What follows belongs to an exercise in optimizing a design on an open flow for small area; a production flow would make more cautious choices. Function was checked by simulation only, so behaviour that the tests miss may differ from the original. The series may have gaps, and a smaller design here may also do less where the tests do not look.

==> flow/design.v <==
module mac_unit #(
    parameter DATA_WIDTH = 8,
    parameter ACC_WIDTH = 32
)(
    input wire clk,
    input wire rst_n,
    input wire enable,
    input wire acc_clear,
    input wire signed [DATA_WIDTH-1:0] a_in,       
    input wire signed [DATA_WIDTH-1:0] w_in,       
    input wire signed [ACC_WIDTH-1:0] acc_in,      
    output reg signed [DATA_WIDTH-1:0] a_out,      
    output reg signed [DATA_WIDTH-1:0] w_out,      
    output reg signed [ACC_WIDTH-1:0] acc_out      
);
    reg signed [ACC_WIDTH-1:0] accumulator;
    wire signed [2*DATA_WIDTH-1:0] mult_result;
    assign mult_result = a_in * w_in;
    always @(posedge clk or negedge rst_n) begin
        if (!rst_n) begin
            accumulator <= {ACC_WIDTH{1'b0}};
            a_out <= {DATA_WIDTH{1'b0}};
            w_out <= {DATA_WIDTH{1'b0}};
            acc_out <= {ACC_WIDTH{1'b0}};
        end else if (enable) begin
            a_out <= a_in;
            w_out <= w_in;
            if (acc_clear) begin
                accumulator <= {{(ACC_WIDTH-2*DATA_WIDTH){mult_result[2*DATA_WIDTH-1]}}, mult_result};
            end else begin
                accumulator <= accumulator + {{(ACC_WIDTH-2*DATA_WIDTH){mult_result[2*DATA_WIDTH-1]}}, mult_result};
            end
            acc_out <= accumulator;
        end
    end
endmodule
module systolic_array #(
    parameter SIZE = 4,               
    parameter DATA_WIDTH = 8,
    parameter ACC_WIDTH = 32
)(
    input wire clk,
    input wire rst_n,
    input wire enable,
    input wire acc_clear,
    input wire signed [DATA_WIDTH-1:0] a_in_0,
    input wire signed [DATA_WIDTH-1:0] a_in_1,
    input wire signed [DATA_WIDTH-1:0] a_in_2,
    input wire signed [DATA_WIDTH-1:0] a_in_3,
    input wire signed [DATA_WIDTH-1:0] w_in_0,
    input wire signed [DATA_WIDTH-1:0] w_in_1,
    input wire signed [DATA_WIDTH-1:0] w_in_2,
    input wire signed [DATA_WIDTH-1:0] w_in_3,
    output wire signed [ACC_WIDTH-1:0] acc_out_00, acc_out_01, acc_out_02, acc_out_03,
    output wire signed [ACC_WIDTH-1:0] acc_out_10, acc_out_11, acc_out_12, acc_out_13,
    output wire signed [ACC_WIDTH-1:0] acc_out_20, acc_out_21, acc_out_22, acc_out_23,
    output wire signed [ACC_WIDTH-1:0] acc_out_30, acc_out_31, acc_out_32, acc_out_33
);
    wire signed [DATA_WIDTH-1:0] a_wire [0:SIZE-1][0:SIZE];
    wire signed [DATA_WIDTH-1:0] w_wire [0:SIZE][0:SIZE-1];
    wire signed [ACC_WIDTH-1:0] acc_wire [0:SIZE-1][0:SIZE-1];
    assign a_wire[0][0] = a_in_0;
    assign a_wire[1][0] = a_in_1;
    assign a_wire[2][0] = a_in_2;
    assign a_wire[3][0] = a_in_3;
    assign w_wire[0][0] = w_in_0;
    assign w_wire[0][1] = w_in_1;
    assign w_wire[0][2] = w_in_2;
    assign w_wire[0][3] = w_in_3;
    assign acc_out_00 = acc_wire[0][0];
    assign acc_out_01 = acc_wire[0][1];
    assign acc_out_02 = acc_wire[0][2];
    assign acc_out_03 = acc_wire[0][3];
    assign acc_out_10 = acc_wire[1][0];
    assign acc_out_11 = acc_wire[1][1];
    assign acc_out_12 = acc_wire[1][2];
    assign acc_out_13 = acc_wire[1][3];
    assign acc_out_20 = acc_wire[2][0];
    assign acc_out_21 = acc_wire[2][1];
    assign acc_out_22 = acc_wire[2][2];
    assign acc_out_23 = acc_wire[2][3];
    assign acc_out_30 = acc_wire[3][0];
    assign acc_out_31 = acc_wire[3][1];
    assign acc_out_32 = acc_wire[3][2];
    assign acc_out_33 = acc_wire[3][3];
    genvar row, col;
    generate
        for (row = 0; row < SIZE; row = row + 1) begin : gen_row
            for (col = 0; col < SIZE; col = col + 1) begin : gen_col
                mac_unit #(
                    .DATA_WIDTH(DATA_WIDTH),
                    .ACC_WIDTH(ACC_WIDTH)
                ) pe (
                    .clk(clk),
                    .rst_n(rst_n),
                    .enable(enable),
                    .acc_clear(acc_clear),
                    .a_in(a_wire[row][col]),
                    .w_in(w_wire[row][col]),
                    .acc_in({ACC_WIDTH{1'b0}}),   
                    .a_out(a_wire[row][col+1]),
                    .w_out(w_wire[row+1][col]),
                    .acc_out(acc_wire[row][col])
                );
            end
        end
    endgenerate
endmodule
==> flow/run.sh <==
#!/bin/bash
# synth_recipe.tcl (not shown) runs the flow's synth.tcl, then flattens the netlist and writes it again
# the make line also repeats each setting of config.mk as NAME=value (left out here)
make -C /OpenROAD-flow-scripts/flow DESIGN_CONFIG=/design/flow/config.mk WORK_HOME=/design/flow/orfs CLKGATE_MAP_FILE= SYNTH_SCRIPT=/design/flow/synth_recipe.tcl finish
==> flow/config.mk <==
export PLATFORM = sky130hd
export DESIGN_NAME = systolic_array
export DESIGN_NICKNAME = systolic_array
export VERILOG_FILES = /design/flow/design.v
export SDC_FILE = /design/flow/constraint.sdc
export NUM_CORES = 8
export LEC_CHECK = 0
export CAP_MARGIN = 20
export CORE_MARGIN = 2
export CORE_UTILIZATION = 40
export SLEW_MARGIN = 20
==> flow/constraint.sdc <==
create_clock -name core_clock -period 12.0 [get_ports {clk}]
set_input_delay 2.4000 -clock core_clock [delete_from_list [all_inputs] [get_ports {clk}]]
set_output_delay 2.4000 -clock core_clock [all_outputs]
set_load 0.01 [all_outputs]
Figure 1. Finished layout with every layer on (run 1).
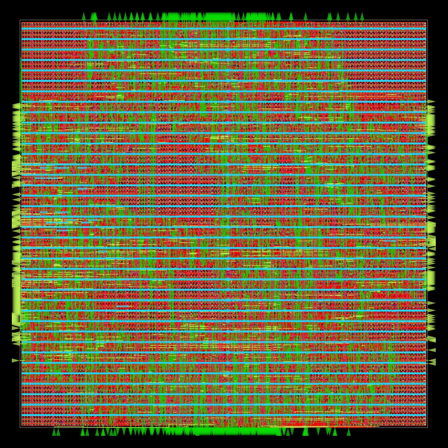
Die Span Y: 531 um
Row Count: 193
fin util: 45.8%

Figure 2. Met1 routing (run 1).
Bar = 200 um. Supply wires on this layer in gray.
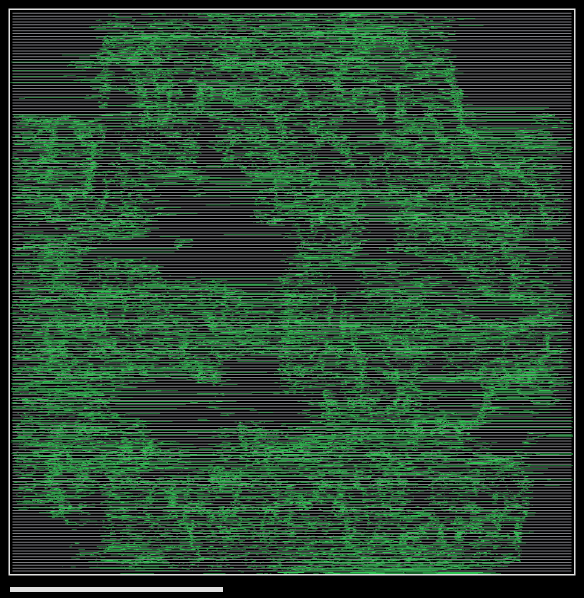
nets with wire on the layer: 13027
main direction: horizontal
wire length on this layer: 142 mm
share of all routed wire: 45%
longest straight run: 153 um

Figure 3. The metal 2 layer (run 1).
Cells faint in the background.
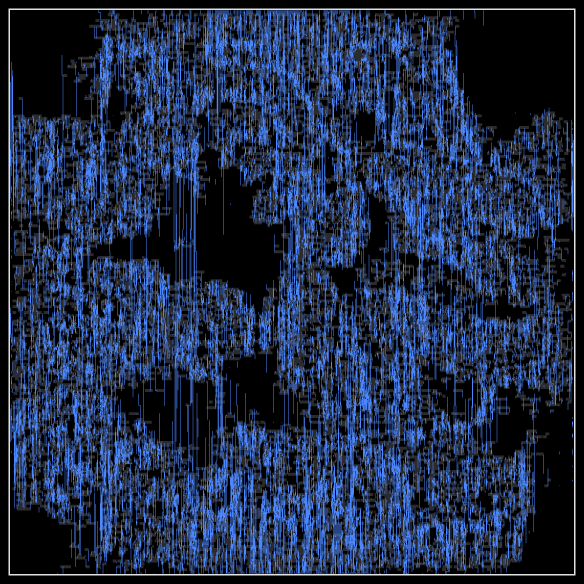
main direction: vertical
nets with wire on the layer: 11902
longest straight run: 252 um
share of all routed wire: 46%
wire length on this layer: 145 mm

==> flow_summary_export.csv, run 1 <==
group,metric,value,unit
sta,post-route-min-period,9790,ps
place,gp_congestion,0.904,
final_layout,seq_cells,1216,
worst_setup_path,worstPathMaxFanout,16,
yosys,synth.ff_latch_count,1216,
worst_setup_path,cp.required,12670,ps
sta,rsz0062_at_grt,"no",
final_layout,nets,13878,
yosys,yosysWarnings,2,
die,die_area,282000,um2
worst_setup_path,startpoint_type,"primary input",
clocking,htree_levels,4,
grt,met2_usage,36.4,%
sta,tightest_slew,1000,ps
grt,grt_overflow,0,
final_layout,drive_gt1_share,9.55,%
sta,slew_viol_final,0,
route,wire_per_inst,20.0,um
final_layout,biggestCellCategory,"multi-input gates",
die,core,276000,um2
grt,antenna_found_initial,40,
worst_setup_path,reg2regPathDepth,29,
final_layout,num_antenna_cells,8,
sta,setup_viol,0,
final_layout,postLayoutCellArea,127000,um2
clocking,cts-resized-gates,0,
worst_setup_path,worstPathArrival,10460,ps
worst_setup_path,cp_common_cell,"inv_1",
yosys,synthTopCellsByCount,"inv_1, dfrtp_1, ha_1",
yosys,async_flop_share,100,%
clocking,cts_num_sinks,1216,
clocking,clk_path_buf_depth,4,
grt,use_met3,3.29,%
clocking,clock_latency,870,ps
worst_setup_path,slowest_delay,610,ps
final_layout,final_common_cell,"inv_1",
final_layout,nonClockBufferCount,636,
route,drc,0,
route,antenna_left,0,
route,drt-initial-drc-count,4805,
sta,hold_ws,501,ps
clocking,cts_hold_buf,0,
worst_setup_path,critPathKind,"in2reg",
route,vias,84291,
yosys,syn_avg_cell_area,9.65,um2
sta,fin_ws,2210,ps
yosys,synth.largest_area_cell,"dfrtp_1",
sta,max_freq,0.102,GHz
clocking,postCtsSetupRepairBufs,0,
final_layout,clk_share,4.43,%
route,wl,316,mm
worst_setup_path,path_delay_family,"adder cells",
place,dpl.cell_count,15498,
hold_path,worstHoldPathType,"reg2reg",
yosys,synth_area_leaders,"dfrtp_1, fa_1, ha_1, mux2_2, inv_1",
place,pre_cts_slack,1360,ps
final_layout,num-multi-input-gates,8424,
route,dr_wl_met3,16.3,mm
die,fp.dieW,531,um
yosys,synth_cell_types,100,
sta,hold_viol_final,0,
sta,period_share,81.6,%
job,maxCapViolCount,0,
place,dpl_cell_area,121000,um2
yosys,synth_most_common_cell,"inv_1",
place,port_buffers,579,
route,m1WireLength,142,mm
final_layout,fill_cells,26163,
grt,grt_pass1_vias,87346,
clocking,root_buffer,"clkbuf_16",
run_status,status,"no timing/DRC/antenna violations",
die,start_util,40.2,%
clocking,path_clk_slew,60,ps
final_layout,n_all_inverters,1518,
yosys,ys_seq_area_share,27.4,%
grt,grt_max_degree,179,
grt,grt_pass1_wl,502,mm
final_layout,multi_input_area,73700,um2
route,drt_first_pass_iters,6,
sta,skew,63.8,ps
## run 1: cells by family (layout without fill, tap and decap cells)
family	Yosys count	after routing	share of synthesized area (%)
adders and majority gates	1856	1856	27.0
AOI/OAI and AO/OA	2399	2399	13.8
and+or+nand+nor	2707	2707	12.2
DFF	1216	1216	27.4
buffers and inverters	1860	2438	6.29
muxes	802	802	8.06
other	0	8	0
xor gates and xnor gates	660	660	5.21
## run 1: final timing paths
kind / startpoint / to / slack, ps
max: w_in_1[2] / gen_row[0].gen_col[1].pe.accumulator[31] / 2210
min: gen_row[1].gen_col[2].pe.acc_out[6] / gen_row[1].gen_col[2].pe.acc_out[6] / 500
max reg2reg: gen_row[2].gen_col[0].pe.a_out[5] / gen_row[2].gen_col[1].pe.accumulator[31] / 3830
min reg2reg: gen_row[1].gen_col[2].pe.acc_out[6] / gen_row[1].gen_col[2].pe.acc_out[6] / 500
max in group asynchronous: rst_n / gen_row[3].gen_col[3].pe.accumulator[23] / 7990
min in group asynchronous: rst_n / gen_row[0].gen_col[0].pe.acc_out[18] / 1520
Figure 4. M4 wires (run 1).
Supply wires on this layer in gray. Cells faint in the background.
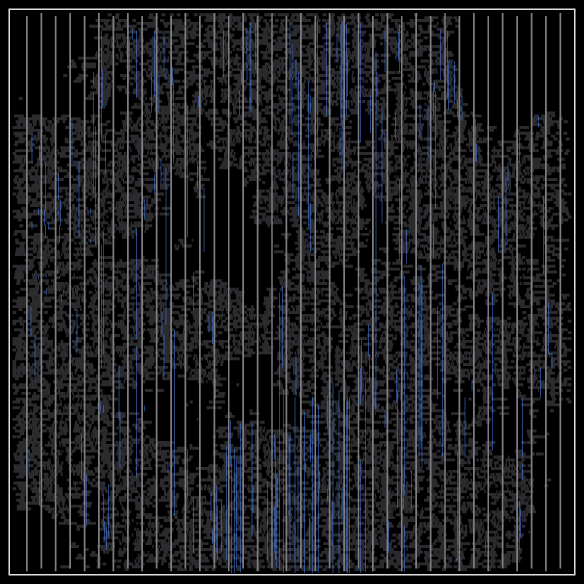

==> run 2: a larger rewrite; changed files in full <==
==> flow/design.v <==
module mac_unit #(
    parameter DATA_WIDTH = 8,
    parameter ACC_WIDTH = 32
)(
    input wire clk,
    input wire rst_n,
    input wire enable,
    input wire clr,
    input wire signed [7:0] a_in,
    input wire signed [7:0] w_in,
    output reg signed [7:0] a_out,
    output reg signed [7:0] w_out,
    output reg signed [31:0] acc_out
);
    wire [7:0] ag = a_out & {8{enable}};
    wire [31:0] base = acc_out & {32{~clr}};
    wire [31:0] nxt;
    wire pp1;
    wire pp2;
    wire pp3;
    wire pp4;
    wire pp5;
    wire pp6;
    wire pp7;
    wire pp8;
    wire pp9;
    wire pp10;
    wire pp11;
    wire pp12;
    wire pp13;
    wire pp14;
    wire pp15;
    wire pp16;
    wire pp17;
    wire pp18;
    wire pp19;
    wire pp20;
    wire pp21;
    wire pp22;
    wire pp23;
    wire pp24;
    wire pp25;
    wire pp26;
    wire pp27;
    wire pp28;
    wire pp29;
    wire pp30;
    wire pp31;
    wire pp32;
    wire pp33;
    wire pp34;
    wire pp35;
    wire pp36;
    wire pp37;
    wire pp38;
    wire pp39;
    wire pp40;
    wire pp41;
    wire pp42;
    wire pp43;
    wire pp44;
    wire pp45;
    wire pp46;
    wire pp47;
    wire pp48;
    wire pp49;
    wire pp50;
    wire pp51;
    wire pp52;
    wire pp53;
    wire pp54;
    wire pp55;
    wire pp56;
    wire pp57;
    wire pp58;
    wire pp59;
    wire pp60;
    wire pp61;
    wire pp62;
    wire pp63;
    wire pp64;
    wire s65;
    wire c66;
    wire s67;
    wire c68;
    wire s69;
    wire c70;
    wire s71;
    wire c72;
    wire s73;
    wire c74;
    wire s75;
    wire c76;
    wire s77;
    wire c78;
    wire s79;
    wire c80;
    wire s81;
    wire c82;
    wire s83;
    wire c84;
    wire s85;
    wire c86;
    wire s87;
    wire c88;
    wire s89;
    wire c90;
    wire s91;
    wire c92;
    wire s93;
    wire c94;
    wire s95;
    wire c96;
    wire s97;
    wire c98;
    wire s99;
    wire c100;
    wire s101;
    wire c102;
    wire s103;
    wire c104;
    wire s105;
    wire c106;
    wire s107;
    wire c108;
    wire s109;
    wire c110;
    wire s111;
    wire c112;
    wire s113;
    wire c114;
    wire s115;
    wire c116;
    wire s117;
    wire c118;
    wire s119;
    wire c120;
    wire s121;
    wire c122;
    wire s123;
    wire c124;
    wire s125;
    wire c126;
    wire s127;
    wire c128;
    wire s129;
    wire c130;
    wire s131;
    wire c132;
    wire s133;
    wire c134;
    wire s135;
    wire c136;
    wire s137;
    wire c138;
    wire s139;
    wire c140;
    wire s141;
    wire c142;
    wire s143;
    wire c144;
    wire s145;
    wire c146;
    wire s147;
    wire c148;
    wire s149;
    wire c150;
    wire s151;
    wire c152;
    wire s153;
    wire c154;
    wire s155;
    wire c156;
    wire s157;
    wire c158;
    wire s159;
    wire c160;
    wire s161;
    wire c162;
    wire s163;
    wire c164;
    wire s165;
    wire c166;
    wire s167;
    wire c168;
    wire s169;
    wire c170;
    wire s171;
    wire c172;
    wire s173;
    wire c174;
    wire s175;
    wire c176;
    wire s177;
    wire c178;
    wire s179;
    wire c180;
    wire s181;
    wire c182;
    wire s183;
    wire c184;
    wire s185;
    wire c186;
    wire s187;
    wire c188;
    wire s189;
    wire c190;
    wire s191;
    wire c192;
    wire s193;
    wire c194;
    wire s195;
    wire c196;
    wire s197;
    wire c198;
    wire s199;
    wire c200;
    wire s201;
    wire c202;
    wire s203;
    wire c204;
    wire s205;
    wire c206;
    wire s207;
    wire c208;
    wire s209;
    wire c210;
    wire sg211;
    wire s212;
    wire c213;
    wire s214;
    wire c215;
    wire s216;
    wire c217;
    wire s218;
    wire c219;
    wire s220;
    wire c221;
    wire s222;
    wire c223;
    wire s224;
    wire c225;
    wire s226;
    wire c227;
    wire s228;
    wire c229;
    wire s230;
    wire c231;
    wire s232;
    wire c233;
    wire s234;
    wire c235;
    wire s236;
    wire c237;
    wire s238;
    wire c239;
    wire s240;
    wire c241;
    wire s242;
    assign pp1 = ag[0] & w_out[0];
    assign pp2 = ag[0] & w_out[1];
    assign pp3 = ag[0] & w_out[2];
    assign pp4 = ag[0] & w_out[3];
    assign pp5 = ag[0] & w_out[4];
    assign pp6 = ag[0] & w_out[5];
    assign pp7 = ag[0] & w_out[6];
    assign pp8 = ~(ag[0] & w_out[7]);
    assign pp9 = ag[1] & w_out[0];
    assign pp10 = ag[1] & w_out[1];
    assign pp11 = ag[1] & w_out[2];
    assign pp12 = ag[1] & w_out[3];
    assign pp13 = ag[1] & w_out[4];
    assign pp14 = ag[1] & w_out[5];
    assign pp15 = ag[1] & w_out[6];
    assign pp16 = ~(ag[1] & w_out[7]);
    assign pp17 = ag[2] & w_out[0];
    assign pp18 = ag[2] & w_out[1];
    assign pp19 = ag[2] & w_out[2];
    assign pp20 = ag[2] & w_out[3];
    assign pp21 = ag[2] & w_out[4];
    assign pp22 = ag[2] & w_out[5];
    assign pp23 = ag[2] & w_out[6];
    assign pp24 = ~(ag[2] & w_out[7]);
    assign pp25 = ag[3] & w_out[0];
    assign pp26 = ag[3] & w_out[1];
    assign pp27 = ag[3] & w_out[2];
    assign pp28 = ag[3] & w_out[3];
    assign pp29 = ag[3] & w_out[4];
    assign pp30 = ag[3] & w_out[5];
    assign pp31 = ag[3] & w_out[6];
    assign pp32 = ~(ag[3] & w_out[7]);
    assign pp33 = ag[4] & w_out[0];
    assign pp34 = ag[4] & w_out[1];
    assign pp35 = ag[4] & w_out[2];
    assign pp36 = ag[4] & w_out[3];
    assign pp37 = ag[4] & w_out[4];
    assign pp38 = ag[4] & w_out[5];
    assign pp39 = ag[4] & w_out[6];
    assign pp40 = ~(ag[4] & w_out[7]);
    assign pp41 = ag[5] & w_out[0];
    assign pp42 = ag[5] & w_out[1];
    assign pp43 = ag[5] & w_out[2];
    assign pp44 = ag[5] & w_out[3];
    assign pp45 = ag[5] & w_out[4];
    assign pp46 = ag[5] & w_out[5];
    assign pp47 = ag[5] & w_out[6];
    assign pp48 = ~(ag[5] & w_out[7]);
    assign pp49 = ag[6] & w_out[0];
    assign pp50 = ag[6] & w_out[1];
    assign pp51 = ag[6] & w_out[2];
    assign pp52 = ag[6] & w_out[3];
    assign pp53 = ag[6] & w_out[4];
    assign pp54 = ag[6] & w_out[5];
    assign pp55 = ag[6] & w_out[6];
    assign pp56 = ~(ag[6] & w_out[7]);
    assign pp57 = ~(ag[7] & w_out[0]);
    assign pp58 = ~(ag[7] & w_out[1]);
    assign pp59 = ~(ag[7] & w_out[2]);
    assign pp60 = ~(ag[7] & w_out[3]);
    assign pp61 = ~(ag[7] & w_out[4]);
    assign pp62 = ~(ag[7] & w_out[5]);
    assign pp63 = ~(ag[7] & w_out[6]);
    assign pp64 = ag[7] & w_out[7];
    assign s65 = base[0] ^ pp1;
    assign c66 = base[0] & pp1;
    assign s67 = base[1] ^ pp2 ^ pp9;
    assign c68 = (base[1] & pp2) | (pp9 & (base[1] ^ pp2));
    assign s69 = c66 ^ s67;
    assign c70 = c66 & s67;
    assign s71 = base[2] ^ pp10 ^ pp17;
    assign c72 = (base[2] & pp10) | (pp17 & (base[2] ^ pp10));
    assign s73 = pp3 ^ c68 ^ s71;
    assign c74 = (pp3 & c68) | (s71 & (pp3 ^ c68));
    assign s75 = c70 ^ s73;
    assign c76 = c70 & s73;
    assign s77 = base[3] ^ pp11 ^ pp18;
    assign c78 = (base[3] & pp11) | (pp18 & (base[3] ^ pp11));
    assign s79 = pp25 ^ pp4 ^ c72;
    assign c80 = (pp25 & pp4) | (c72 & (pp25 ^ pp4));
    assign s81 = s77 ^ c74 ^ s79;
    assign c82 = (s77 & c74) | (s79 & (s77 ^ c74));
    assign s83 = c76 ^ s81;
    assign c84 = c76 & s81;
    assign s85 = base[4] ^ pp12 ^ pp19;
    assign c86 = (base[4] & pp12) | (pp19 & (base[4] ^ pp12));
    assign s87 = pp26 ^ pp33 ^ pp5;
    assign c88 = (pp26 & pp33) | (pp5 & (pp26 ^ pp33));
    assign s89 = c78 ^ s85 ^ s87;
    assign c90 = (c78 & s85) | (s87 & (c78 ^ s85));
    assign s91 = c80 ^ s89 ^ c82;
    assign c92 = (c80 & s89) | (c82 & (c80 ^ s89));
    assign s93 = c84 ^ s91;
    assign c94 = c84 & s91;
    assign s95 = base[5] ^ pp13 ^ pp20;
    assign c96 = (base[5] & pp13) | (pp20 & (base[5] ^ pp13));
    assign s97 = pp27 ^ pp34 ^ pp41;
    assign c98 = (pp27 & pp34) | (pp41 & (pp27 ^ pp34));
    assign s99 = pp6 ^ c86 ^ c88;
    assign c100 = (pp6 & c86) | (c88 & (pp6 ^ c86));
    assign s101 = s95 ^ s97 ^ c90;
    assign c102 = (s95 & s97) | (c90 & (s95 ^ s97));
    assign s103 = s99 ^ s101 ^ c92;
    assign c104 = (s99 & s101) | (c92 & (s99 ^ s101));
    assign s105 = c94 ^ s103;
    assign c106 = c94 & s103;
    assign s107 = base[6] ^ pp14 ^ pp21;
    assign c108 = (base[6] & pp14) | (pp21 & (base[6] ^ pp14));
    assign s109 = pp28 ^ pp35 ^ pp42;
    assign c110 = (pp28 & pp35) | (pp42 & (pp28 ^ pp35));
    assign s111 = pp49 ^ pp7 ^ c96;
    assign c112 = (pp49 & pp7) | (c96 & (pp49 ^ pp7));
    assign s113 = c98 ^ s107 ^ s109;
    assign c114 = (c98 & s107) | (s109 & (c98 ^ s107));
    assign s115 = c100 ^ s111 ^ s113;
    assign c116 = (c100 & s111) | (s113 & (c100 ^ s111));
    assign s117 = c102 ^ s115 ^ c104;
    assign c118 = (c102 & s115) | (c104 & (c102 ^ s115));
    assign s119 = c106 ^ s117;
    assign c120 = c106 & s117;
    assign s121 = base[7] ^ pp15 ^ pp22;
    assign c122 = (base[7] & pp15) | (pp22 & (base[7] ^ pp15));
    assign s123 = pp29 ^ pp36 ^ pp43;
    assign c124 = (pp29 & pp36) | (pp43 & (pp29 ^ pp36));
    assign s125 = pp50 ^ pp57 ^ pp8;
    assign c126 = (pp50 & pp57) | (pp8 & (pp50 ^ pp57));
    assign s127 = c108 ^ c110 ^ s121;
    assign c128 = (c108 & c110) | (s121 & (c108 ^ c110));
    assign s129 = s123 ^ s125 ^ c112;
    assign c130 = (s123 & s125) | (c112 & (s123 ^ s125));
    assign s131 = c114 ^ s127 ^ s129;
    assign c132 = (c114 & s127) | (s129 & (c114 ^ s127));
    assign s133 = c116 ^ s131 ^ c118;
    assign c134 = (c116 & s131) | (c118 & (c116 ^ s131));
    assign s135 = c120 ^ s133;
    assign c136 = c120 & s133;
    assign s137 = 1'b1 ^ base[8] ^ pp16;
    assign c138 = (1'b1 & base[8]) | (pp16 & (1'b1 ^ base[8]));
    assign s139 = pp23 ^ pp30 ^ pp37;
    assign c140 = (pp23 & pp30) | (pp37 & (pp23 ^ pp30));
    assign s141 = pp44 ^ pp51 ^ pp58;
    assign c142 = (pp44 & pp51) | (pp58 & (pp44 ^ pp51));
    assign s143 = c122 ^ c124 ^ c126;
    assign c144 = (c122 & c124) | (c126 & (c122 ^ c124));
    assign s145 = s137 ^ s139 ^ s141;
    assign c146 = (s137 & s139) | (s141 & (s137 ^ s139));
    assign s147 = c128 ^ s143 ^ s145;
    assign c148 = (c128 & s143) | (s145 & (c128 ^ s143));
    assign s149 = c130 ^ s147 ^ c132;
    assign c150 = (c130 & s147) | (c132 & (c130 ^ s147));
    assign s151 = s149 ^ c134 ^ c136;
    assign c152 = (s149 & c134) | (c136 & (s149 ^ c134));
    assign s153 = base[9] ^ pp24 ^ pp31;
    assign c154 = (base[9] & pp24) | (pp31 & (base[9] ^ pp24));
    assign s155 = pp38 ^ pp45 ^ pp52;
    assign c156 = (pp38 & pp45) | (pp52 & (pp38 ^ pp45));
    assign s157 = pp59 ^ c138 ^ c140;
    assign c158 = (pp59 & c138) | (c140 & (pp59 ^ c138));
    assign s159 = c142 ^ s153 ^ s155;
    assign c160 = (c142 & s153) | (s155 & (c142 ^ s153));
    assign s161 = c144 ^ c146 ^ s157;
    assign c162 = (c144 & c146) | (s157 & (c144 ^ c146));
    assign s163 = s159 ^ c148 ^ s161;
    assign c164 = (s159 & c148) | (s161 & (s159 ^ c148));
    assign s165 = s163 ^ c150 ^ c152;
    assign c166 = (s163 & c150) | (c152 & (s163 ^ c150));
    assign s167 = base[10] ^ pp32 ^ pp39;
    assign c168 = (base[10] & pp32) | (pp39 & (base[10] ^ pp32));
    assign s169 = pp46 ^ pp53 ^ pp60;
    assign c170 = (pp46 & pp53) | (pp60 & (pp46 ^ pp53));
    assign s171 = c154 ^ c156 ^ s167;
    assign c172 = (c154 & c156) | (s167 & (c154 ^ c156));
    assign s173 = s169 ^ c158 ^ c160;
    assign c174 = (s169 & c158) | (c160 & (s169 ^ c158));
    assign s175 = s171 ^ c162 ^ s173;
    assign c176 = (s171 & c162) | (s173 & (s171 ^ c162));
    assign s177 = c164 ^ s175 ^ c166;
    assign c178 = (c164 & s175) | (c166 & (c164 ^ s175));
    assign s179 = base[11] ^ pp40 ^ pp47;
    assign c180 = (base[11] & pp40) | (pp47 & (base[11] ^ pp40));
    assign s181 = pp54 ^ pp61 ^ c168;
    assign c182 = (pp54 & pp61) | (c168 & (pp54 ^ pp61));
    assign s183 = c170 ^ s179 ^ c172;
    assign c184 = (c170 & s179) | (c172 & (c170 ^ s179));
    assign s185 = s181 ^ c174 ^ s183;
    assign c186 = (s181 & c174) | (s183 & (s181 ^ c174));
    assign s187 = c176 ^ s185 ^ c178;
    assign c188 = (c176 & s185) | (c178 & (c176 ^ s185));
    assign s189 = base[12] ^ pp48 ^ pp55;
    assign c190 = (base[12] & pp48) | (pp55 & (base[12] ^ pp48));
    assign s191 = pp62 ^ c180 ^ s189;
    assign c192 = (pp62 & c180) | (s189 & (pp62 ^ c180));
    assign s193 = c182 ^ s191 ^ c184;
    assign c194 = (c182 & s191) | (c184 & (c182 ^ s191));
    assign s195 = c186 ^ s193 ^ c188;
    assign c196 = (c186 & s193) | (c188 & (c186 ^ s193));
    assign s197 = base[13] ^ pp56 ^ pp63;
    assign c198 = (base[13] & pp56) | (pp63 & (base[13] ^ pp56));
    assign s199 = c190 ^ s197 ^ c192;
    assign c200 = (c190 & s197) | (c192 & (c190 ^ s197));
    assign s201 = s199 ^ c194 ^ c196;
    assign c202 = (s199 & c194) | (c196 & (s199 ^ c194));
    assign s203 = base[14] ^ pp64 ^ c198;
    assign c204 = (base[14] & pp64) | (c198 & (base[14] ^ pp64));
    assign s205 = s203 ^ c200 ^ c202;
    assign c206 = (s203 & c200) | (c202 & (s203 ^ c200));
    assign s207 = 1'b1 ^ base[15] ^ c204;
    assign c208 = (1'b1 & base[15]) | (c204 & (1'b1 ^ base[15]));
    assign s209 = s207 ^ c206;
    assign c210 = s207 & c206;
    assign sg211 = ~c208;
    assign s212 = base[16] ^ sg211 ^ c210;
    assign c213 = (base[16] & sg211) | (c210 & (base[16] ^ sg211));
    assign s214 = base[17] ^ sg211 ^ c213;
    assign c215 = (base[17] & sg211) | (c213 & (base[17] ^ sg211));
    assign s216 = base[18] ^ sg211 ^ c215;
    assign c217 = (base[18] & sg211) | (c215 & (base[18] ^ sg211));
    assign s218 = base[19] ^ sg211 ^ c217;
    assign c219 = (base[19] & sg211) | (c217 & (base[19] ^ sg211));
    assign s220 = base[20] ^ sg211 ^ c219;
    assign c221 = (base[20] & sg211) | (c219 & (base[20] ^ sg211));
    assign s222 = base[21] ^ sg211 ^ c221;
    assign c223 = (base[21] & sg211) | (c221 & (base[21] ^ sg211));
    assign s224 = base[22] ^ sg211 ^ c223;
    assign c225 = (base[22] & sg211) | (c223 & (base[22] ^ sg211));
    assign s226 = base[23] ^ sg211 ^ c225;
    assign c227 = (base[23] & sg211) | (c225 & (base[23] ^ sg211));
    assign s228 = base[24] ^ sg211 ^ c227;
    assign c229 = (base[24] & sg211) | (c227 & (base[24] ^ sg211));
    assign s230 = base[25] ^ sg211 ^ c229;
    assign c231 = (base[25] & sg211) | (c229 & (base[25] ^ sg211));
    assign s232 = base[26] ^ sg211 ^ c231;
    assign c233 = (base[26] & sg211) | (c231 & (base[26] ^ sg211));
    assign s234 = base[27] ^ sg211 ^ c233;
    assign c235 = (base[27] & sg211) | (c233 & (base[27] ^ sg211));
    assign s236 = base[28] ^ sg211 ^ c235;
    assign c237 = (base[28] & sg211) | (c235 & (base[28] ^ sg211));
    assign s238 = base[29] ^ sg211 ^ c237;
    assign c239 = (base[29] & sg211) | (c237 & (base[29] ^ sg211));
    assign s240 = base[30] ^ sg211 ^ c239;
    assign c241 = (base[30] & sg211) | (c239 & (base[30] ^ sg211));
    assign s242 = base[31] ^ sg211 ^ c241;
    assign nxt = {s242, s240, s238, s236, s234, s232, s230, s228, s226, s224, s222, s220, s218, s216, s214, s212, s209, s205, s201, s195, s187, s177, s165, s151, s135, s119, s105, s93, s83, s75, s69, s65};
    always @(posedge clk or negedge rst_n) begin
        if (!rst_n) begin
            a_out <= 8'd0;
            w_out <= 8'd0;
            acc_out <= 32'd0;
        end else begin
            if (enable) begin
                a_out <= a_in;
                w_out <= w_in;
            end
            acc_out <= nxt;
        end
    end
endmodule
module systolic_array #(
    parameter SIZE = 4,               
    parameter DATA_WIDTH = 8,
    parameter ACC_WIDTH = 32
)(
    input wire clk,
    input wire rst_n,
    input wire enable,
    input wire acc_clear,
    input wire signed [DATA_WIDTH-1:0] a_in_0,
    input wire signed [DATA_WIDTH-1:0] a_in_1,
    input wire signed [DATA_WIDTH-1:0] a_in_2,
    input wire signed [DATA_WIDTH-1:0] a_in_3,
    input wire signed [DATA_WIDTH-1:0] w_in_0,
    input wire signed [DATA_WIDTH-1:0] w_in_1,
    input wire signed [DATA_WIDTH-1:0] w_in_2,
    input wire signed [DATA_WIDTH-1:0] w_in_3,
    output wire signed [ACC_WIDTH-1:0] acc_out_00, acc_out_01, acc_out_02, acc_out_03,
    output wire signed [ACC_WIDTH-1:0] acc_out_10, acc_out_11, acc_out_12, acc_out_13,
    output wire signed [ACC_WIDTH-1:0] acc_out_20, acc_out_21, acc_out_22, acc_out_23,
    output wire signed [ACC_WIDTH-1:0] acc_out_30, acc_out_31, acc_out_32, acc_out_33
);
    wire signed [DATA_WIDTH-1:0] a_wire [0:SIZE-1][0:SIZE];
    wire signed [DATA_WIDTH-1:0] w_wire [0:SIZE][0:SIZE-1];
    wire signed [ACC_WIDTH-1:0] acc_wire [0:SIZE-1][0:SIZE-1];
    assign a_wire[0][0] = a_in_0;
    assign a_wire[1][0] = a_in_1;
    assign a_wire[2][0] = a_in_2;
    assign a_wire[3][0] = a_in_3;
    assign w_wire[0][0] = w_in_0;
    assign w_wire[0][1] = w_in_1;
    assign w_wire[0][2] = w_in_2;
    assign w_wire[0][3] = w_in_3;
    assign acc_out_00 = acc_wire[0][0];
    assign acc_out_01 = acc_wire[0][1];
    assign acc_out_02 = acc_wire[0][2];
    assign acc_out_03 = acc_wire[0][3];
    assign acc_out_10 = acc_wire[1][0];
    assign acc_out_11 = acc_wire[1][1];
    assign acc_out_12 = acc_wire[1][2];
    assign acc_out_13 = acc_wire[1][3];
    assign acc_out_20 = acc_wire[2][0];
    assign acc_out_21 = acc_wire[2][1];
    assign acc_out_22 = acc_wire[2][2];
    assign acc_out_23 = acc_wire[2][3];
    assign acc_out_30 = acc_wire[3][0];
    assign acc_out_31 = acc_wire[3][1];
    assign acc_out_32 = acc_wire[3][2];
    assign acc_out_33 = acc_wire[3][3];
    reg clr_q;
    always @(posedge clk or negedge rst_n) begin
        if (!rst_n)
            clr_q <= 1'b0;
        else if (enable)
            clr_q <= acc_clear;
    end
    wire clr = enable & clr_q;
    genvar row, col;
    generate
        for (row = 0; row < SIZE; row = row + 1) begin : gen_row
            for (col = 0; col < SIZE; col = col + 1) begin : gen_col
                mac_unit #(
                    .DATA_WIDTH(DATA_WIDTH),
                    .ACC_WIDTH(ACC_WIDTH)
                ) pe (
                    .clk(clk),
                    .rst_n(rst_n),
                    .enable(enable),
                    .clr(clr),
                    .a_in(a_wire[row][col]),
                    .w_in(w_wire[row][col]),
                    .a_out(a_wire[row][col+1]),
                    .w_out(w_wire[row+1][col]),
                    .acc_out(acc_wire[row][col])
                );
            end
        end
    endgenerate
endmodule
Figure 5. M4 wires (run 2).
Supply wires on this layer in gray. Cells faint in the background.
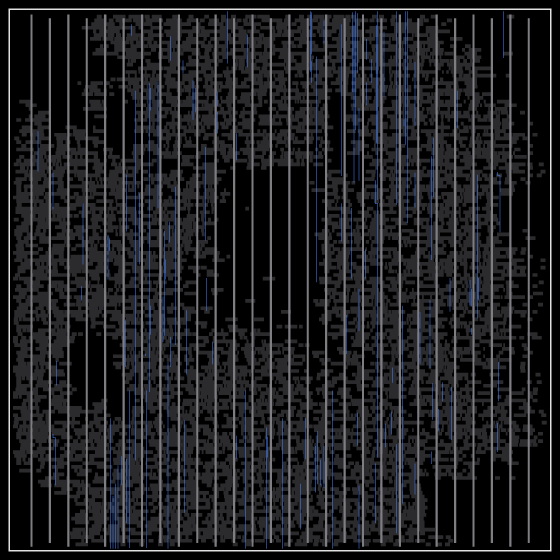
share of all routed wire: 3.4%
wire length on this layer: 5910 um

Figure 6. Finished layout with every layer on (run 2).
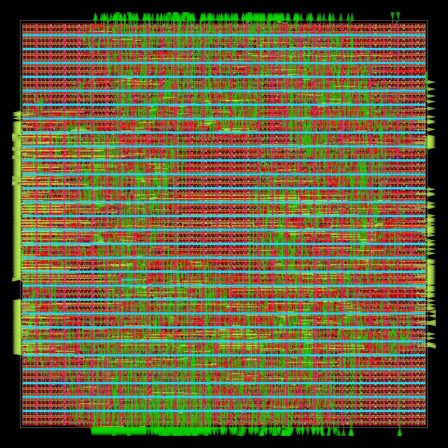
DRT Wirelength: 176 mm
Die ar.: 158000 um2
I/O pins: 580
Die Span Y: 398 um
Die Wd: 398 um

==> run 2 against run 1 <==
The layout now fails its checks (negative setup slack). First-iteration DRC count down 48%. Register-to-register slack worse by 4400 ps. Design area down 38%.
==> flow_summary_export.csv, run 2 <==
group,metric,value,unit
final_layout,postLayoutCellArea,77800,um2
place,dpl.cell_count,7641,
clocking,clk_path_buf_depth,3,
worst_setup_path,reg2reg_slack,-610,ps
clocking,postCtsSetupRepairBufs,35,
clocking,root_buffer,"clkbuf_16",
yosys,synth_cells,5007,
worst_setup_path,slowest_delay,490,ps
final_layout,nets,7230,
final_layout,layout.cells.non_filler,7880,
worst_setup_path,path_delay_family,"adder cells",
worst_setup_path,cp.required,12600,ps
grt,use_met3,5.41,%
route,dr_wl_met3,13.1,mm
hold_path,hold_end,"gen_row[0].gen_col[3].pe.w_out[4]",
grt,grt_pass1_wl,280,mm
yosys,synth_cell_types,21,
final_layout,largest_reg_flops,512,
grt,met1_usage,31.7,%
clocking,cts_made_buffers,96,
worst_setup_path,path_buf_inv,6,
final_layout,mostFrequentLayoutCells,"dfrtp_1, fa_1, inv_1",
worst_setup_path,critPathKind,"in2reg",
worst_setup_path,r2r_end,"gen_row[0].gen_col[0].pe.acc_out[31]",
die,start_util,40.3,%
grt,grt_pass1_vias,45754,
clocking,cts_tree,"done",
sta,skew,37.8,ps
grt,antenna_found_initial,11,
grt,top_usage_layer,"met2",
route,highest_layer,"met5",
worst_setup_path,critPathCapture,"gen_row[0].gen_col[3].pe.acc_out[31]",
grt,grt_util_all_layers,23.1,%
yosys,yosysWarnings,2,
clocking,cts-resized-gates,128,
die,row_count,144,
hold_path,worstHoldStart,"gen_row[0].gen_col[3].pe.w_out[4]",
run_status,check.faults,"negative setup slack",
route,wire_per_inst,22.3,um
yosys,syn_avg_cell_area,12.4,um2
route,via_per_inst,5.06,
grt,met2_usage,36.4,%
yosys,synth_most_common_cell,"fa_1",
final_layout,top_regs,"gen_row.gen_col.pe.acc_out x512, gen_row.gen_col.pe.a_out x128, gen_row.gen_col.pe.w_out x128",
job,maxCapViolCount,0,
place,hpwlAfterDp,134,mm
final_layout,drive_gt1_share,24.2,%
worst_setup_path,r2r_start,"clr_q",
sta,max_freq,0.0717,GHz
yosys,syn-num-nets,6483,
sta,setup_viol,98,
sta,rsz0062_at_grt,"yes",
clocking,cts_num_sinks,769,
worst_setup_path,end_kind,"flip-flop",
final_layout,final_common_cell,"dfrtp_1",
clocking,path_clk_slew,60,ps
worst_setup_path,cp_common_cell,"fa_2",
worst_setup_path,worstPathArrival,14550,ps
yosys,synth_edf_count,0,
worst_setup_path,crit_cells,41,
clocking,clock_latency,720,ps
worst_setup_path,startpoint_type,"primary input",
route,drc,0,
hold_path,min_path_cells,1,
yosys,async_flop_share,100,%
yosys,synthTopCellsByCount,"fa_1, dfrtp_1, inv_1",
yosys,synthFlopType,"dfrtp_1",
clocking,cts_hold_buf,0,
sta,period_share,116,%
worst_setup_path,reg2regPathDepth,37,
route,m1WireLength,73.6,mm
die,core,154000,um2
yosys,synth.ff_latch_count,769,
final_layout,syn_to_final_growth,25.4,%
place,port_buffers,579,
worst_setup_path,critPathLaunch,"enable",
final_layout,final_util,50.5,%
sta,tightest_slew,961,ps
grt,grt_overflow,0,
route,drt_first_pass_iters,5,
place,gp_congestion,0.869,
route,drt-initial-drc-count,2513,
yosys,synth_top_area_share,39.7,%
sta,slew_viol_final,0,
sta,fin_ws,-1950,ps
sta,maxSlewHeadroom,35.9,%
yosys,synth.largest_area_cell,"fa_1",
clocking,htree_levels,3,
sta,hold_viol_final,0,
yosys,ys_seq_area_share,31.0,%
grt,grt_max_degree,152,
route,met2_wirelength,83.4,mm
final_layout,regMostFlops,"gen_row.gen_col.pe.acc_out",
worst_setup_path,cp_slowest_cell,"fa_1",
sta,post-route-min-period,13950,ps
hold_path,worstHoldPathType,"reg2reg",
sta,hold_ws,557,ps
route,antenna_left,0,
place,dpl_cell_area,72900,um2
final_layout,fill_cells,13411,
yosys,synth_area,62100,um2
run_status,status,"complete, but fails checks",
yosys,synth_area_leaders,"fa_1, dfrtp_1, and3_1, mux2_2, inv_1",
worst_setup_path,worstPathMaxFanout,9,
route,vias,39848,
-- run 2: final cells by class --
type	instances	area (um2)	share of cell area (%)
timing repair buffer	997	9890	12.7
tap	2044	2560	3.29
clock buffer	127	2700	3.47
inverter	642	2410	3.10
antenna	6	15.0	0.0193
clock inverter	47	557	0.715
multi-input combinational	3248	40500	52.0
sequential	769	19200	24.7
-- run 2: metrics by stage --
step / worst slack, ps / TNS (ps)
final: -1950 / -105300
after global routing: -2210 / -127950
after CTS: -1930 / -101580
after detailed placement: -2850 / -208170
after global placement: -2700 / -194760
after floorplan: -2360 / -120380
-- run 2: logic make-up (layout without fill, tap and decap cells) --
logic type                 Yosys count  after routing  share of synthesized area, %
adders and majority gates         1408           1408                          43.3
DFF                                769            769                          31.0
muxes                              257            257                          4.66
xor gates and xnor gates            32             32                         0.451
AOI/OAI and AO/OA                   16             16                         0.194
other                                0              6                             0
buffers and inverters              990           1813                          6.63
and+or+nand+nor                   1535           1535                          13.8
Figure 7. The metal 2 layer (run 2).
Cells faint in the background.
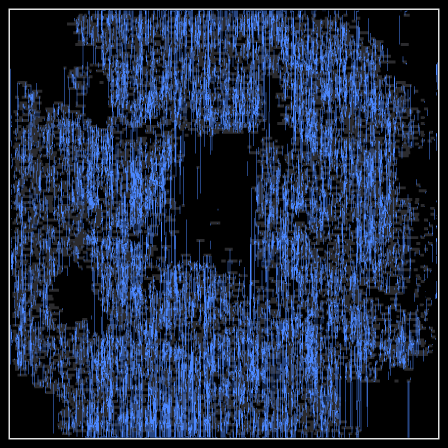

## Run 3: files that changed since run 2, shown whole
==> flow/design.v <==
module mac_unit #(
    parameter DATA_WIDTH = 8,
    parameter ACC_WIDTH = 32
)(
    input wire clk,
    input wire rst_n,
    input wire enable,
    input wire clr,
    input wire signed [7:0] a_in,
    input wire signed [7:0] w_in,
    output reg signed [7:0] a_out,
    output reg signed [7:0] w_out,
    output reg signed [31:0] acc_out
);
    wire [7:0] ag = a_out & {8{enable}};
    wire [31:0] base = acc_out & {32{~clr}};
    wire [31:0] nxt;
    wire pp1;
    wire pp2;
    wire pp3;
    wire pp4;
    wire pp5;
    wire pp6;
    wire pp7;
    wire pp8;
    wire pp9;
    wire pp10;
    wire pp11;
    wire pp12;
    wire pp13;
    wire pp14;
    wire pp15;
    wire pp16;
    wire pp17;
    wire pp18;
    wire pp19;
    wire pp20;
    wire pp21;
    wire pp22;
    wire pp23;
    wire pp24;
    wire pp25;
    wire pp26;
    wire pp27;
    wire pp28;
    wire pp29;
    wire pp30;
    wire pp31;
    wire pp32;
    wire pp33;
    wire pp34;
    wire pp35;
    wire pp36;
    wire pp37;
    wire pp38;
    wire pp39;
    wire pp40;
    wire pp41;
    wire pp42;
    wire pp43;
    wire pp44;
    wire pp45;
    wire pp46;
    wire pp47;
    wire pp48;
    wire pp49;
    wire pp50;
    wire pp51;
    wire pp52;
    wire pp53;
    wire pp54;
    wire pp55;
    wire pp56;
    wire pp57;
    wire pp58;
    wire pp59;
    wire pp60;
    wire pp61;
    wire pp62;
    wire pp63;
    wire pp64;
    wire s65;
    wire c66;
    wire s67;
    wire c68;
    wire s69;
    wire c70;
    wire s71;
    wire c72;
    wire s73;
    wire c74;
    wire s75;
    wire c76;
    wire s77;
    wire c78;
    wire s79;
    wire c80;
    wire s81;
    wire c82;
    wire s83;
    wire c84;
    wire s85;
    wire c86;
    wire s87;
    wire c88;
    wire s89;
    wire c90;
    wire s91;
    wire c92;
    wire s93;
    wire c94;
    wire s95;
    wire c96;
    wire s97;
    wire c98;
    wire s99;
    wire c100;
    wire s101;
    wire c102;
    wire s103;
    wire c104;
    wire s105;
    wire c106;
    wire s107;
    wire c108;
    wire s109;
    wire c110;
    wire s111;
    wire c112;
    wire s113;
    wire c114;
    wire s115;
    wire c116;
    wire s117;
    wire c118;
    wire s119;
    wire c120;
    wire s121;
    wire c122;
    wire s123;
    wire c124;
    wire s125;
    wire c126;
    wire s127;
    wire c128;
    wire s129;
    wire c130;
    wire s131;
    wire c132;
    wire s133;
    wire c134;
    wire s135;
    wire c136;
    wire s137;
    wire c138;
    wire s139;
    wire c140;
    wire s141;
    wire c142;
    wire s143;
    wire c144;
    wire s145;
    wire c146;
    wire s147;
    wire c148;
    wire s149;
    wire c150;
    wire s151;
    wire c152;
    wire s153;
    wire c154;
    wire s155;
    wire c156;
    wire s157;
    wire c158;
    wire s159;
    wire c160;
    wire s161;
    wire c162;
    wire s163;
    wire c164;
    wire s165;
    wire c166;
    wire s167;
    wire c168;
    wire s169;
    wire c170;
    wire s171;
    wire c172;
    wire s173;
    wire c174;
    wire s175;
    wire c176;
    wire s177;
    wire c178;
    wire s179;
    wire c180;
    wire s181;
    wire c182;
    wire s183;
    wire c184;
    wire s185;
    wire c186;
    wire s187;
    wire c188;
    wire s189;
    wire c190;
    wire s191;
    wire c192;
    wire s193;
    wire c194;
    wire s195;
    wire c196;
    wire s197;
    wire c198;
    wire s199;
    wire c200;
    wire s201;
    wire c202;
    wire s203;
    wire c204;
    wire s205;
    wire c206;
    wire s207;
    wire c208;
    wire s209;
    wire up210;
    wire dn211;
    wire s212;
    wire ao213;
    wire az214;
    wire s215;
    wire ao216;
    wire az217;
    wire s218;
    wire ao219;
    wire az220;
    wire s221;
    wire ao222;
    wire az223;
    wire s224;
    wire ao225;
    wire az226;
    wire s227;
    wire ao228;
    wire az229;
    wire s230;
    wire ao231;
    wire az232;
    wire s233;
    wire ao234;
    wire az235;
    wire s236;
    wire ao237;
    wire az238;
    wire s239;
    wire ao240;
    wire az241;
    wire s242;
    wire ao243;
    wire az244;
    wire s245;
    wire ao246;
    wire az247;
    wire s248;
    wire ao249;
    wire az250;
    wire s251;
    wire ao252;
    wire az253;
    wire s254;
    wire ao255;
    wire az256;
    wire s257;
    assign pp1 = ag[0] & w_out[0];
    assign pp2 = ag[0] & w_out[1];
    assign pp3 = ag[1] & w_out[0];
    assign pp4 = ag[0] & w_out[2];
    assign pp5 = ag[1] & w_out[1];
    assign pp6 = ag[2] & w_out[0];
    assign pp7 = ag[0] & w_out[3];
    assign pp8 = ag[1] & w_out[2];
    assign pp9 = ag[2] & w_out[1];
    assign pp10 = ag[3] & w_out[0];
    assign pp11 = ag[0] & w_out[4];
    assign pp12 = ag[1] & w_out[3];
    assign pp13 = ag[2] & w_out[2];
    assign pp14 = ag[3] & w_out[1];
    assign pp15 = ag[4] & w_out[0];
    assign pp16 = ag[0] & w_out[5];
    assign pp17 = ag[1] & w_out[4];
    assign pp18 = ag[2] & w_out[3];
    assign pp19 = ag[3] & w_out[2];
    assign pp20 = ag[4] & w_out[1];
    assign pp21 = ag[5] & w_out[0];
    assign pp22 = ag[0] & w_out[6];
    assign pp23 = ag[1] & w_out[5];
    assign pp24 = ag[2] & w_out[4];
    assign pp25 = ag[3] & w_out[3];
    assign pp26 = ag[4] & w_out[2];
    assign pp27 = ag[5] & w_out[1];
    assign pp28 = ag[6] & w_out[0];
    assign pp29 = ~(ag[0] & w_out[7]);
    assign pp30 = ag[1] & w_out[6];
    assign pp31 = ag[2] & w_out[5];
    assign pp32 = ag[3] & w_out[4];
    assign pp33 = ag[4] & w_out[3];
    assign pp34 = ag[5] & w_out[2];
    assign pp35 = ag[6] & w_out[1];
    assign pp36 = ~(ag[7] & w_out[0]);
    assign pp37 = ~(ag[1] & w_out[7]);
    assign pp38 = ag[2] & w_out[6];
    assign pp39 = ag[3] & w_out[5];
    assign pp40 = ag[4] & w_out[4];
    assign pp41 = ag[5] & w_out[3];
    assign pp42 = ag[6] & w_out[2];
    assign pp43 = ~(ag[7] & w_out[1]);
    assign pp44 = ~(ag[2] & w_out[7]);
    assign pp45 = ag[3] & w_out[6];
    assign pp46 = ag[4] & w_out[5];
    assign pp47 = ag[5] & w_out[4];
    assign pp48 = ag[6] & w_out[3];
    assign pp49 = ~(ag[7] & w_out[2]);
    assign pp50 = ~(ag[3] & w_out[7]);
    assign pp51 = ag[4] & w_out[6];
    assign pp52 = ag[5] & w_out[5];
    assign pp53 = ag[6] & w_out[4];
    assign pp54 = ~(ag[7] & w_out[3]);
    assign pp55 = ~(ag[4] & w_out[7]);
    assign pp56 = ag[5] & w_out[6];
    assign pp57 = ag[6] & w_out[5];
    assign pp58 = ~(ag[7] & w_out[4]);
    assign pp59 = ~(ag[5] & w_out[7]);
    assign pp60 = ag[6] & w_out[6];
    assign pp61 = ~(ag[7] & w_out[5]);
    assign pp62 = ~(ag[6] & w_out[7]);
    assign pp63 = ~(ag[7] & w_out[6]);
    assign pp64 = ag[7] & w_out[7];
    mac_ha u_s65 (.a(base[0]), .b(pp1), .s(s65), .co(c66));
    mac_fa u_s67 (.a(base[1]), .b(pp2), .c(pp3), .s(s67), .co(c68));
    mac_ha u_s69 (.a(c66), .b(s67), .s(s69), .co(c70));
    mac_fa u_s71 (.a(base[2]), .b(pp4), .c(pp5), .s(s71), .co(c72));
    mac_fa u_s73 (.a(pp6), .b(c68), .c(s71), .s(s73), .co(c74));
    mac_ha u_s75 (.a(c70), .b(s73), .s(s75), .co(c76));
    mac_fa u_s77 (.a(base[3]), .b(pp10), .c(pp7), .s(s77), .co(c78));
    mac_fa u_s79 (.a(pp8), .b(pp9), .c(c72), .s(s79), .co(c80));
    mac_fa u_s81 (.a(s77), .b(c74), .c(s79), .s(s81), .co(c82));
    mac_ha u_s83 (.a(c76), .b(s81), .s(s83), .co(c84));
    mac_fa u_s85 (.a(base[4]), .b(pp11), .c(pp12), .s(s85), .co(c86));
    mac_fa u_s87 (.a(pp13), .b(pp14), .c(pp15), .s(s87), .co(c88));
    mac_fa u_s89 (.a(c78), .b(s85), .c(s87), .s(s89), .co(c90));
    mac_fa u_s91 (.a(c80), .b(s89), .c(c82), .s(s91), .co(c92));
    mac_ha u_s93 (.a(c84), .b(s91), .s(s93), .co(c94));
    mac_fa u_s95 (.a(base[5]), .b(pp16), .c(pp17), .s(s95), .co(c96));
    mac_fa u_s97 (.a(pp18), .b(pp19), .c(pp20), .s(s97), .co(c98));
    mac_fa u_s99 (.a(pp21), .b(c86), .c(c88), .s(s99), .co(c100));
    mac_fa u_s101 (.a(s95), .b(s97), .c(c90), .s(s101), .co(c102));
    mac_fa u_s103 (.a(s99), .b(s101), .c(c92), .s(s103), .co(c104));
    mac_ha u_s105 (.a(c94), .b(s103), .s(s105), .co(c106));
    mac_fa u_s107 (.a(base[6]), .b(pp22), .c(pp23), .s(s107), .co(c108));
    mac_fa u_s109 (.a(pp24), .b(pp25), .c(pp26), .s(s109), .co(c110));
    mac_fa u_s111 (.a(pp27), .b(pp28), .c(c96), .s(s111), .co(c112));
    mac_fa u_s113 (.a(c98), .b(s107), .c(s109), .s(s113), .co(c114));
    mac_fa u_s115 (.a(c100), .b(s111), .c(s113), .s(s115), .co(c116));
    mac_fa u_s117 (.a(c102), .b(s115), .c(c104), .s(s117), .co(c118));
    mac_ha u_s119 (.a(c106), .b(s117), .s(s119), .co(c120));
    mac_fa u_s121 (.a(base[7]), .b(pp29), .c(pp30), .s(s121), .co(c122));
    mac_fa u_s123 (.a(pp31), .b(pp32), .c(pp33), .s(s123), .co(c124));
    mac_fa u_s125 (.a(pp34), .b(pp35), .c(pp36), .s(s125), .co(c126));
    mac_fa u_s127 (.a(c108), .b(c110), .c(s121), .s(s127), .co(c128));
    mac_fa u_s129 (.a(s123), .b(s125), .c(c112), .s(s129), .co(c130));
    mac_fa u_s131 (.a(c114), .b(s127), .c(s129), .s(s131), .co(c132));
    mac_fa u_s133 (.a(c116), .b(s131), .c(c118), .s(s133), .co(c134));
    mac_ha u_s135 (.a(c120), .b(s133), .s(s135), .co(c136));
    mac_fa u_s137 (.a(base[8]), .b(pp37), .c(pp38), .s(s137), .co(c138));
    mac_fa u_s139 (.a(pp39), .b(pp40), .c(pp41), .s(s139), .co(c140));
    mac_fa u_s141 (.a(pp42), .b(pp43), .c(c122), .s(s141), .co(c142));
    mac_fa u_s143 (.a(c124), .b(c126), .c(s137), .s(s143), .co(c144));
    mac_fa u_s145 (.a(s139), .b(c128), .c(s141), .s(s145), .co(c146));
    mac_fa u_s147 (.a(s143), .b(c130), .c(s145), .s(s147), .co(c148));
    mac_fa u_s149 (.a(c132), .b(s147), .c(c134), .s(s149), .co(c150));
    assign s151 = ~(c136 ^ s149);
    assign c152 = c136 | s149;
    mac_fa u_s153 (.a(base[9]), .b(pp44), .c(pp45), .s(s153), .co(c154));
    mac_fa u_s155 (.a(pp46), .b(pp47), .c(pp48), .s(s155), .co(c156));
    mac_fa u_s157 (.a(pp49), .b(c138), .c(c140), .s(s157), .co(c158));
    mac_fa u_s159 (.a(s153), .b(s155), .c(c142), .s(s159), .co(c160));
    mac_fa u_s161 (.a(c144), .b(s157), .c(c146), .s(s161), .co(c162));
    mac_fa u_s163 (.a(s159), .b(c148), .c(s161), .s(s163), .co(c164));
    mac_fa u_s165 (.a(s163), .b(c150), .c(c152), .s(s165), .co(c166));
    mac_fa u_s167 (.a(base[10]), .b(pp50), .c(pp51), .s(s167), .co(c168));
    mac_fa u_s169 (.a(pp52), .b(pp53), .c(pp54), .s(s169), .co(c170));
    mac_fa u_s171 (.a(c154), .b(c156), .c(s167), .s(s171), .co(c172));
    mac_fa u_s173 (.a(s169), .b(c158), .c(s171), .s(s173), .co(c174));
    mac_fa u_s175 (.a(c160), .b(s173), .c(c162), .s(s175), .co(c176));
    mac_fa u_s177 (.a(s175), .b(c164), .c(c166), .s(s177), .co(c178));
    mac_fa u_s179 (.a(base[11]), .b(pp55), .c(pp56), .s(s179), .co(c180));
    mac_fa u_s181 (.a(pp57), .b(pp58), .c(c168), .s(s181), .co(c182));
    mac_fa u_s183 (.a(c170), .b(s179), .c(c172), .s(s183), .co(c184));
    mac_fa u_s185 (.a(s181), .b(c174), .c(s183), .s(s185), .co(c186));
    mac_fa u_s187 (.a(s185), .b(c176), .c(c178), .s(s187), .co(c188));
    mac_fa u_s189 (.a(base[12]), .b(pp59), .c(pp60), .s(s189), .co(c190));
    mac_fa u_s191 (.a(pp61), .b(c180), .c(s189), .s(s191), .co(c192));
    mac_fa u_s193 (.a(c182), .b(s191), .c(c184), .s(s193), .co(c194));
    mac_fa u_s195 (.a(s193), .b(c186), .c(c188), .s(s195), .co(c196));
    mac_fa u_s197 (.a(base[13]), .b(pp62), .c(pp63), .s(s197), .co(c198));
    mac_fa u_s199 (.a(c190), .b(s197), .c(c192), .s(s199), .co(c200));
    mac_fa u_s201 (.a(s199), .b(c194), .c(c196), .s(s201), .co(c202));
    mac_fa u_s203 (.a(base[14]), .b(pp64), .c(c198), .s(s203), .co(c204));
    mac_fa u_s205 (.a(s203), .b(c200), .c(c202), .s(s205), .co(c206));
    mac_fa u_s207 (.a(base[15]), .b(c204), .c(c206), .s(s207), .co(c208));
    assign s209 = ~s207;
    assign up210 = c208 & s207;
    assign dn211 = ~(c208 | s207);
    assign s212 = base[16] ^ (up210 | dn211);
    assign ao213 = base[16];
    assign az214 = ~base[16];
    assign s215 = base[17] ^ ((up210 & ao213) | (dn211 & az214));
    assign ao216 = ao213 & base[17];
    assign az217 = az214 & ~base[17];
    assign s218 = base[18] ^ ((up210 & ao216) | (dn211 & az217));
    assign ao219 = ao216 & base[18];
    assign az220 = az217 & ~base[18];
    assign s221 = base[19] ^ ((up210 & ao219) | (dn211 & az220));
    assign ao222 = ao219 & base[19];
    assign az223 = az220 & ~base[19];
    assign s224 = base[20] ^ ((up210 & ao222) | (dn211 & az223));
    assign ao225 = ao222 & base[20];
    assign az226 = az223 & ~base[20];
    assign s227 = base[21] ^ ((up210 & ao225) | (dn211 & az226));
    assign ao228 = ao225 & base[21];
    assign az229 = az226 & ~base[21];
    assign s230 = base[22] ^ ((up210 & ao228) | (dn211 & az229));
    assign ao231 = ao228 & base[22];
    assign az232 = az229 & ~base[22];
    assign s233 = base[23] ^ ((up210 & ao231) | (dn211 & az232));
    assign ao234 = ao231 & base[23];
    assign az235 = az232 & ~base[23];
    assign s236 = base[24] ^ ((up210 & ao234) | (dn211 & az235));
    assign ao237 = ao234 & base[24];
    assign az238 = az235 & ~base[24];
    assign s239 = base[25] ^ ((up210 & ao237) | (dn211 & az238));
    assign ao240 = ao237 & base[25];
    assign az241 = az238 & ~base[25];
    assign s242 = base[26] ^ ((up210 & ao240) | (dn211 & az241));
    assign ao243 = ao240 & base[26];
    assign az244 = az241 & ~base[26];
    assign s245 = base[27] ^ ((up210 & ao243) | (dn211 & az244));
    assign ao246 = ao243 & base[27];
    assign az247 = az244 & ~base[27];
    assign s248 = base[28] ^ ((up210 & ao246) | (dn211 & az247));
    assign ao249 = ao246 & base[28];
    assign az250 = az247 & ~base[28];
    assign s251 = base[29] ^ ((up210 & ao249) | (dn211 & az250));
    assign ao252 = ao249 & base[29];
    assign az253 = az250 & ~base[29];
    assign s254 = base[30] ^ ((up210 & ao252) | (dn211 & az253));
    assign ao255 = ao252 & base[30];
    assign az256 = az253 & ~base[30];
    assign s257 = base[31] ^ ((up210 & ao255) | (dn211 & az256));
    assign nxt = {s257, s254, s251, s248, s245, s242, s239, s236, s233, s230, s227, s224, s221, s218, s215, s212, s209, s205, s201, s195, s187, s177, s165, s151, s135, s119, s105, s93, s83, s75, s69, s65};
    always @(posedge clk or negedge rst_n) begin
        if (!rst_n) begin
            a_out <= 8'd0;
            w_out <= 8'd0;
            acc_out <= 32'd0;
        end else begin
            if (enable) begin
                a_out <= a_in;
                w_out <= w_in;
            end
            acc_out <= nxt;
        end
    end
endmodule
module mac_fa (
    input wire a,
    input wire b,
    input wire c,
    output wire s,
    output wire co
);
    assign s = a ^ b ^ c;
    assign co = (a & b) | (c & (a | b));
endmodule
module mac_ha (
    input wire a,
    input wire b,
    output wire s,
    output wire co
);
    assign s = a ^ b;
    assign co = a & b;
endmodule
module systolic_array #(
    parameter SIZE = 4,               
    parameter DATA_WIDTH = 8,
    parameter ACC_WIDTH = 32
)(
    input wire clk,
    input wire rst_n,
    input wire enable,
    input wire acc_clear,
    input wire signed [DATA_WIDTH-1:0] a_in_0,
    input wire signed [DATA_WIDTH-1:0] a_in_1,
    input wire signed [DATA_WIDTH-1:0] a_in_2,
    input wire signed [DATA_WIDTH-1:0] a_in_3,
    input wire signed [DATA_WIDTH-1:0] w_in_0,
    input wire signed [DATA_WIDTH-1:0] w_in_1,
    input wire signed [DATA_WIDTH-1:0] w_in_2,
    input wire signed [DATA_WIDTH-1:0] w_in_3,
    output wire signed [ACC_WIDTH-1:0] acc_out_00, acc_out_01, acc_out_02, acc_out_03,
    output wire signed [ACC_WIDTH-1:0] acc_out_10, acc_out_11, acc_out_12, acc_out_13,
    output wire signed [ACC_WIDTH-1:0] acc_out_20, acc_out_21, acc_out_22, acc_out_23,
    output wire signed [ACC_WIDTH-1:0] acc_out_30, acc_out_31, acc_out_32, acc_out_33
);
    wire signed [DATA_WIDTH-1:0] a_wire [0:SIZE-1][0:SIZE];
    wire signed [DATA_WIDTH-1:0] w_wire [0:SIZE][0:SIZE-1];
    wire signed [ACC_WIDTH-1:0] acc_wire [0:SIZE-1][0:SIZE-1];
    assign a_wire[0][0] = a_in_0;
    assign a_wire[1][0] = a_in_1;
    assign a_wire[2][0] = a_in_2;
    assign a_wire[3][0] = a_in_3;
    assign w_wire[0][0] = w_in_0;
    assign w_wire[0][1] = w_in_1;
    assign w_wire[0][2] = w_in_2;
    assign w_wire[0][3] = w_in_3;
    assign acc_out_00 = acc_wire[0][0];
    assign acc_out_01 = acc_wire[0][1];
    assign acc_out_02 = acc_wire[0][2];
    assign acc_out_03 = acc_wire[0][3];
    assign acc_out_10 = acc_wire[1][0];
    assign acc_out_11 = acc_wire[1][1];
    assign acc_out_12 = acc_wire[1][2];
    assign acc_out_13 = acc_wire[1][3];
    assign acc_out_20 = acc_wire[2][0];
    assign acc_out_21 = acc_wire[2][1];
    assign acc_out_22 = acc_wire[2][2];
    assign acc_out_23 = acc_wire[2][3];
    assign acc_out_30 = acc_wire[3][0];
    assign acc_out_31 = acc_wire[3][1];
    assign acc_out_32 = acc_wire[3][2];
    assign acc_out_33 = acc_wire[3][3];
    reg clr_q;
    always @(posedge clk or negedge rst_n) begin
        if (!rst_n)
            clr_q <= 1'b0;
        else if (enable)
            clr_q <= acc_clear;
    end
    wire clr = enable & clr_q;
    genvar row, col;
    generate
        for (row = 0; row < SIZE; row = row + 1) begin : gen_row
            for (col = 0; col < SIZE; col = col + 1) begin : gen_col
                mac_unit #(
                    .DATA_WIDTH(DATA_WIDTH),
                    .ACC_WIDTH(ACC_WIDTH)
                ) pe (
                    .clk(clk),
                    .rst_n(rst_n),
                    .enable(enable),
                    .clr(clr),
                    .a_in(a_wire[row][col]),
                    .w_in(w_wire[row][col]),
                    .a_out(a_wire[row][col+1]),
                    .w_out(w_wire[row+1][col]),
                    .acc_out(acc_wire[row][col])
                );
            end
        end
    endgenerate
endmodule
==> flow/config.mk <==
export PLATFORM = sky130hd
export DESIGN_NAME = systolic_array
export DESIGN_NICKNAME = systolic_array
export VERILOG_FILES = /design/flow/design.v
export SDC_FILE = /design/flow/constraint.sdc
export NUM_CORES = 8
export LEC_CHECK = 0
export ABC_AREA = 1
export CAP_MARGIN = 20
export CORE_MARGIN = 2
export CORE_UTILIZATION = 60
export CTS_BUF_LIST = sky130_fd_sc_hd__clkbuf_4
export SLEW_MARGIN = 20
export SYNTH_HIERARCHICAL = 1
export SYNTH_MINIMUM_KEEP_SIZE = 0
Figure 8. The metal 2 layer (run 3).
Cells faint in the background.
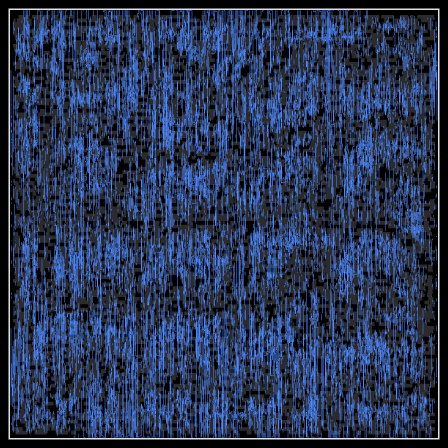
main direction: vertical
longest straight run: 97.9 um
share of all routed wire: 48%
nets with wire on the layer: 7144

Figure 9. Metal 3 (run 3).
Bar = 100 um.
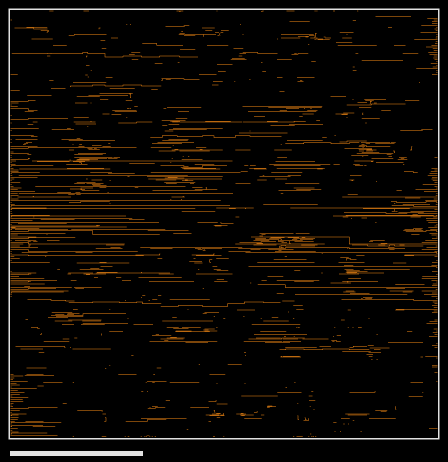
wire length on this layer: 13700 um
longest straight run: 164 um
main direction: horizontal

==> run 3 against run 2 <==
Now clean on timing, DRC and antenna. Non-clock buffer count shrank 375. Setup slack gained 3600 ps. Sequential cell count is the same. Cell count grew 5.4%. Core utilization grew 20 points. Highest routed layer unchanged.
==> flow_summary_export.csv, run 3 <==
group,metric,value,unit
final_layout,biggestCellCategory,"multi-input gates",
place,pre_cts_slack,465,ps
place,dpl.cell_count,7927,
final_layout,multi_input_area,37800,um2
yosys,synth.largest_area_cell,"fa_1",
worst_setup_path,cp_common_cell,"fa_1",
grt,antenna_found_initial,6,
route,drt_first_pass_iters,6,
yosys,synth.ff_latch_count,769,
route,met2_wirelength,74.3,mm
final_layout,clk_share,3.69,%
route,drt-initial-drc-count,3023,
yosys,async_flop_share,100,%
sta,post-route-min-period,10370,ps
route,m1WireLength,61.2,mm
worst_setup_path,critPathLaunch,"enable",
hold_path,min_path_cells,1,
run_status,status,"no timing/DRC/antenna violations",
die,taps,1298,
place,port_buffers,579,
yosys,synth_cell_types,22,
final_layout,ff_latch_area,19200,um2
final_layout,layout.cells.non_filler,8307,
final_layout,fill_cells,7895,
die,die_area,104000,um2
place,dpl_cell_area,67900,um2
route,wl,155,mm
sta,skew,59.8,ps
final_layout,regMostFlops,"gen_row.gen_col.pe.acc_out",
yosys,synth_cells,6135,
final_layout,final_common_cell,"nor2_1",
final_layout,final_util,70.4,%
yosys,syn-num-nets,7387,
clocking,root_buffer,"clkbuf_4",
sta,rsz0062_at_grt,"no",
worst_setup_path,path_buf_inv,8,
grt,grt_util_all_layers,31.2,%
sta,max_freq,0.0964,GHz
grt,grt_pass1_wl,251,mm
clocking,postCtsSetupRepairBufs,0,
yosys,synth_top_area_share,33.3,%
yosys,synth_most_common_cell,"nor2_1",
final_layout,n_clock_buffer,313,
final_layout,nonClockBufferCount,622,
worst_setup_path,path_delay_family,"adder cells",
clocking,cts_num_sinks,769,
yosys,synthFlopType,"dfrtp_1",
sta,fin_ws,1630,ps
final_layout,postLayoutCellArea,70500,um2
sta,maxSlewHeadroom,35.9,%
worst_setup_path,cp.required,12990,ps
die,core,100000,um2
final_layout,nets,8096,
final_layout,top_regs,"gen_row.gen_col.pe.acc_out x512, gen_row.gen_col.pe.a_out x128, gen_row.gen_col.pe.w_out x128",
clocking,cts_made_buffers,213,
die,row_count,116,
route,wire_per_inst,18.7,um
sta,hold_ws,527,ps
worst_setup_path,cp_slowest_cell,"fa_1",
worst_setup_path,end_kind,"flip-flop",
die,io_pins,580,
yosys,ys_seq_area_share,31.7,%
grt,grt_pass1_vias,47698,
worst_setup_path,reg2reg_slack,2700,ps
clocking,cts_hold_buf,0,
route,drc,0,
final_layout,drive_gt1_share,8.26,%
final_layout,num-multi-input-gates,4436,
worst_setup_path,startpoint_type,"primary input",
sta,hold_viol_final,0,
route,vias,45027,
grt,grt_max_degree,154,
final_layout,n_all_inverters,802,
final_layout,mostFrequentLayoutCells,"nor2_1, fa_1, nand2_1",
die,start_util,60.6,%
yosys,synth_area_leaders,"fa_1, dfrtp_1, nor2_1, nand2_1, inv_1",
yosys,synthTopCellsByCount,"nor2_1, fa_1, nand2_1",
hold_path,worstHoldStart,"gen_row[3].gen_col[0].pe.a_out[7]",
yosys,synth_edf_count,0,
clocking,cts_tree,"done",
clocking,clk_path_buf_depth,3,
final_layout,num_antenna_cells,10,
final_layout,syn_to_final_growth,16.3,%
worst_setup_path,critPathCapture,"gen_row[1].gen_col[3].pe.acc_out[28]",
final_layout,largest_reg_flops,512,
final_layout,seq_share,27.3,%
place,gp_congestion,0.958,
sta,setup_viol,0,
sta,period_share,86.4,%
grt,grt_overflow,0,
clocking,htree_levels,4,
yosys,syn_avg_cell_area,9.89,um2
worst_setup_path,worstPathMaxFanout,53,
sta,tightest_slew,961,ps
worst_setup_path,r2r_end,"gen_row[1].gen_col[3].pe.acc_out[28]",
yosys,synth_area,60700,um2
place,hpwlAfterDp,122,mm
worst_setup_path,crit_cells,36,
final_layout,buffer_area_share,8.81,%
clocking,path_clk_slew,60,ps
worst_setup_path,worstPathArrival,11360,ps
clocking,cts-resized-gates,0,
route,dr_wl_met3,13.7,mm
die,fp.dieH,322,um
sta,fin_tns_setup,0,ps
worst_setup_path,r2r_start,"clr_q",
==> run 3: cell count changes after synthesis, sizes merged, moves of 18 or more <==
cell    delta
and3     -626
nand2    +638
clkbuf    +18
nand3     -40
mux2     -129
nand4     +64
nor2    +1296
xor2     +176
inv      +160
nor3      +32
o21ai    +288
and2     -319
buf      -238
fa       -224
==> run 3: logic make-up (layout without fill, tap and decap cells) <==
family | count (synthesis) | after routing | share of synthesized area [%]
simple gates | 2596 | 2596 | 17.3
fa+ha+maj | 1184 | 1184 | 36.9
buf+inv | 930 | 1794 | 5.95
flops | 769 | 769 | 31.7
compound gates | 320 | 320 | 2.77
xor+xnor | 208 | 208 | 3.00
mux | 128 | 128 | 2.38
other cells | 0 | 10 | 0
==> run 3: routing by layer <==
| layer | vias to the layer above | GRT usage, % |
|---|---|---|
| met5 | - | 0 |
| met4 | 2 | 12.3 |
| met3 | 339 | 8.59 |
| met2 | 1680 | 49.7 |
| met1 | 22589 | 41.0 |
| li1 | 20417 | - |
Figure 10. Met1 routing (run 3).
Bar = 100 um. Supply wires on this layer in gray.
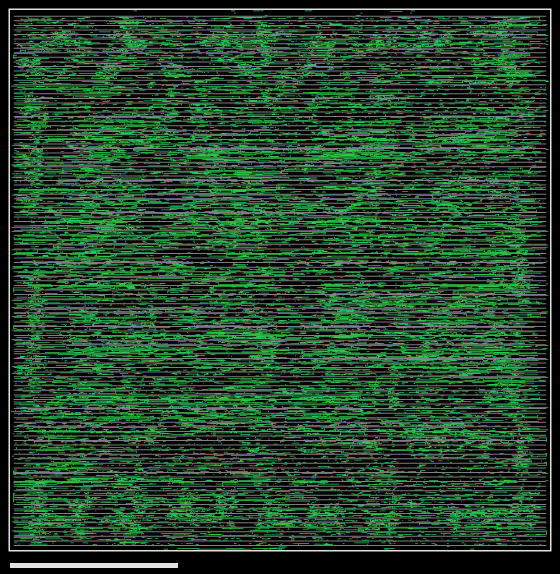

--- run 4 (diff from run 3) ---
--- a/flow/config.mk
+++ b/flow/config.mk
@@ -8,8 +8,7 @@
 export ABC_AREA = 1
 export CAP_MARGIN = 20
 export CORE_MARGIN = 2
-export CORE_UTILIZATION = 60
-export CTS_BUF_LIST = sky130_fd_sc_hd__clkbuf_4
+export CORE_UTILIZATION = 40
 export SLEW_MARGIN = 20
 export SYNTH_HIERARCHICAL = 1
 export SYNTH_MINIMUM_KEEP_SIZE = 0
Figure 11. Met1 routing (run 4).
Bar = 100 um. Supply wires on this layer in gray.
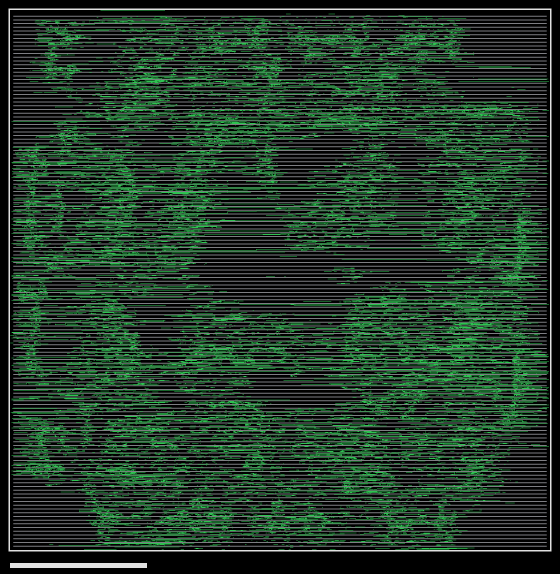
share of all routed wire: 42%
nets with wire on the layer: 7276
longest straight run: 150 um
wire length on this layer: 71.5 mm
main direction: horizontal

==> run 4 against run 3 <==
Still clean on timing, DRC and antenna. First-iteration DRC count shrank 8.8%. Routed wire length grew 9.1%. Design area is 2.4% higher. Clock skew decreased by 38 ps. Maximum frequency decreased by 3.7%. Highest routed layer unchanged.
==> flow_summary_export.csv, run 4 <==
group,metric,value,unit
final_layout,final_util,48.1,%
clocking,cts_made_buffers,96,
route,vias,43765,
yosys,synthTopCellsByCount,"nor2_1, fa_1, nand2_1",
yosys,ys_seq_area_share,31.7,%
worst_setup_path,worstPathMaxFanout,27,
worst_setup_path,path_delay_family,"adder cells",
route,wire_per_inst,19.2,um
grt,top_usage_layer,"met2",
sta,post-route-min-period,10770,ps
sta,maxSlewHeadroom,38.9,%
final_layout,regMostFlops,"gen_row.gen_col.pe.acc_out",
worst_setup_path,r2r_start,"clr_q",
final_layout,fill_cells,13917,
grt,grt_overflow,0,
grt,use_met3,5.40,%
hold_path,worstHoldPathType,"reg2reg",
yosys,synth-simple-area-share,17.3,%
worst_setup_path,cp_common_cell,"fa_1",
clocking,cts_num_sinks,769,
hold_path,hold_end,"gen_row[0].gen_col[3].pe.a_out[7]",
die,row_count,142,
yosys,synth.ff_latch_count,769,
yosys,synth.largest_area_cell,"fa_1",
final_layout,top_regs,"gen_row.gen_col.pe.acc_out x512, gen_row.gen_col.pe.a_out x128, gen_row.gen_col.pe.w_out x128",
worst_setup_path,startpoint_type,"primary input",
yosys,syn-num-nets,7387,
place,gp_congestion,0.916,
worst_setup_path,worstPathArrival,11330,ps
place,dpl.cell_count,8659,
sta,period_share,89.7,%
hold_path,worstHoldStart,"gen_row[0].gen_col[3].pe.a_out[7]",
yosys,synth_edf_count,0,
clocking,clock_latency,690,ps
route,antenna_left,0,
yosys,synthFlopType,"dfrtp_1",
die,start_util,40.4,%
die,fp.dieH,393,um
route,drc,0,
hold_path,min_path_cells,1,
grt,grt_max_degree,126,
die,core,150000,um2
worst_setup_path,end_kind,"flip-flop",
yosys,yosysWarnings,8,
die,die_area,155000,um2
route,wl,169,mm
worst_setup_path,slowest_delay,490,ps
sta,tightest_slew,916,ps
worst_setup_path,reg2regPathDepth,35,
worst_setup_path,r2r_end,"gen_row[2].gen_col[1].pe.acc_out[28]",
yosys,synth_top_family_by_area,"adder cells",
grt,met1_usage,29.7,%
final_layout,syn_to_final_growth,19.1,%
place,pre_cts_slack,477,ps
sta,skew,22.0,ps
worst_setup_path,critPathKind,"in2reg",
final_layout,layout.cells.non_filler,8830,
die,io_pins,580,
yosys,async_flop_share,100,%
grt,grt_pass1_vias,47183,
clocking,cts_hold_buf,0,
yosys,synth-xor-area-share,3.00,%
route,drt_first_pass_iters,5,
yosys,synth_cell_types,22,
sta,max_freq,0.0929,GHz
die,fp.dieW,393,um
place,dpl_cell_area,68900,um2
clocking,root_buffer,"clkbuf_16",
grt,antenna_found_initial,6,
final_layout,nets,7993,
worst_setup_path,path_buf_inv,7,
final_layout,mostFrequentLayoutCells,"nor2_1, fa_1, nand2_1",
final_layout,largest_reg_flops,512,
sta,fin_tns_setup,0,ps
clocking,postCtsSetupRepairBufs,0,
worst_setup_path,reg2reg_slack,2810,ps
final_layout,drive_gt1_share,6.24,%
route,dr_wl_met3,12.3,mm
sta,fin_ws,1230,ps
sta,slew_viol_final,0,
clocking,htree_levels,3,
worst_setup_path,cp.required,12570,ps
clocking,clk_path_buf_depth,3,
sta,setup_viol,0,
job,maxCapViolCount,0,
yosys,synth_compound_area_share,2.77,%
yosys,synth_cells,6135,
grt,met2_usage,35.9,%
route,m1WireLength,71.5,mm
yosys,synth_mux_area_share,2.38,%
grt,grt_pass1_wl,271,mm
run_status,status,"no timing/DRC/antenna violations",
place,hpwlAfterDp,135,mm
yosys,synth_top_area_share,33.3,%
yosys,yosys.area_share.adder,36.9,%
final_layout,final_common_cell,"nor2_1",
clocking,cts_tree,"done",
place,port_buffers,579,
route,via_per_inst,4.96,
clocking,cts-resized-gates,0,
yosys,syn_avg_cell_area,9.89,um2
final_layout,postLayoutCellArea,72300,um2
route,drt-initial-drc-count,2756,
yosys,synth_area_leaders,"fa_1, dfrtp_1, nor2_1, nand2_1, inv_1",
worst_setup_path,cp_slowest_cell,"fa_1",
sta,hold_ws,507,ps
route,met2_wirelength,79.8,mm
sta,hold_viol_final,0,
route,highest_layer,"met5",
sta,rsz0062_at_grt,"no",
grt,grt_util_all_layers,22.3,%
yosys,synth_most_common_cell,"nor2_1",
clocking,path_clk_slew,50,ps
yosys,synth_area,60700,um2
Figure 12. Metal 3 (run 4).
Bar = 100 um.
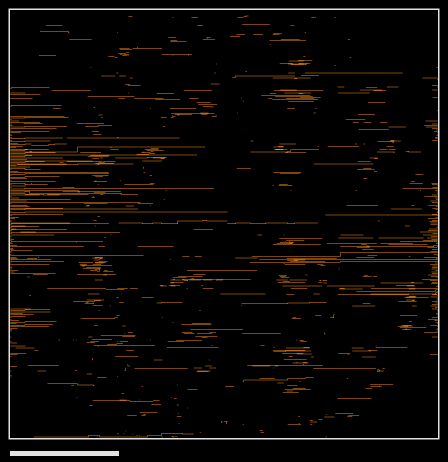
main direction: horizontal
share of all routed wire: 7.3%
wire length on this layer: 12300 um
longest straight run: 186 um

run 4: cell counts after synthesis:
No cell type changed its count.
run 4: worst max-delay path by stage:
| stage | end | depth (start not counted) | from | slack [ps] |
|---|---|---|---|---|
| floorplan | gen_row[0].gen_col[0].pe.acc_out[28] | 35 | enable | 150 |
| global placement | gen_row[0].gen_col[3].pe.acc_out[28] | 36 | enable | 620 |
| detailed placement | gen_row[0].gen_col[2].pe.acc_out[28] | 36 | enable | 480 |
| CTS | gen_row[0].gen_col[3].pe.acc_out[28] | 36 | enable | 1280 |
| global route | gen_row[1].gen_col[3].pe.acc_out[28] | 36 | enable | 720 |
| finish | gen_row[1].gen_col[2].pe.acc_out[28] | 35 | enable | 1230 |
run 4: layout make-up:
cell class | instances | area, um2 | area share [%]
sequential | 769 | 19200 | 26.6
clock buffer | 134 | 2830 | 3.92
antenna | 1 | 2.50 | 0.00346
clock inverter | 36 | 529 | 0.733
inverter | 802 | 3020 | 4.18
multi-input combinational | 4436 | 37800 | 52.3
tap | 2016 | 2520 | 3.49
timing repair buffer | 636 | 6300 | 8.71
Figure 13. M4 wires (run 4).
Supply wires on this layer in gray. Cells faint in the background.
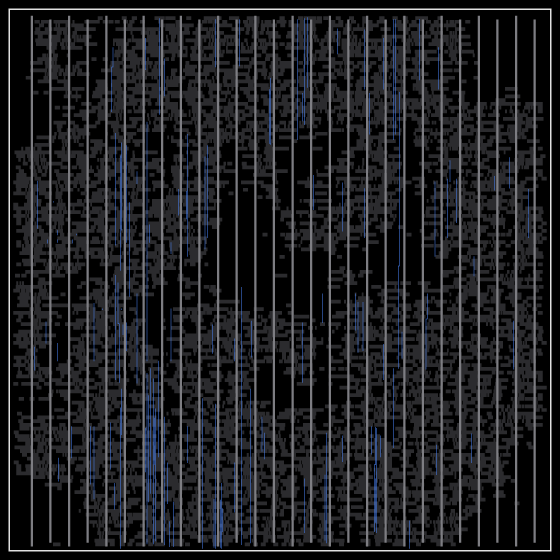

--- run 5 (diff from run 4) ---
==> flow/flow/run.sh (new file) <==
#!/bin/bash
# Own layout flow: the standard layout, with the port buffers that global
# placement inserts on every input and output made of the smallest buffer cell.
set -euo pipefail
bash standard.sh finish \
  "BUFFER_PORTS_ARGS=-buffer_cell sky130_fd_sc_hd__buf_1" \
  > standard.log 2>&1
==> flow/standard.sh (new file) <==
#!/bin/bash
# synth_recipe.tcl (not shown) runs the flow's synth.tcl, then flattens the netlist and writes it again
# the make line also repeats each setting of config.mk as NAME=value (left out here)
make -C /OpenROAD-flow-scripts/flow DESIGN_CONFIG=/design/flow/config.mk WORK_HOME=/design/flow/orfs CLKGATE_MAP_FILE= SYNTH_SCRIPT=/design/flow/synth_recipe.tcl "${@:-finish}"
removed: flow/run.sh
Figure 14. M4 wires (run 5).
Supply wires on this layer in gray. Cells faint in the background.
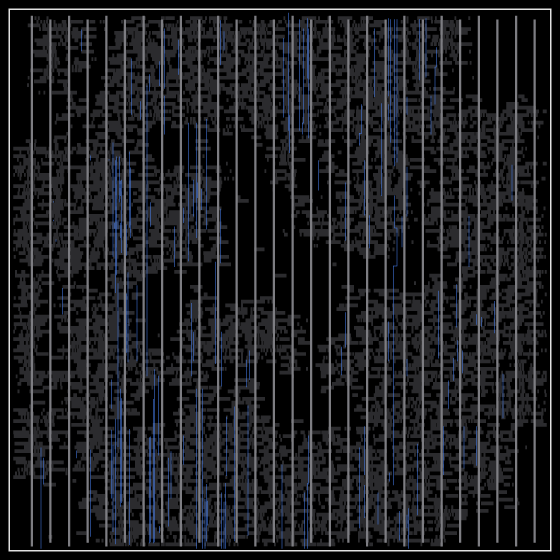
share of all routed wire: 3.7%
longest straight run: 212 um
main direction: vertical
nets with wire on the layer: 102
wire length on this layer: 6230 um

Figure 15. Met1 routing (run 5).
Bar = 100 um. Supply wires on this layer in gray.
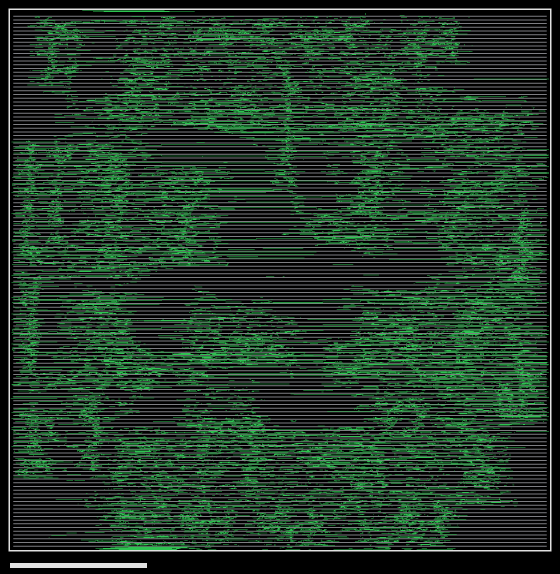
nets with wire on the layer: 7198
share of all routed wire: 42%

==> run 5 against run 4 <==
Non-clock buffer count shrank 8. Still clean on timing, DRC and antenna. Cell count is essentially flat. Highest routed layer unchanged. First-iteration DRC count is 4.4% lower. Die area is the same. Routed wire length is 0.35% lower. Core utilization shrank 2.2 points. Clock-buffer cell count grew 2. Critical path depth increased by 1. Sequential share of layout area up 1.3 points.
==> flow_summary_export.csv, run 5 <==
group,metric,value,unit
run_status,status,"no timing/DRC/antenna violations",
place,hpwlAfterDp,134,mm
route,drt-initial-drc-count,2636,
final_layout,clk_share,5.20,%
yosys,synth.largest_area_cell,"fa_1",
final_layout,ff_latch_area,19200,um2
final_layout,syn_to_final_growth,13.5,%
worst_setup_path,worstPathArrival,11320,ps
yosys,synth_edf_count,0,
final_layout,largest_reg_flops,512,
yosys,synth-simple-area-share,17.3,%
sta,period_share,89.4,%
final_layout,biggestCellCategory,"multi-input gates",
grt,antenna_found_initial,9,
route,antenna_left,0,
yosys,syn-num-nets,7387,
yosys,synth_top_area_share,33.3,%
final_layout,buffer_area_share,3.92,%
final_layout,seq_share,27.9,%
worst_setup_path,path_buf_inv,8,
final_layout,seq_cells,769,
route,vias,44075,
final_layout,num_antenna_cells,4,
yosys,synthFlopType,"dfrtp_1",
route,m1WireLength,70.2,mm
sta,post-route-min-period,10730,ps
route,met2_wirelength,79.2,mm
final_layout,mostFrequentLayoutCells,"nor2_1, fa_1, nand2_1",
place,pre_cts_slack,488,ps
die,fp.dieH,393,um
final_layout,nets,7987,
route,wire_per_inst,19.1,um
grt,grt_util_all_layers,22.2,%
worst_setup_path,worstPathMaxFanout,37,
yosys,ys_seq_area_share,31.7,%
worst_setup_path,critPathKind,"in2reg",
clocking,root_buffer,"clkbuf_16",
yosys,synth.ff_latch_count,769,
final_layout,drive_gt1_share,6.29,%
route,via_per_inst,4.99,
worst_setup_path,end_kind,"flip-flop",
sta,setup_viol,0,
sta,maxSlewHeadroom,35.9,%
grt,grt_pass1_vias,46841,
grt,grt_max_degree,150,
final_layout,fill_cells,14324,
yosys,synth_most_common_cell,"nor2_1",
clocking,cts_num_sinks,769,
yosys,yosysWarnings,8,
final_layout,multi_input_area_share,54.9,%
sta,slew_viol_final,0,
yosys,async_flop_share,100,%
final_layout,regMostFlops,"gen_row.gen_col.pe.acc_out",
grt,top_usage_layer,"met2",
worst_setup_path,crit_cells,36,
place,gp_congestion,0.917,
clocking,postCtsSetupRepairBufs,0,
sta,max_freq,0.0932,GHz
final_layout,n_clock_buffer,136,
sta,hold_viol_final,0,
route,wl,169,mm
final_layout,top_regs,"gen_row.gen_col.pe.acc_out x512, gen_row.gen_col.pe.a_out x128, gen_row.gen_col.pe.w_out x128",
die,core,150000,um2
job,maxCapViolCount,0,
grt,use_met3,5.31,%
route,dr_wl_met3,12.9,mm
grt,grt_pass1_wl,269,mm
yosys,synthTopCellsByCount,"nor2_1, fa_1, nand2_1",
yosys,synth_compound_area_share,2.77,%
yosys,synth_area_leaders,"fa_1, dfrtp_1, nor2_1, nand2_1, inv_1",
final_layout,n_all_inverters,802,
route,drc,0,
yosys,synth_cell_types,22,
grt,met1_usage,29.6,%
clocking,cts-resized-gates,0,
worst_setup_path,path_delay_family,"adder cells",
final_layout,multi_input_area,37800,um2
yosys,synth_cells,6135,
clocking,htree_levels,3,
grt,grt_overflow,0,
yosys,synth_area,60700,um2
worst_setup_path,cp_slowest_cell,"fa_1",
die,io_pins,580,
worst_setup_path,startpoint_type,"primary input",
hold_path,min_path_cells,2,
die,fp.dieW,393,um
yosys,synth_mux_area_share,2.38,%
grt,met2_usage,35.2,%
worst_setup_path,slowest_delay,490,ps
die,row_count,142,
sta,rsz0062_at_grt,"no",
worst_setup_path,cp.required,12590,ps
yosys,synth_top_family_by_area,"adder cells",
## run 5: path summary, 6_finish.rpt
kind / endpoint / slack (ps) / from
setup reg to reg: gen_row[1].gen_col[0].pe.acc_out[28] / 2720 / clr_q
hold reg to reg: gen_row[3].gen_col[3].pe.w_out[0] / 510 / gen_row[2].gen_col[3].pe.w_out[0]
max in group asynchronous: gen_row[3].gen_col[3].pe.acc_out[16] / 8050 / rst_n
hold / removal: gen_row[3].gen_col[3].pe.w_out[0] / 510 / gen_row[2].gen_col[3].pe.w_out[0]
setup / recovery: gen_row[1].gen_col[0].pe.acc_out[28] / 1270 / enable
min in group asynchronous: gen_row[0].gen_col[0].pe.acc_out[28] / 1830 / rst_n
## run 5: through the flow
step | hold WS (ps) | cells | area (um2)
3_3_place_gp | 493 | 8651 | 65300
5_1_grt | 534 | 8838 | 68900
4_1_cts | 514 | 8834 | 68900
6_report | 511 | 8838 | 68900
3_5_place_dp | 501 | 8651 | 65300
2_1_floorplan | 441 | 6135 | 60700
Figure 16. Finished layout with every layer on (run 5).
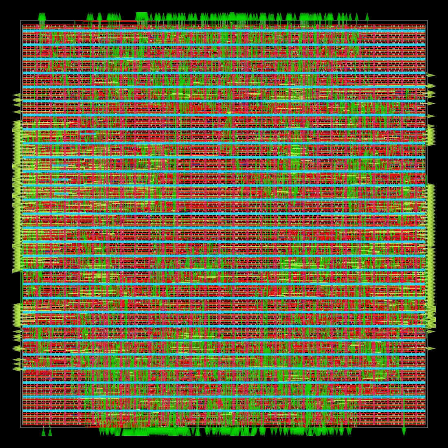

--- run 6 (diff from run 5) ---
--- a/flow/design.v
+++ b/flow/design.v
@@ -5,6 +5,7 @@
     input wire clk,
     input wire rst_n,
     input wire enable,
+    input wire gate,
     input wire clr,
     input wire signed [7:0] a_in,
     input wire signed [7:0] w_in,
@@ -12,7 +13,7 @@
     output reg signed [7:0] w_out,
     output reg signed [31:0] acc_out
 );
-    wire [7:0] ag = a_out & {8{enable}};
+    wire [7:0] ag = a_out & {8{gate}};
     wire [31:0] base = acc_out & {32{~clr}};
     wire [31:0] nxt;
     wire pp1;
@@ -459,18 +460,17 @@
     assign az256 = az253 & ~base[30];
     assign s257 = base[31] ^ ((up210 & ao255) | (dn211 & az256));
     assign nxt = {s257, s254, s251, s248, s245, s242, s239, s236, s233, s230, s227, s224, s221, s218, s215, s212, s209, s205, s201, s195, s187, s177, s165, s151, s135, s119, s105, s93, s83, s75, s69, s65};
+    always @(posedge clk) begin
+        if (enable) begin
+            a_out <= a_in;
+            w_out <= w_in;
+        end
+    end
     always @(posedge clk or negedge rst_n) begin
-        if (!rst_n) begin
-            a_out <= 8'd0;
-            w_out <= 8'd0;
+        if (!rst_n)
             acc_out <= 32'd0;
-        end else begin
-            if (enable) begin
-                a_out <= a_in;
-                w_out <= w_in;
-            end
+        else
             acc_out <= nxt;
-        end
     end
 endmodule
 module mac_fa (
@@ -549,6 +549,13 @@
             clr_q <= acc_clear;
     end
     wire clr = enable & clr_q;
+    reg [SIZE-1:0] loaded;
+    always @(posedge clk or negedge rst_n) begin
+        if (!rst_n)
+            loaded <= {SIZE{1'b0}};
+        else if (enable)
+            loaded <= {loaded[SIZE-2:0], 1'b1};
+    end
     genvar row, col;
     generate
         for (row = 0; row < SIZE; row = row + 1) begin : gen_row
@@ -560,6 +567,7 @@
                     .clk(clk),
                     .rst_n(rst_n),
                     .enable(enable),
+                    .gate(enable & loaded[(row > col) ? row : col]),
                     .clr(clr),
                     .a_in(a_wire[row][col]),
                     .w_in(w_wire[row][col]),
==> flow/run.sh (new file) <==
#!/bin/bash
# synth_recipe.tcl (not shown) runs the flow's synth.tcl, then flattens the netlist and writes it again
# the make line also repeats each setting of config.mk as NAME=value (left out here)
make -C /OpenROAD-flow-scripts/flow DESIGN_CONFIG=/design/flow/config.mk WORK_HOME=/design/flow/orfs CLKGATE_MAP_FILE= SYNTH_SCRIPT=/design/flow/synth_recipe.tcl finish
removed: flow/flow/run.sh
removed: flow/standard.sh
Figure 17. Finished layout with every layer on (run 6).
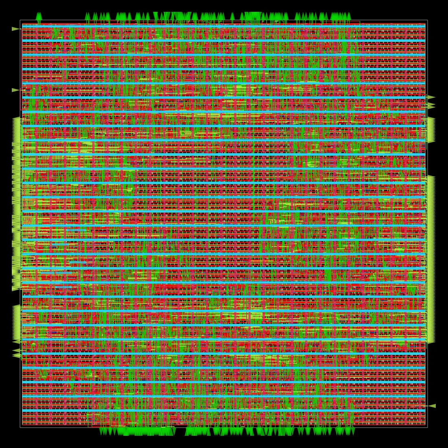
final instance area: 70900 um2
DRT Wirelength: 163 mm

Figure 18. The metal 2 layer (run 6).
Cells faint in the background.
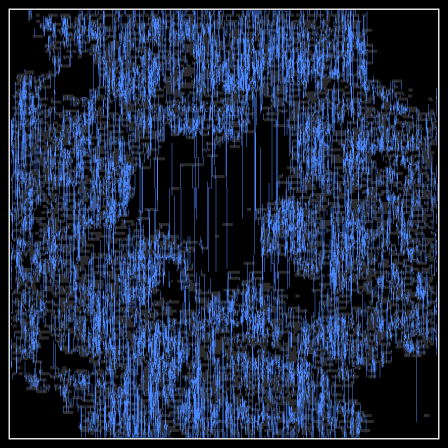
main direction: vertical
longest straight run: 127 um

==> run 6 against run 5 <==
Still clean. Area after synthesis is 1.9% lower. Core utilization is 2.1 points higher. Register-to-register slack worse by 20 ps. Die area is 1.9% lower. Hold slack worse by 57 ps. Clock skew is 5.1 ps higher. Via count is 7.3% lower. Sequential cell count is 4 higher. Critical path type unchanged. Highest routed layer unchanged.
==> flow_summary_export.csv, run 6 <==
group,metric,value,unit
sta,setup_viol,0,
place,port_buffers,579,
hold_path,hold_end,"gen_row[1].gen_col[1].pe.a_out[7]",
clocking,root_buffer,"clkbuf_16",
grt,antenna_found_initial,12,
clocking,htree_levels,3,
job,maxCapViolCount,0,
sta,rsz0062_at_grt,"no",
worst_setup_path,critPathCapture,"gen_row[2].gen_col[3].pe.acc_out[30]",
worst_setup_path,slowest_delay,460,ps
final_layout,fill_cells,13413,
final_layout,nets,7485,
worst_setup_path,worstPathArrival,11590,ps
yosys,synth_top_family_by_area,"adder cells",
yosys,synth_compound_area_share,2.12,%
hold_path,min_path_cells,0,
final_layout,mostFrequentLayoutCells,"nor2_1, fa_1, inv_1",
place,pre_cts_slack,349,ps
yosys,yosysWarnings,8,
sta,period_share,91.4,%
yosys,synth-simple-area-share,16.6,%
route,drt_first_pass_iters,5,
clocking,clock_latency,710,ps
grt,grt_pass1_vias,44476,
route,drt-initial-drc-count,2511,
grt,grt_overflow,0,
final_layout,multi_input_area,35500,um2
worst_setup_path,critPathKind,"in2reg",
die,fp.dieH,390,um
final_layout,regMostFlops,"gen_row.gen_col.pe.acc_out",
worst_setup_path,path_delay_family,"adder cells",
sta,maxSlewHeadroom,39.2,%
worst_setup_path,r2r_start,"loaded[3]",
final_layout,final_common_cell,"nor2_1",
hold_path,worstHoldStart,"gen_row[1].gen_col[0].pe.a_out[7]",
place,dpl_cell_area,67700,um2
place,hpwlAfterDp,131,mm
yosys,syn_avg_cell_area,10.6,um2
sta,fin_tns_setup,0,ps
yosys,synth_edf_count,256,
sta,slew_viol_final,0,
yosys,synth_area_leaders,"fa_1, dfrtp_1, edfxtp_1, nor2_1, inv_1",
yosys,synth_cells,5594,
final_layout,layout.cells.non_filler,8250,
clocking,postCtsSetupRepairBufs,0,
final_layout,largest_reg_flops,512,
clocking,cts_hold_buf,0,
final_layout,drive_gt1_share,7.25,%
clocking,cts_num_sinks,773,
die,fp.dieW,390,um
sta,fin_ws,1030,ps
run_status,status,"no timing/DRC/antenna violations",
yosys,syn-num-nets,6846,
route,wire_per_inst,19.7,um
route,via_per_inst,4.95,
die,die_area,152000,um2
yosys,synth.largest_area_cell,"fa_1",
grt,grt_pass1_wl,258,mm
final_layout,syn_to_final_growth,19.2,%
sta,skew,34.0,ps
worst_setup_path,path_buf_inv,7,
route,drc,0,
worst_setup_path,reg2reg_slack,2700,ps
sta,tightest_slew,911,ps
final_layout,final_util,48.0,%
die,start_util,40.3,%
clocking,path_clk_slew,60,ps
yosys,synth_top_area_share,33.9,%
die,io_pins,580,
yosys,synth_most_common_cell,"nor2_1",
sta,hold_viol_final,0,
clocking,cts_made_buffers,97,
worst_setup_path,startpoint_type,"primary input",
die,row_count,141,
worst_setup_path,r2r_end,"gen_row[2].gen_col[3].pe.acc_out[30]",
grt,grt_util_all_layers,22.1,%
worst_setup_path,end_kind,"flip-flop",
clocking,cts-resized-gates,0,
clocking,cts_tree,"done",
worst_setup_path,cp_common_cell,"fa_1",
final_layout,ff_latch_area,20600,um2
sta,hold_ws,455,ps
yosys,synthTopCellsByCount,"nor2_1, fa_1, inv_1",
yosys,synth-xor-area-share,3.30,%
route,antenna_left,0,
yosys,synth_mux_area_share,0,%
route,vias,40860,
sta,max_freq,0.0912,GHz
yosys,ys_seq_area_share,34.7,%
yosys,synth_area,59500,um2
worst_setup_path,cp.required,12630,ps
yosys,synthFlopType,"dfrtp_1",
hold_path,worstHoldPathType,"reg2reg",
final_layout,top_regs,"gen_row.gen_col.pe.acc_out x512, gen_row.gen_col.pe.a_out x128, gen_row.gen_col.pe.w_out x128",
clocking,clk_path_buf_depth,3,
worst_setup_path,crit_cells,36,
place,dpl.cell_count,8064,
yosys,async_flop_share,66.9,%
worst_setup_path,worstPathMaxFanout,59,
yosys,yosys.area_share.adder,37.6,%
yosys,synth.ff_latch_count,773,
worst_setup_path,critPathLaunch,"enable",
grt,grt_max_degree,141,
worst_setup_path,cp_slowest_cell,"fa_1",
sta,post-route-min-period,10970,ps
die,core,148000,um2
worst_setup_path,reg2regPathDepth,35,
yosys,synth_cell_types,27,
place,gp_congestion,0.928,
-- run 6: changes by cell type in the layout (fill, tap and decap cells not counted), moves of 64 or more --
cell / delta
clkdlybuf4s50_1: +577
nand2_1: -198
o21ai_0: -192
dfrtp_1: -252
o21ai_1: +64
mux2_2: -128
edfxtp_1: +256
buf_1: -577
-- run 6: area by class of cell --
| class | instances | area share (%) |
|---|---|---|
| inverter | 790 | 4.19 |
| clock inverter | 47 | 0.672 |
| tap | 1930 | 3.40 |
| multi-input combinational | 3951 | 50.0 |
| sequential | 773 | 29.1 |
| clock buffer | 134 | 3.89 |
| antenna | 5 | 0.0176 |
| timing repair buffer | 620 | 8.73 |
-- run 6: per-layer routing --
layer  part of all wire, %  routed length [um]  GRT usage (%)  up-vias
met2                    48               77900           35.8     1283
met3                   8.1               13100           6.43      272
met5                 0.050                  81              0        -
met4                   3.6                5870           7.53       12
li1                      -                   -              -    18522
met1                    40               65800           28.4    20771
Figure 19. Metal 3 (run 6).
Bar = 100 um.
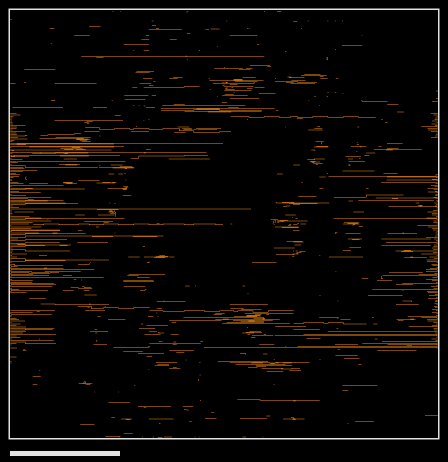

--- run 7 (diff from run 6) ---
==> flow/flow/run.sh (new file) <==
#!/bin/bash
# Own layout flow: the standard layout (standard.sh) with three changes:
# - synthesis is the standard flow's (synth_recipe.tcl), but ABC maps with flow/abc_area.script;
# - the port buffers that global placement inserts on every input and output
#   are the smallest buffer cell (buf_1);
# - clock tree synthesis uses clkbuf_16 with up to 24 flip-flops per leaf
#   buffer and inserts no dummy loads.
# make's output goes to standard.log; ORFS keeps each step's log under orfs/logs.
set -euo pipefail
export OWN_WORK=$PWD
export OWN_ABC_SCRIPT=$PWD/flow/abc_area.script
bash standard.sh finish \
  "SYNTH_SCRIPT=$PWD/flow/synth.tcl" \
  "BUFFER_PORTS_ARGS=-buffer_cell sky130_fd_sc_hd__buf_1" \
  "CTS_ARGS=-sink_clustering_enable -repair_clock_nets -dont_use_dummy_load -buf_list sky130_fd_sc_hd__clkbuf_16 -sink_buffer_max_cap_derate 1.0 -sink_clustering_size 24 -sink_clustering_max_diameter 100" \
  > standard.log 2>&1
==> flow/flow/abc_area.script (new file) <==
strash
dch
amap
topo
==> flow/flow/synth.tcl (new file) <==
# The standard flow's synthesis (synth_recipe.tcl in the work folder), with ABC's
# technology mapping script replaced by flow/abc_area.script (area mapping
# without ABC's own buffering and sizing; the layout's repair steps size and
# buffer the netlist afterwards).
proc abc {args} {
  set i [lsearch -exact $args -script]
  if {$i >= 0} {
    set args [lreplace $args $i [expr {$i + 1}] -script $::env(OWN_ABC_SCRIPT)]
  }
  yosys abc {*}$args
}
source $::env(OWN_WORK)/synth_recipe.tcl
==> flow/standard.sh (new file) <==
#!/bin/bash
# synth_recipe.tcl (not shown) runs the flow's synth.tcl, then flattens the netlist and writes it again
# the make line also repeats each setting of config.mk as NAME=value (left out here)
make -C /OpenROAD-flow-scripts/flow DESIGN_CONFIG=/design/flow/config.mk WORK_HOME=/design/flow/orfs CLKGATE_MAP_FILE= SYNTH_SCRIPT=/design/flow/synth_recipe.tcl "${@:-finish}"
--- a/flow/config.mk
+++ b/flow/config.mk
@@ -8,7 +8,7 @@
 export ABC_AREA = 1
 export CAP_MARGIN = 20
 export CORE_MARGIN = 2
-export CORE_UTILIZATION = 40
+export CORE_UTILIZATION = 60
 export SLEW_MARGIN = 20
 export SYNTH_HIERARCHICAL = 1
 export SYNTH_MINIMUM_KEEP_SIZE = 0
removed: flow/run.sh
Figure 20. Metal 3 (run 7).
Bar = 100 um.
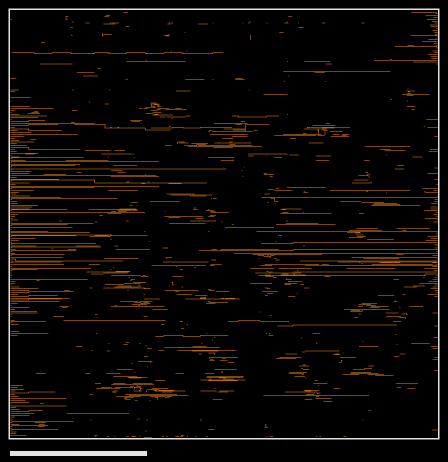
share of all routed wire: 7.7%
longest straight run: 157 um

Figure 21. Finished layout with every layer on (run 7).
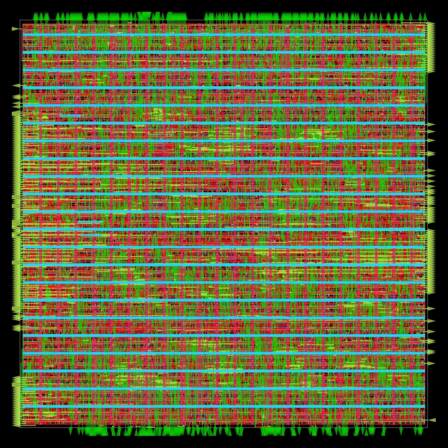
Die ar.: 98100 um2
Non-Filler Instances: 7028
Die Wd: 313 um
Die Span Y: 313 um

==> run 7 against run 6 <==
Area after synthesis shrank 3.6%. Clock skew grew 21 ps. Sequential share of layout area grew 3.3 points. Setup slack gained 9.5 ps. Maximum frequency is essentially flat. Register-to-register slack is essentially flat. Cell count shrank 15%. First-iteration DRC count grew 13%.
==> flow_summary_export.csv, run 7 <==
group,metric,value,unit
hold_path,worstHoldPathType,"reg2reg",
worst_setup_path,crit_cells,36,
yosys,synth-xor-area-share,0,%
final_layout,multi_input_area_share,57.1,%
yosys,synth.largest_area_cell,"fa_1",
place,port_buffers,579,
worst_setup_path,critPathKind,"in2reg",
final_layout,biggestCellCategory,"multi-input gates",
yosys,synth_most_common_cell,"nor2_1",
hold_path,worstHoldStart,"gen_row[0].gen_col[1].pe.w_out[6]",
final_layout,seq_cells,773,
grt,grt_pass1_vias,41914,
route,wire_per_inst,20.3,um
place,gp_congestion,0.942,
final_layout,fill_cells,7491,
final_layout,multi_input_area,36400,um2
job,maxCapViolCount,0,
clocking,path_clk_slew,100,ps
route,via_per_inst,5.61,
yosys,synth_area_leaders,"fa_1, dfrtp_1, edfxtp_1, nor2_1, nor2b_1",
run_status,status,"no timing/DRC/antenna violations",
final_layout,mostFrequentLayoutCells,"nor2_1, fa_1, buf_1",
die,core,94900,um2
die,taps,1265,
hold_path,min_path_cells,0,
clocking,clk_path_buf_depth,3,
yosys,synthFlopType,"dfrtp_1",
sta,setup_viol,0,
worst_setup_path,slowest_delay,550,ps
final_layout,n_clock_buffer,41,
final_layout,syn_to_final_growth,11.2,%
sta,slew_viol_final,0,
die,start_util,60.5,%
hold_path,hold_end,"gen_row[1].gen_col[1].pe.w_out[6]",
yosys,synth.ff_latch_count,773,
yosys,synth_mux_area_share,0,%
final_layout,regMostFlops,"gen_row.gen_col.pe.acc_out",
sta,post-route-min-period,10960,ps
sta,rsz0062_at_grt,"no",
sta,maxSlewHeadroom,33.7,%
final_layout,nets,7012,
place,pre_cts_slack,468,ps
final_layout,drive_gt1_share,7.55,%
worst_setup_path,path_buf_inv,7,
worst_setup_path,r2r_end,"gen_row[3].gen_col[0].pe.acc_out[31]",
yosys,synth_edf_count,256,
clocking,htree_levels,2,
yosys,synthTopCellsByCount,"nor2_1, fa_1, dfrtp_1",
yosys,synth_cells,5094,
worst_setup_path,cp_slowest_cell,"fa_1",
worst_setup_path,reg2regPathDepth,35,
sta,tightest_slew,994,ps
final_layout,ff_latch_area,20600,um2
sta,hold_ws,507,ps
final_layout,largest_reg_flops,512,
worst_setup_path,startpoint_type,"primary input",
route,drc,0,
grt,antenna_found_initial,8,
sta,hold_viol_final,0,
grt,grt_pass1_wl,231,mm
clocking,cts-resized-gates,0,
-- run 7: cell types whose count changed after synthesis, sizes merged, moves of 80 or more --
| cell | before | now |
|---|---|---|
| inv | 790 | 0 |
| xnor2 | 80 | 0 |
| or3 | 0 | 80 |
| nand2 | 750 | 274 |
| a21oi | 16 | 192 |
| clkinv | 0 | 358 |
| nor2b | 0 | 432 |
| xor2 | 144 | 0 |
| nor2 | 1264 | 1173 |
-- run 7: metal layers --
metal | part of all wire (%) | GRT usage, % | up-vias
met2 | 49 | 49.6 | 1349
li1 | - | - | 17853
met5 | 0.031 | 0 | -
met3 | 7.7 | 7.11 | 277
met1 | 39 | 40.1 | 19972
met4 | 4.2 | 11.0 | 6
-- run 7: per-stage QoR --
stage	instance area (um2)	cells	setup TNS, ps
after floorplan	58500	5094	-1030080
after global placement	62700	6982	0
after detailed placement	62700	6982	0
after CTS	63700	7023	0
after global routing	63800	7027	0
final	63800	7028	0
-- run 7: Yosys stat by module, one instance, submodules excluded, excerpt --
module          copies in the design  flip-flops and latches
systolic_array                     1                       5
mac_fa                          1008                       0
mac_ha                           128                       0
Figure 22. The metal 2 layer (run 7).
Cells faint in the background.
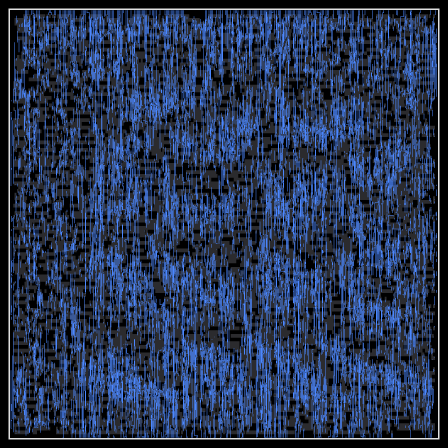

--- run 8 (diff from run 7) ---
--- a/flow/flow/run.sh
+++ b/flow/flow/run.sh
@@ -1,6 +1,8 @@
 #!/bin/bash
 # Own layout flow: the standard layout (standard.sh) with three changes:
 # - synthesis is the standard flow's (synth_recipe.tcl), but ABC maps with flow/abc_area.script;
+# - floorplan does not run repair_timing on the unplaced netlist (wire-load
+#   timing of the unbuffered high-fanout nets made it upsize gates needlessly);
 # - the port buffers that global placement inserts on every input and output
 #   are the smallest buffer cell (buf_1);
 # - clock tree synthesis uses clkbuf_16 with up to 24 flip-flops per leaf
@@ -11,6 +13,7 @@
 export OWN_ABC_SCRIPT=$PWD/flow/abc_area.script
 bash standard.sh finish \
   "SYNTH_SCRIPT=$PWD/flow/synth.tcl" \
+  REMOVE_ABC_BUFFERS=1 \
   "BUFFER_PORTS_ARGS=-buffer_cell sky130_fd_sc_hd__buf_1" \
   "CTS_ARGS=-sink_clustering_enable -repair_clock_nets -dont_use_dummy_load -buf_list sky130_fd_sc_hd__clkbuf_16 -sink_buffer_max_cap_derate 1.0 -sink_clustering_size 24 -sink_clustering_max_diameter 100" \
   > standard.log 2>&1
Figure 23. The metal 2 layer (run 8).
Cells faint in the background.
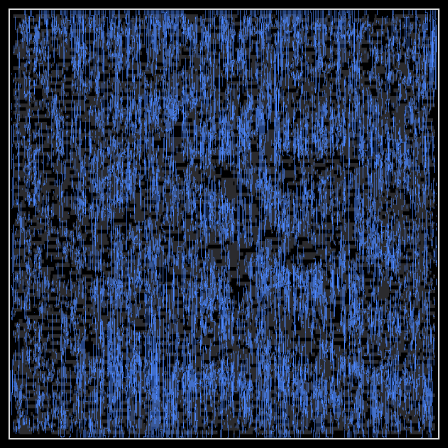
main direction: vertical
share of all routed wire: 49%
wire length on this layer: 70.2 mm
nets with wire on the layer: 6262
longest straight run: 142 um

Figure 24. Finished layout with every layer on (run 8).
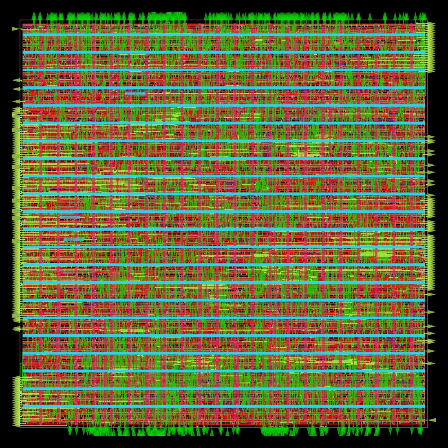
Non-Filler Instances: 7091
DRT Wirelength: 144 mm
final instance area: 63100 um2
fin util: 66.5%
Row Count: 113

==> run 8 against run 7 <==
Design area shrank 1.0%. Synthesized cell count unchanged. Routed wire length rose by 0.90%. Clock skew is 12 ps higher. First-iteration DRC count up 7.5%. Critical path type unchanged. Die area unchanged. Setup slack lost 260 ps.
==> flow_summary_export.csv, run 8 <==
group,metric,value,unit
yosys,async_flop_share,66.9,%
yosys,syn_avg_cell_area,11.3,um2
die,core,94900,um2
sta,fin_tns_setup,0,ps
worst_setup_path,slowest_delay,580,ps
sta,rsz0062_at_grt,"no",
route,drt-initial-drc-count,3050,
grt,grt_overflow,0,
final_layout,final_common_cell,"nor2_1",
route,vias,39593,
worst_setup_path,worstPathMaxFanout,10,
sta,skew,66.8,ps
sta,post-route-min-period,11220,ps
yosys,synth_area,57400,um2
grt,grt_util_all_layers,30.8,%
sta,slew_viol_final,0,
worst_setup_path,startpoint_type,"primary input",
grt,grt_pass1_vias,42185,
place,hpwlAfterDp,116,mm
yosys,synthFlopType,"dfrtp_1",
yosys,synth_cells,5094,
worst_setup_path,worstPathArrival,11770,ps
grt,antenna_found_initial,7,
sta,max_freq,0.0891,GHz
clocking,clock_latency,660,ps
worst_setup_path,critPathLaunch,"enable",
route,via_per_inst,5.58,
clocking,cts_made_buffers,41,
worst_setup_path,cp.required,12550,ps
final_layout,fill_cells,7642,
sta,hold_ws,500,ps
yosys,yosysWarnings,8,
run_status,status,"no timing/DRC/antenna violations",
final_layout,mostFrequentLayoutCells,"nor2_1, fa_1, buf_1",
worst_setup_path,reg2regPathDepth,35,
die,fp.dieH,313,um
clocking,cts-resized-gates,0,
sta,maxSlewHeadroom,32.8,%
yosys,synth_cell_types,20,
final_layout,nets,7076,
route,drt_first_pass_iters,6,
final_layout,regMostFlops,"gen_row.gen_col.pe.acc_out",
sta,setup_viol,0,
worst_setup_path,critPathCapture,"gen_row[1].gen_col[2].pe.acc_out[31]",
final_layout,ff_latch_area,20600,um2
place,gp_congestion,0.951,
place,dpl_cell_area,62100,um2
yosys,synth.ff_latch_count,773,
hold_path,worstHoldPathType,"reg2reg",
grt,grt_max_degree,120,
sta,fin_ws,779,ps
die,die_area,98100,um2
yosys,synth_edf_count,256,
die,io_pins,580,
final_layout,largest_reg_flops,512,
route,wire_per_inst,20.3,um
place,pre_cts_slack,49.9,ps
clocking,postCtsSetupRepairBufs,0,
final_layout,top_regs,"gen_row.gen_col.pe.acc_out x512, gen_row.gen_col.pe.a_out x128, gen_row.gen_col.pe.w_out x128",
hold_path,worstHoldStart,"gen_row[2].gen_col[0].pe.w_out[5]",
## run 8: cell counts after synthesis
Identical to the previous run, type by type.
## run 8: cell families after synthesis
logic type | share of synthesized area, %
flip-flops | 36.0
AND/OR/NAND/NOR | 18.3
adder cells (fa/ha/maj) | 39.0
AO/OA/AOI/OAI | 4.40
buffers and inverters | 2.34
## run 8: worst max-delay path: cells and delay by family
family,cells,cell delay [ps]
simple gates,11,1680
buf+inv,7,810
compound gates,2,170
fa+ha+maj,17,6670
## run 8: layer usage
layer  vias up  GRT usage [%]  wire length, um
met5         -              0               41
met4         6           11.2             5720
met3       263           7.03            10800
met2      1281           49.8            70200
met1     20043           41.3            56900
li1      18000              -                -
## run 8: final cells by class
class                           count  share of cell area [%]
Multi-Input combinational cell   3963                    56.1
Sequential cell                   773                    32.7
Timing Repair Buffer              687                    4.92
Tap cell                         1265                    2.51
Inverter                          358                    2.13
Clock buffer                       41                    1.63
Antenna cell                        4                  0.0159
## run 8: per-module statistics from Yosys (local to each module, per instance), excerpt
module / times used / cells inside
mac_fa: 1008 / 1
mac_ha: 128 / 1
systolic_array: 1 / 22
--- run 9 (diff from run 8) ---
--- a/flow/flow/run.sh
+++ b/flow/flow/run.sh
@@ -1,5 +1,5 @@
 #!/bin/bash
-# Own layout flow: the standard layout (standard.sh) with three changes:
+# Own layout flow: the standard layout (standard.sh) with these changes:
 # - synthesis is the standard flow's (synth_recipe.tcl), but ABC maps with flow/abc_area.script;
 # - floorplan does not run repair_timing on the unplaced netlist (wire-load
 #   timing of the unbuffered high-fanout nets made it upsize gates needlessly);
Figure 25. M4 wires (run 9).
Supply wires on this layer in gray. Cells faint in the background.
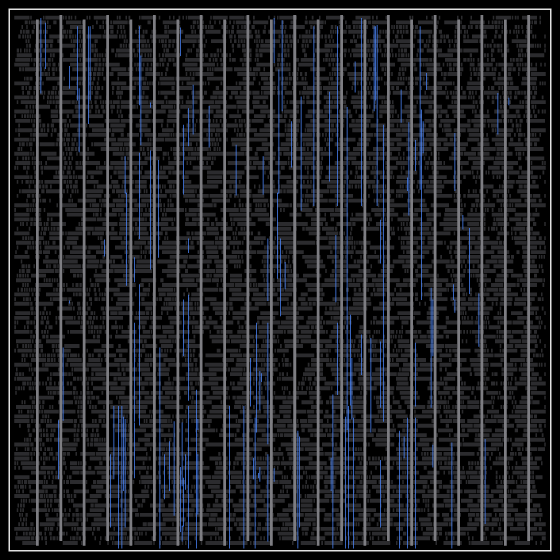
wire length on this layer: 5720 um
longest straight run: 187 um

Figure 26. Met1 routing (run 9).
Bar = 100 um. Supply wires on this layer in gray.
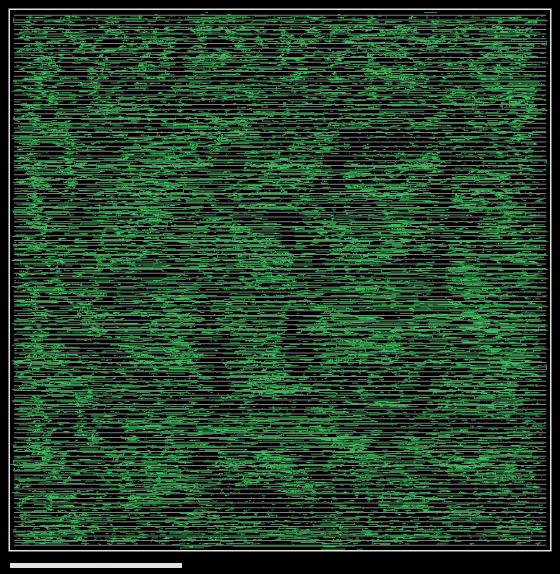
share of all routed wire: 40%
wire length on this layer: 56.9 mm

==> run 9 against run 8 <==
Non-clock buffer count stayed put. Highest routed layer unchanged. First-iteration DRC count is the same. Sequential share of layout area unchanged. Maximum frequency stayed put.
==> flow_summary_export.csv, run 9 <==
group,metric,value,unit
run_status,status,"no timing/DRC/antenna violations",
clocking,postCtsSetupRepairBufs,0,
die,fp.dieH,313,um
sta,max_freq,0.0891,GHz
die,fp.dieW,313,um
yosys,synth_cell_types,20,
grt,top_usage_layer,"met2",
worst_setup_path,worstPathMaxFanout,10,
clocking,cts_hold_buf,0,
place,port_buffers,579,
yosys,synth.largest_area_cell,"fa_1",
die,start_util,60.5,%
final_layout,ff_latch_area,20600,um2
yosys,yosys.area_share.adder,39.0,%
grt,met1_usage,41.3,%
yosys,synth-simple-area-share,18.3,%
yosys,synthTopCellsByCount,"nor2_1, fa_1, dfrtp_1",
sta,fin_ws,779,ps
final_layout,num_antenna_cells,4,
final_layout,n_clock_buffer,41,
final_layout,regMostFlops,"gen_row.gen_col.pe.acc_out",
grt,grt_pass1_vias,42185,
hold_path,hold_end,"gen_row[3].gen_col[0].pe.w_out[5]",
grt,grt_pass1_wl,233,mm
worst_setup_path,cp_slowest_cell,"fa_1",
final_layout,clk_share,1.63,%
clocking,clk_path_buf_depth,3,
route,drt_first_pass_iters,6,
hold_path,worstHoldStart,"gen_row[2].gen_col[0].pe.w_out[5]",
clocking,cts_made_buffers,41,
worst_setup_path,cp_common_cell,"fa_1",
worst_setup_path,end_kind,"flip-flop",
final_layout,buffer_area_share,4.92,%
worst_setup_path,startpoint_type,"primary input",
route,vias,39593,
sta,hold_viol_final,0,
grt,met2_usage,49.8,%
worst_setup_path,r2r_start,"loaded[2]",
final_layout,seq_share,32.7,%
sta,setup_viol,0,
yosys,yosysWarnings,8,
final_layout,final_util,66.5,%
final_layout,fill_cells,7642,
route,highest_layer,"met5",
final_layout,layout.cells.non_filler,7091,
place,hpwlAfterDp,116,mm
final_layout,num-multi-input-gates,3963,
sta,rsz0062_at_grt,"no",
worst_setup_path,reg2reg_slack,2390,ps
final_layout,drive_gt1_share,2.66,%
hold_path,min_path_cells,0,
yosys,synth-xor-area-share,0,%
yosys,synth_mux_area_share,0,%
sta,skew,66.8,ps
final_layout,nonClockBufferCount,687,
clocking,cts-resized-gates,0,
worst_setup_path,worstPathArrival,11770,ps
grt,grt_util_all_layers,30.8,%
final_layout,syn_to_final_growth,10.0,%
yosys,ys_seq_area_share,36.0,%
final_layout,nets,7076,
final_layout,postLayoutCellArea,63100,um2
worst_setup_path,reg2regPathDepth,35,
grt,grt_overflow,0,
yosys,async_flop_share,66.9,%
yosys,synth_top_area_share,35.2,%
yosys,synth_most_common_cell,"nor2_1",
clocking,clock_latency,660,ps
route,drt-initial-drc-count,3050,
worst_setup_path,path_delay_family,"adder cells",
final_layout,multi_input_area_share,56.1,%
sta,maxSlewHeadroom,32.8,%
hold_path,worstHoldPathType,"reg2reg",
yosys,synth.ff_latch_count,773,
yosys,syn_avg_cell_area,11.3,um2
clocking,path_clk_slew,90,ps
sta,fin_tns_setup,0,ps
worst_setup_path,path_buf_inv,7,
sta,tightest_slew,1010,ps
sta,hold_ws,500,ps
yosys,synth_cells,5094,
final_layout,final_common_cell,"nor2_1",
route,antenna_left,0,
final_layout,mostFrequentLayoutCells,"nor2_1, fa_1, buf_1",
final_layout,top_regs,"gen_row.gen_col.pe.acc_out x512, gen_row.gen_col.pe.a_out x128, gen_row.gen_col.pe.w_out x128",
grt,grt_max_degree,120,
route,wl,144,mm
place,pre_cts_slack,49.9,ps
final_layout,n_all_inverters,358,
route,dr_wl_met3,10.8,mm
worst_setup_path,critPathKind,"in2reg",
place,dpl_cell_area,62100,um2
final_layout,largest_reg_flops,512,
final_layout,biggestCellCategory,"multi-input gates",
sta,slew_viol_final,0,
route,m1WireLength,56.9,mm
yosys,synth_compound_area_share,4.40,%
die,taps,1265,
grt,use_met3,7.03,%
place,gp_congestion,0.951,
clocking,cts_num_sinks,773,
job,maxCapViolCount,0,
sta,period_share,93.5,%
yosys,synthFlopType,"dfrtp_1",
worst_setup_path,r2r_end,"gen_row[1].gen_col[2].pe.acc_out[31]",
clocking,root_buffer,"clkbuf_16",
yosys,synth_area,57400,um2
worst_setup_path,slowest_delay,580,ps
worst_setup_path,cp.required,12550,ps
route,wire_per_inst,20.3,um
final_layout,seq_cells,773,
grt,antenna_found_initial,7,
die,io_pins,580,
route,met2_wirelength,70.2,mm
die,row_count,113,
clocking,cts_tree,"done",
sta,post-route-min-period,11220,ps
yosys,synth_edf_count,256,
die,die_area,98100,um2
final_layout,multi_input_area,35400,um2
route,drc,0,
yosys,synth_top_family_by_area,"adder cells",
die,core,94900,um2
clocking,htree_levels,2,
route,via_per_inst,5.58,
place,dpl.cell_count,7046,
yosys,synth_area_leaders,"fa_1, dfrtp_1, edfxtp_1, nor2_1, nor2b_1",
-- run 9: cell counts in the layout (fill, tap and decap cells not counted) --
No cell type changed its count.
-- run 9: how the worst max path moves through the flow --
stage | end | cells past startpoint | from | slack (ps)
final | gen_row[1].gen_col[2].pe.acc_out[31] | 37 | enable | 780
after global routing | gen_row[3].gen_col[1].pe.acc_out[31] | 35 | enable | 190
after CTS | gen_row[1].gen_col[3].pe.acc_out[31] | 36 | enable | 760
after detailed placement | gen_row[2].gen_col[1].pe.acc_out[31] | 38 | enable | 50
after global placement | gen_row[1].gen_col[2].pe.acc_out[31] | 37 | enable | 190
after floorplan | gen_row[0].gen_col[0].pe.acc_out[31] | 31 | enable | -16610
-- run 9: modules after synthesis (local to each module, per instance), excerpt --
module / cells inside / cell area (um2) / flops+latches
mac_fa: 1 / 20.0 / 0
mac_ha: 1 / 12.5 / 0
systolic_array: 22 / 198 / 5
Figure 27. Metal 3 (run 9).
Bar = 100 um.
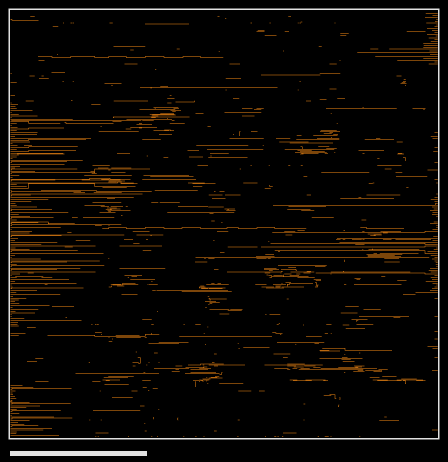

--- run 10: outline of the changes from run 9 ---
flow/design.v: 581 -> 486 lines; modules unchanged: 3
  mac_unit: edited, 475 -> 370 lines
  mac_tog: new, 10 lines
==> module mac_tog as of run 10 <==
module mac_tog (
    input wire x,
    input wire a,
    input wire z,
    input wire up,
    input wire dn,
    output wire y
);
    assign y = x ^ ((up & a) | (dn & z));
endmodule
Figure 28. Metal 3 (run 10).
Bar = 100 um.
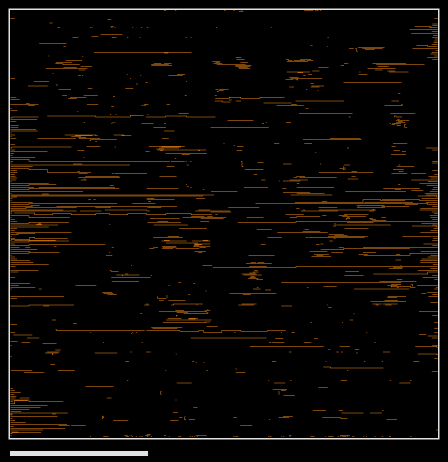
share of all routed wire: 6.3%
wire length on this layer: 9370 um
nets with wire on the layer: 667

==> run 10 against run 9 <==
Maximum frequency is 0.50% lower. Critical endpoint is now gen_row[0].gen_col[3].pe.acc_out[29]. Core utilization is 0.22 points lower. Global-route usage is 0.67 points higher. Setup slack worse by 56 ps. Critical path depth is 9 lower. Cell count is 9.2% higher. Die area is 2.2% lower. Area after synthesis is 2.3% lower. Clock-buffer cell count is 1 higher.
==> flow_summary_export.csv, run 10 <==
group,metric,value,unit
place,gp_congestion,0.960,
yosys,synth_top_family_by_area,"adder cells",
yosys,synthFlopType,"dfrtp_1",
route,via_per_inst,5.73,
final_layout,top_regs,"gen_row.gen_col.pe.acc_out x512, gen_row.gen_col.pe.a_out x128, gen_row.gen_col.pe.w_out x128",
grt,grt_overflow,0,
grt,met1_usage,41.9,%
final_layout,syn_to_final_growth,9.89,%
grt,grt_pass1_vias,42879,
grt,antenna_found_initial,6,
yosys,ys_seq_area_share,36.8,%
worst_setup_path,r2r_end,"gen_row[0].gen_col[3].pe.acc_out[29]",
worst_setup_path,end_kind,"flip-flop",
worst_setup_path,critPathKind,"in2reg",
yosys,synthTopCellsByCount,"nor2_1, fa_1, clkinv_1",
route,m1WireLength,59.9,mm
yosys,synth_area,56100,um2
final_layout,regMostFlops,"gen_row.gen_col.pe.acc_out",
yosys,synth.ff_latch_count,773,
final_layout,final_util,66.3,%
worst_setup_path,r2r_start,"loaded[3]",
worst_setup_path,critPathCapture,"gen_row[0].gen_col[3].pe.acc_out[29]",
route,drc,0,
clocking,clock_latency,640,ps
clocking,cts-resized-gates,0,
die,start_util,60.3,%
final_layout,nets,7274,
sta,maxSlewHeadroom,40.7,%
die,core,92900,um2
place,hpwlAfterDp,118,mm
clocking,cts_num_sinks,773,
final_layout,final_common_cell,"nor2_1",
yosys,async_flop_share,66.9,%
sta,max_freq,0.0887,GHz
sta,setup_viol,0,
job,maxCapViolCount,0,
yosys,synth-simple-area-share,16.0,%
hold_path,min_path_cells,0,
worst_setup_path,startpoint_type,"primary input",
clocking,htree_levels,2,
run_status,status,"no timing/DRC/antenna violations",
yosys,synth_most_common_cell,"nor2_1",
place,pre_cts_slack,36.9,ps
route,highest_layer,"met4",
place,dpl.cell_count,7696,
yosys,synth_area_leaders,"fa_1, dfrtp_1, edfxtp_1, nor2_1, o22ai_1",
route,dr_wl_met3,9.37,mm
die,io_pins,580,
worst_setup_path,worstPathMaxFanout,18,
sta,hold_viol_final,0,
worst_setup_path,cp_slowest_cell,"fa_1",
yosys,synth_edf_count,256,
sta,skew,65.4,ps
worst_setup_path,path_delay_family,"adder cells",
clocking,root_buffer,"clkbuf_16",
sta,slew_viol_final,0,
hold_path,worstHoldPathType,"reg2reg",
final_layout,largest_reg_flops,512,
route,met2_wirelength,71.6,mm
worst_setup_path,cp_common_cell,"fa_1",
grt,grt_util_all_layers,31.4,%
final_layout,postLayoutCellArea,61600,um2
yosys,synth.largest_area_cell,"fa_1",
Figure 29. M4 wires (run 10).
Supply wires on this layer in gray. Cells faint in the background.
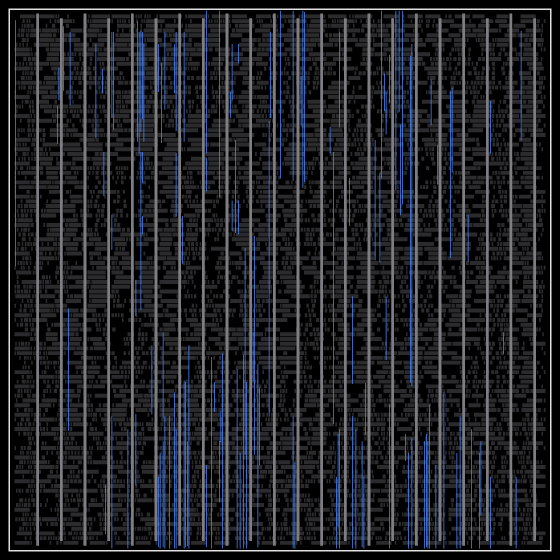
wire length on this layer: 7770 um
share of all routed wire: 5.2%

[run 10: cell types whose count changed in the layout (fill, tap and decap cells not counted), moves of 48 or more]
| cell | before | now |
|---|---|---|
| o21ai_0 | 193 | 465 |
| ha_1 | 176 | 32 |
| or3_1 | 80 | 0 |
| nand2_1 | 274 | 450 |
| nor2_1 | 1169 | 801 |
| a21oi_1 | 192 | 496 |
| fa_1 | 1008 | 688 |
| a22oi_1 | 16 | 240 |
| nand3_1 | 272 | 160 |
| o32a_1 | 0 | 48 |
| clkinv_1 | 358 | 598 |
| o22ai_1 | 35 | 467 |
[run 10: final cells by class]
class,instances,area (um2)
inverters,598,2240
diodes,6,15.0
well taps,1254,1570
repair buffers,660,2880
clock buffers,42,1050
fillers,7703,31300
multi-input cells,4411,33200
flip-flops and latches,773,20600

## port drivers added, routing unchanged
In the flow no input, the clock included, has a driving cell. The finished layouts below were timed again as built, in two steps. Step 1 sets driving cells, clkbuf_16 on the clock port and buf_2 on the other inputs (assumed; they add their load-dependent delay and slew). Step 2, shift: input delay + t, output delay - t, t = (earliest + latest rising clock arrival at the registers) / 2. This alone moves slack from input paths to output paths. Slacks: no drivers / after step 1 / after step 2; pairs: no drivers / after step 1.
run | t, ns | setup WS [ns] | clock arrival spread, ns | worst data-port slew with drivers (ns) | pins driven straight from the clock port
run 1 | 0.931 | 2.212 / 2.283 / 1.352 | 0.073 / 0.073 | 0.14 | 1
run 2 | 0.786 | -1.950 / -1.930 / -2.716 | 0.040 / 0.040 | 0.11 | 1
run 3 | 1.197 | 1.628 / 1.632 / 0.435 | 0.068 / 0.068 | 0.10 | 1
run 4 | 0.762 | 1.234 / 1.225 / 0.463 | 0.028 / 0.028 | 0.11 | 1
run 5 | 0.785 | 1.270 / 1.242 / 0.457 | 0.031 / 0.030 | 0.10 | 1
run 6 | 0.778 | 1.033 / 1.064 / 0.286 | 0.036 / 0.036 | 0.13 | 1
run 7 | 0.688 | 1.043 / 1.084 / 0.397 | 0.058 / 0.059 | 0.10 | 1
run 8 | 0.706 | 0.779 / 0.826 / 0.120 | 0.067 / 0.067 | 0.10 | 1
run 9 | 0.706 | 0.779 / 0.826 / 0.120 | 0.067 / 0.067 | 0.10 | 1
run 10 | 0.682 | 0.722 / 0.765 / 0.083 | 0.071 / 0.071 | 0.13 | 1
The setup slack of run 3, which loses most, moves by +0.004 ns with the drivers and by -1.193 ns with both steps.
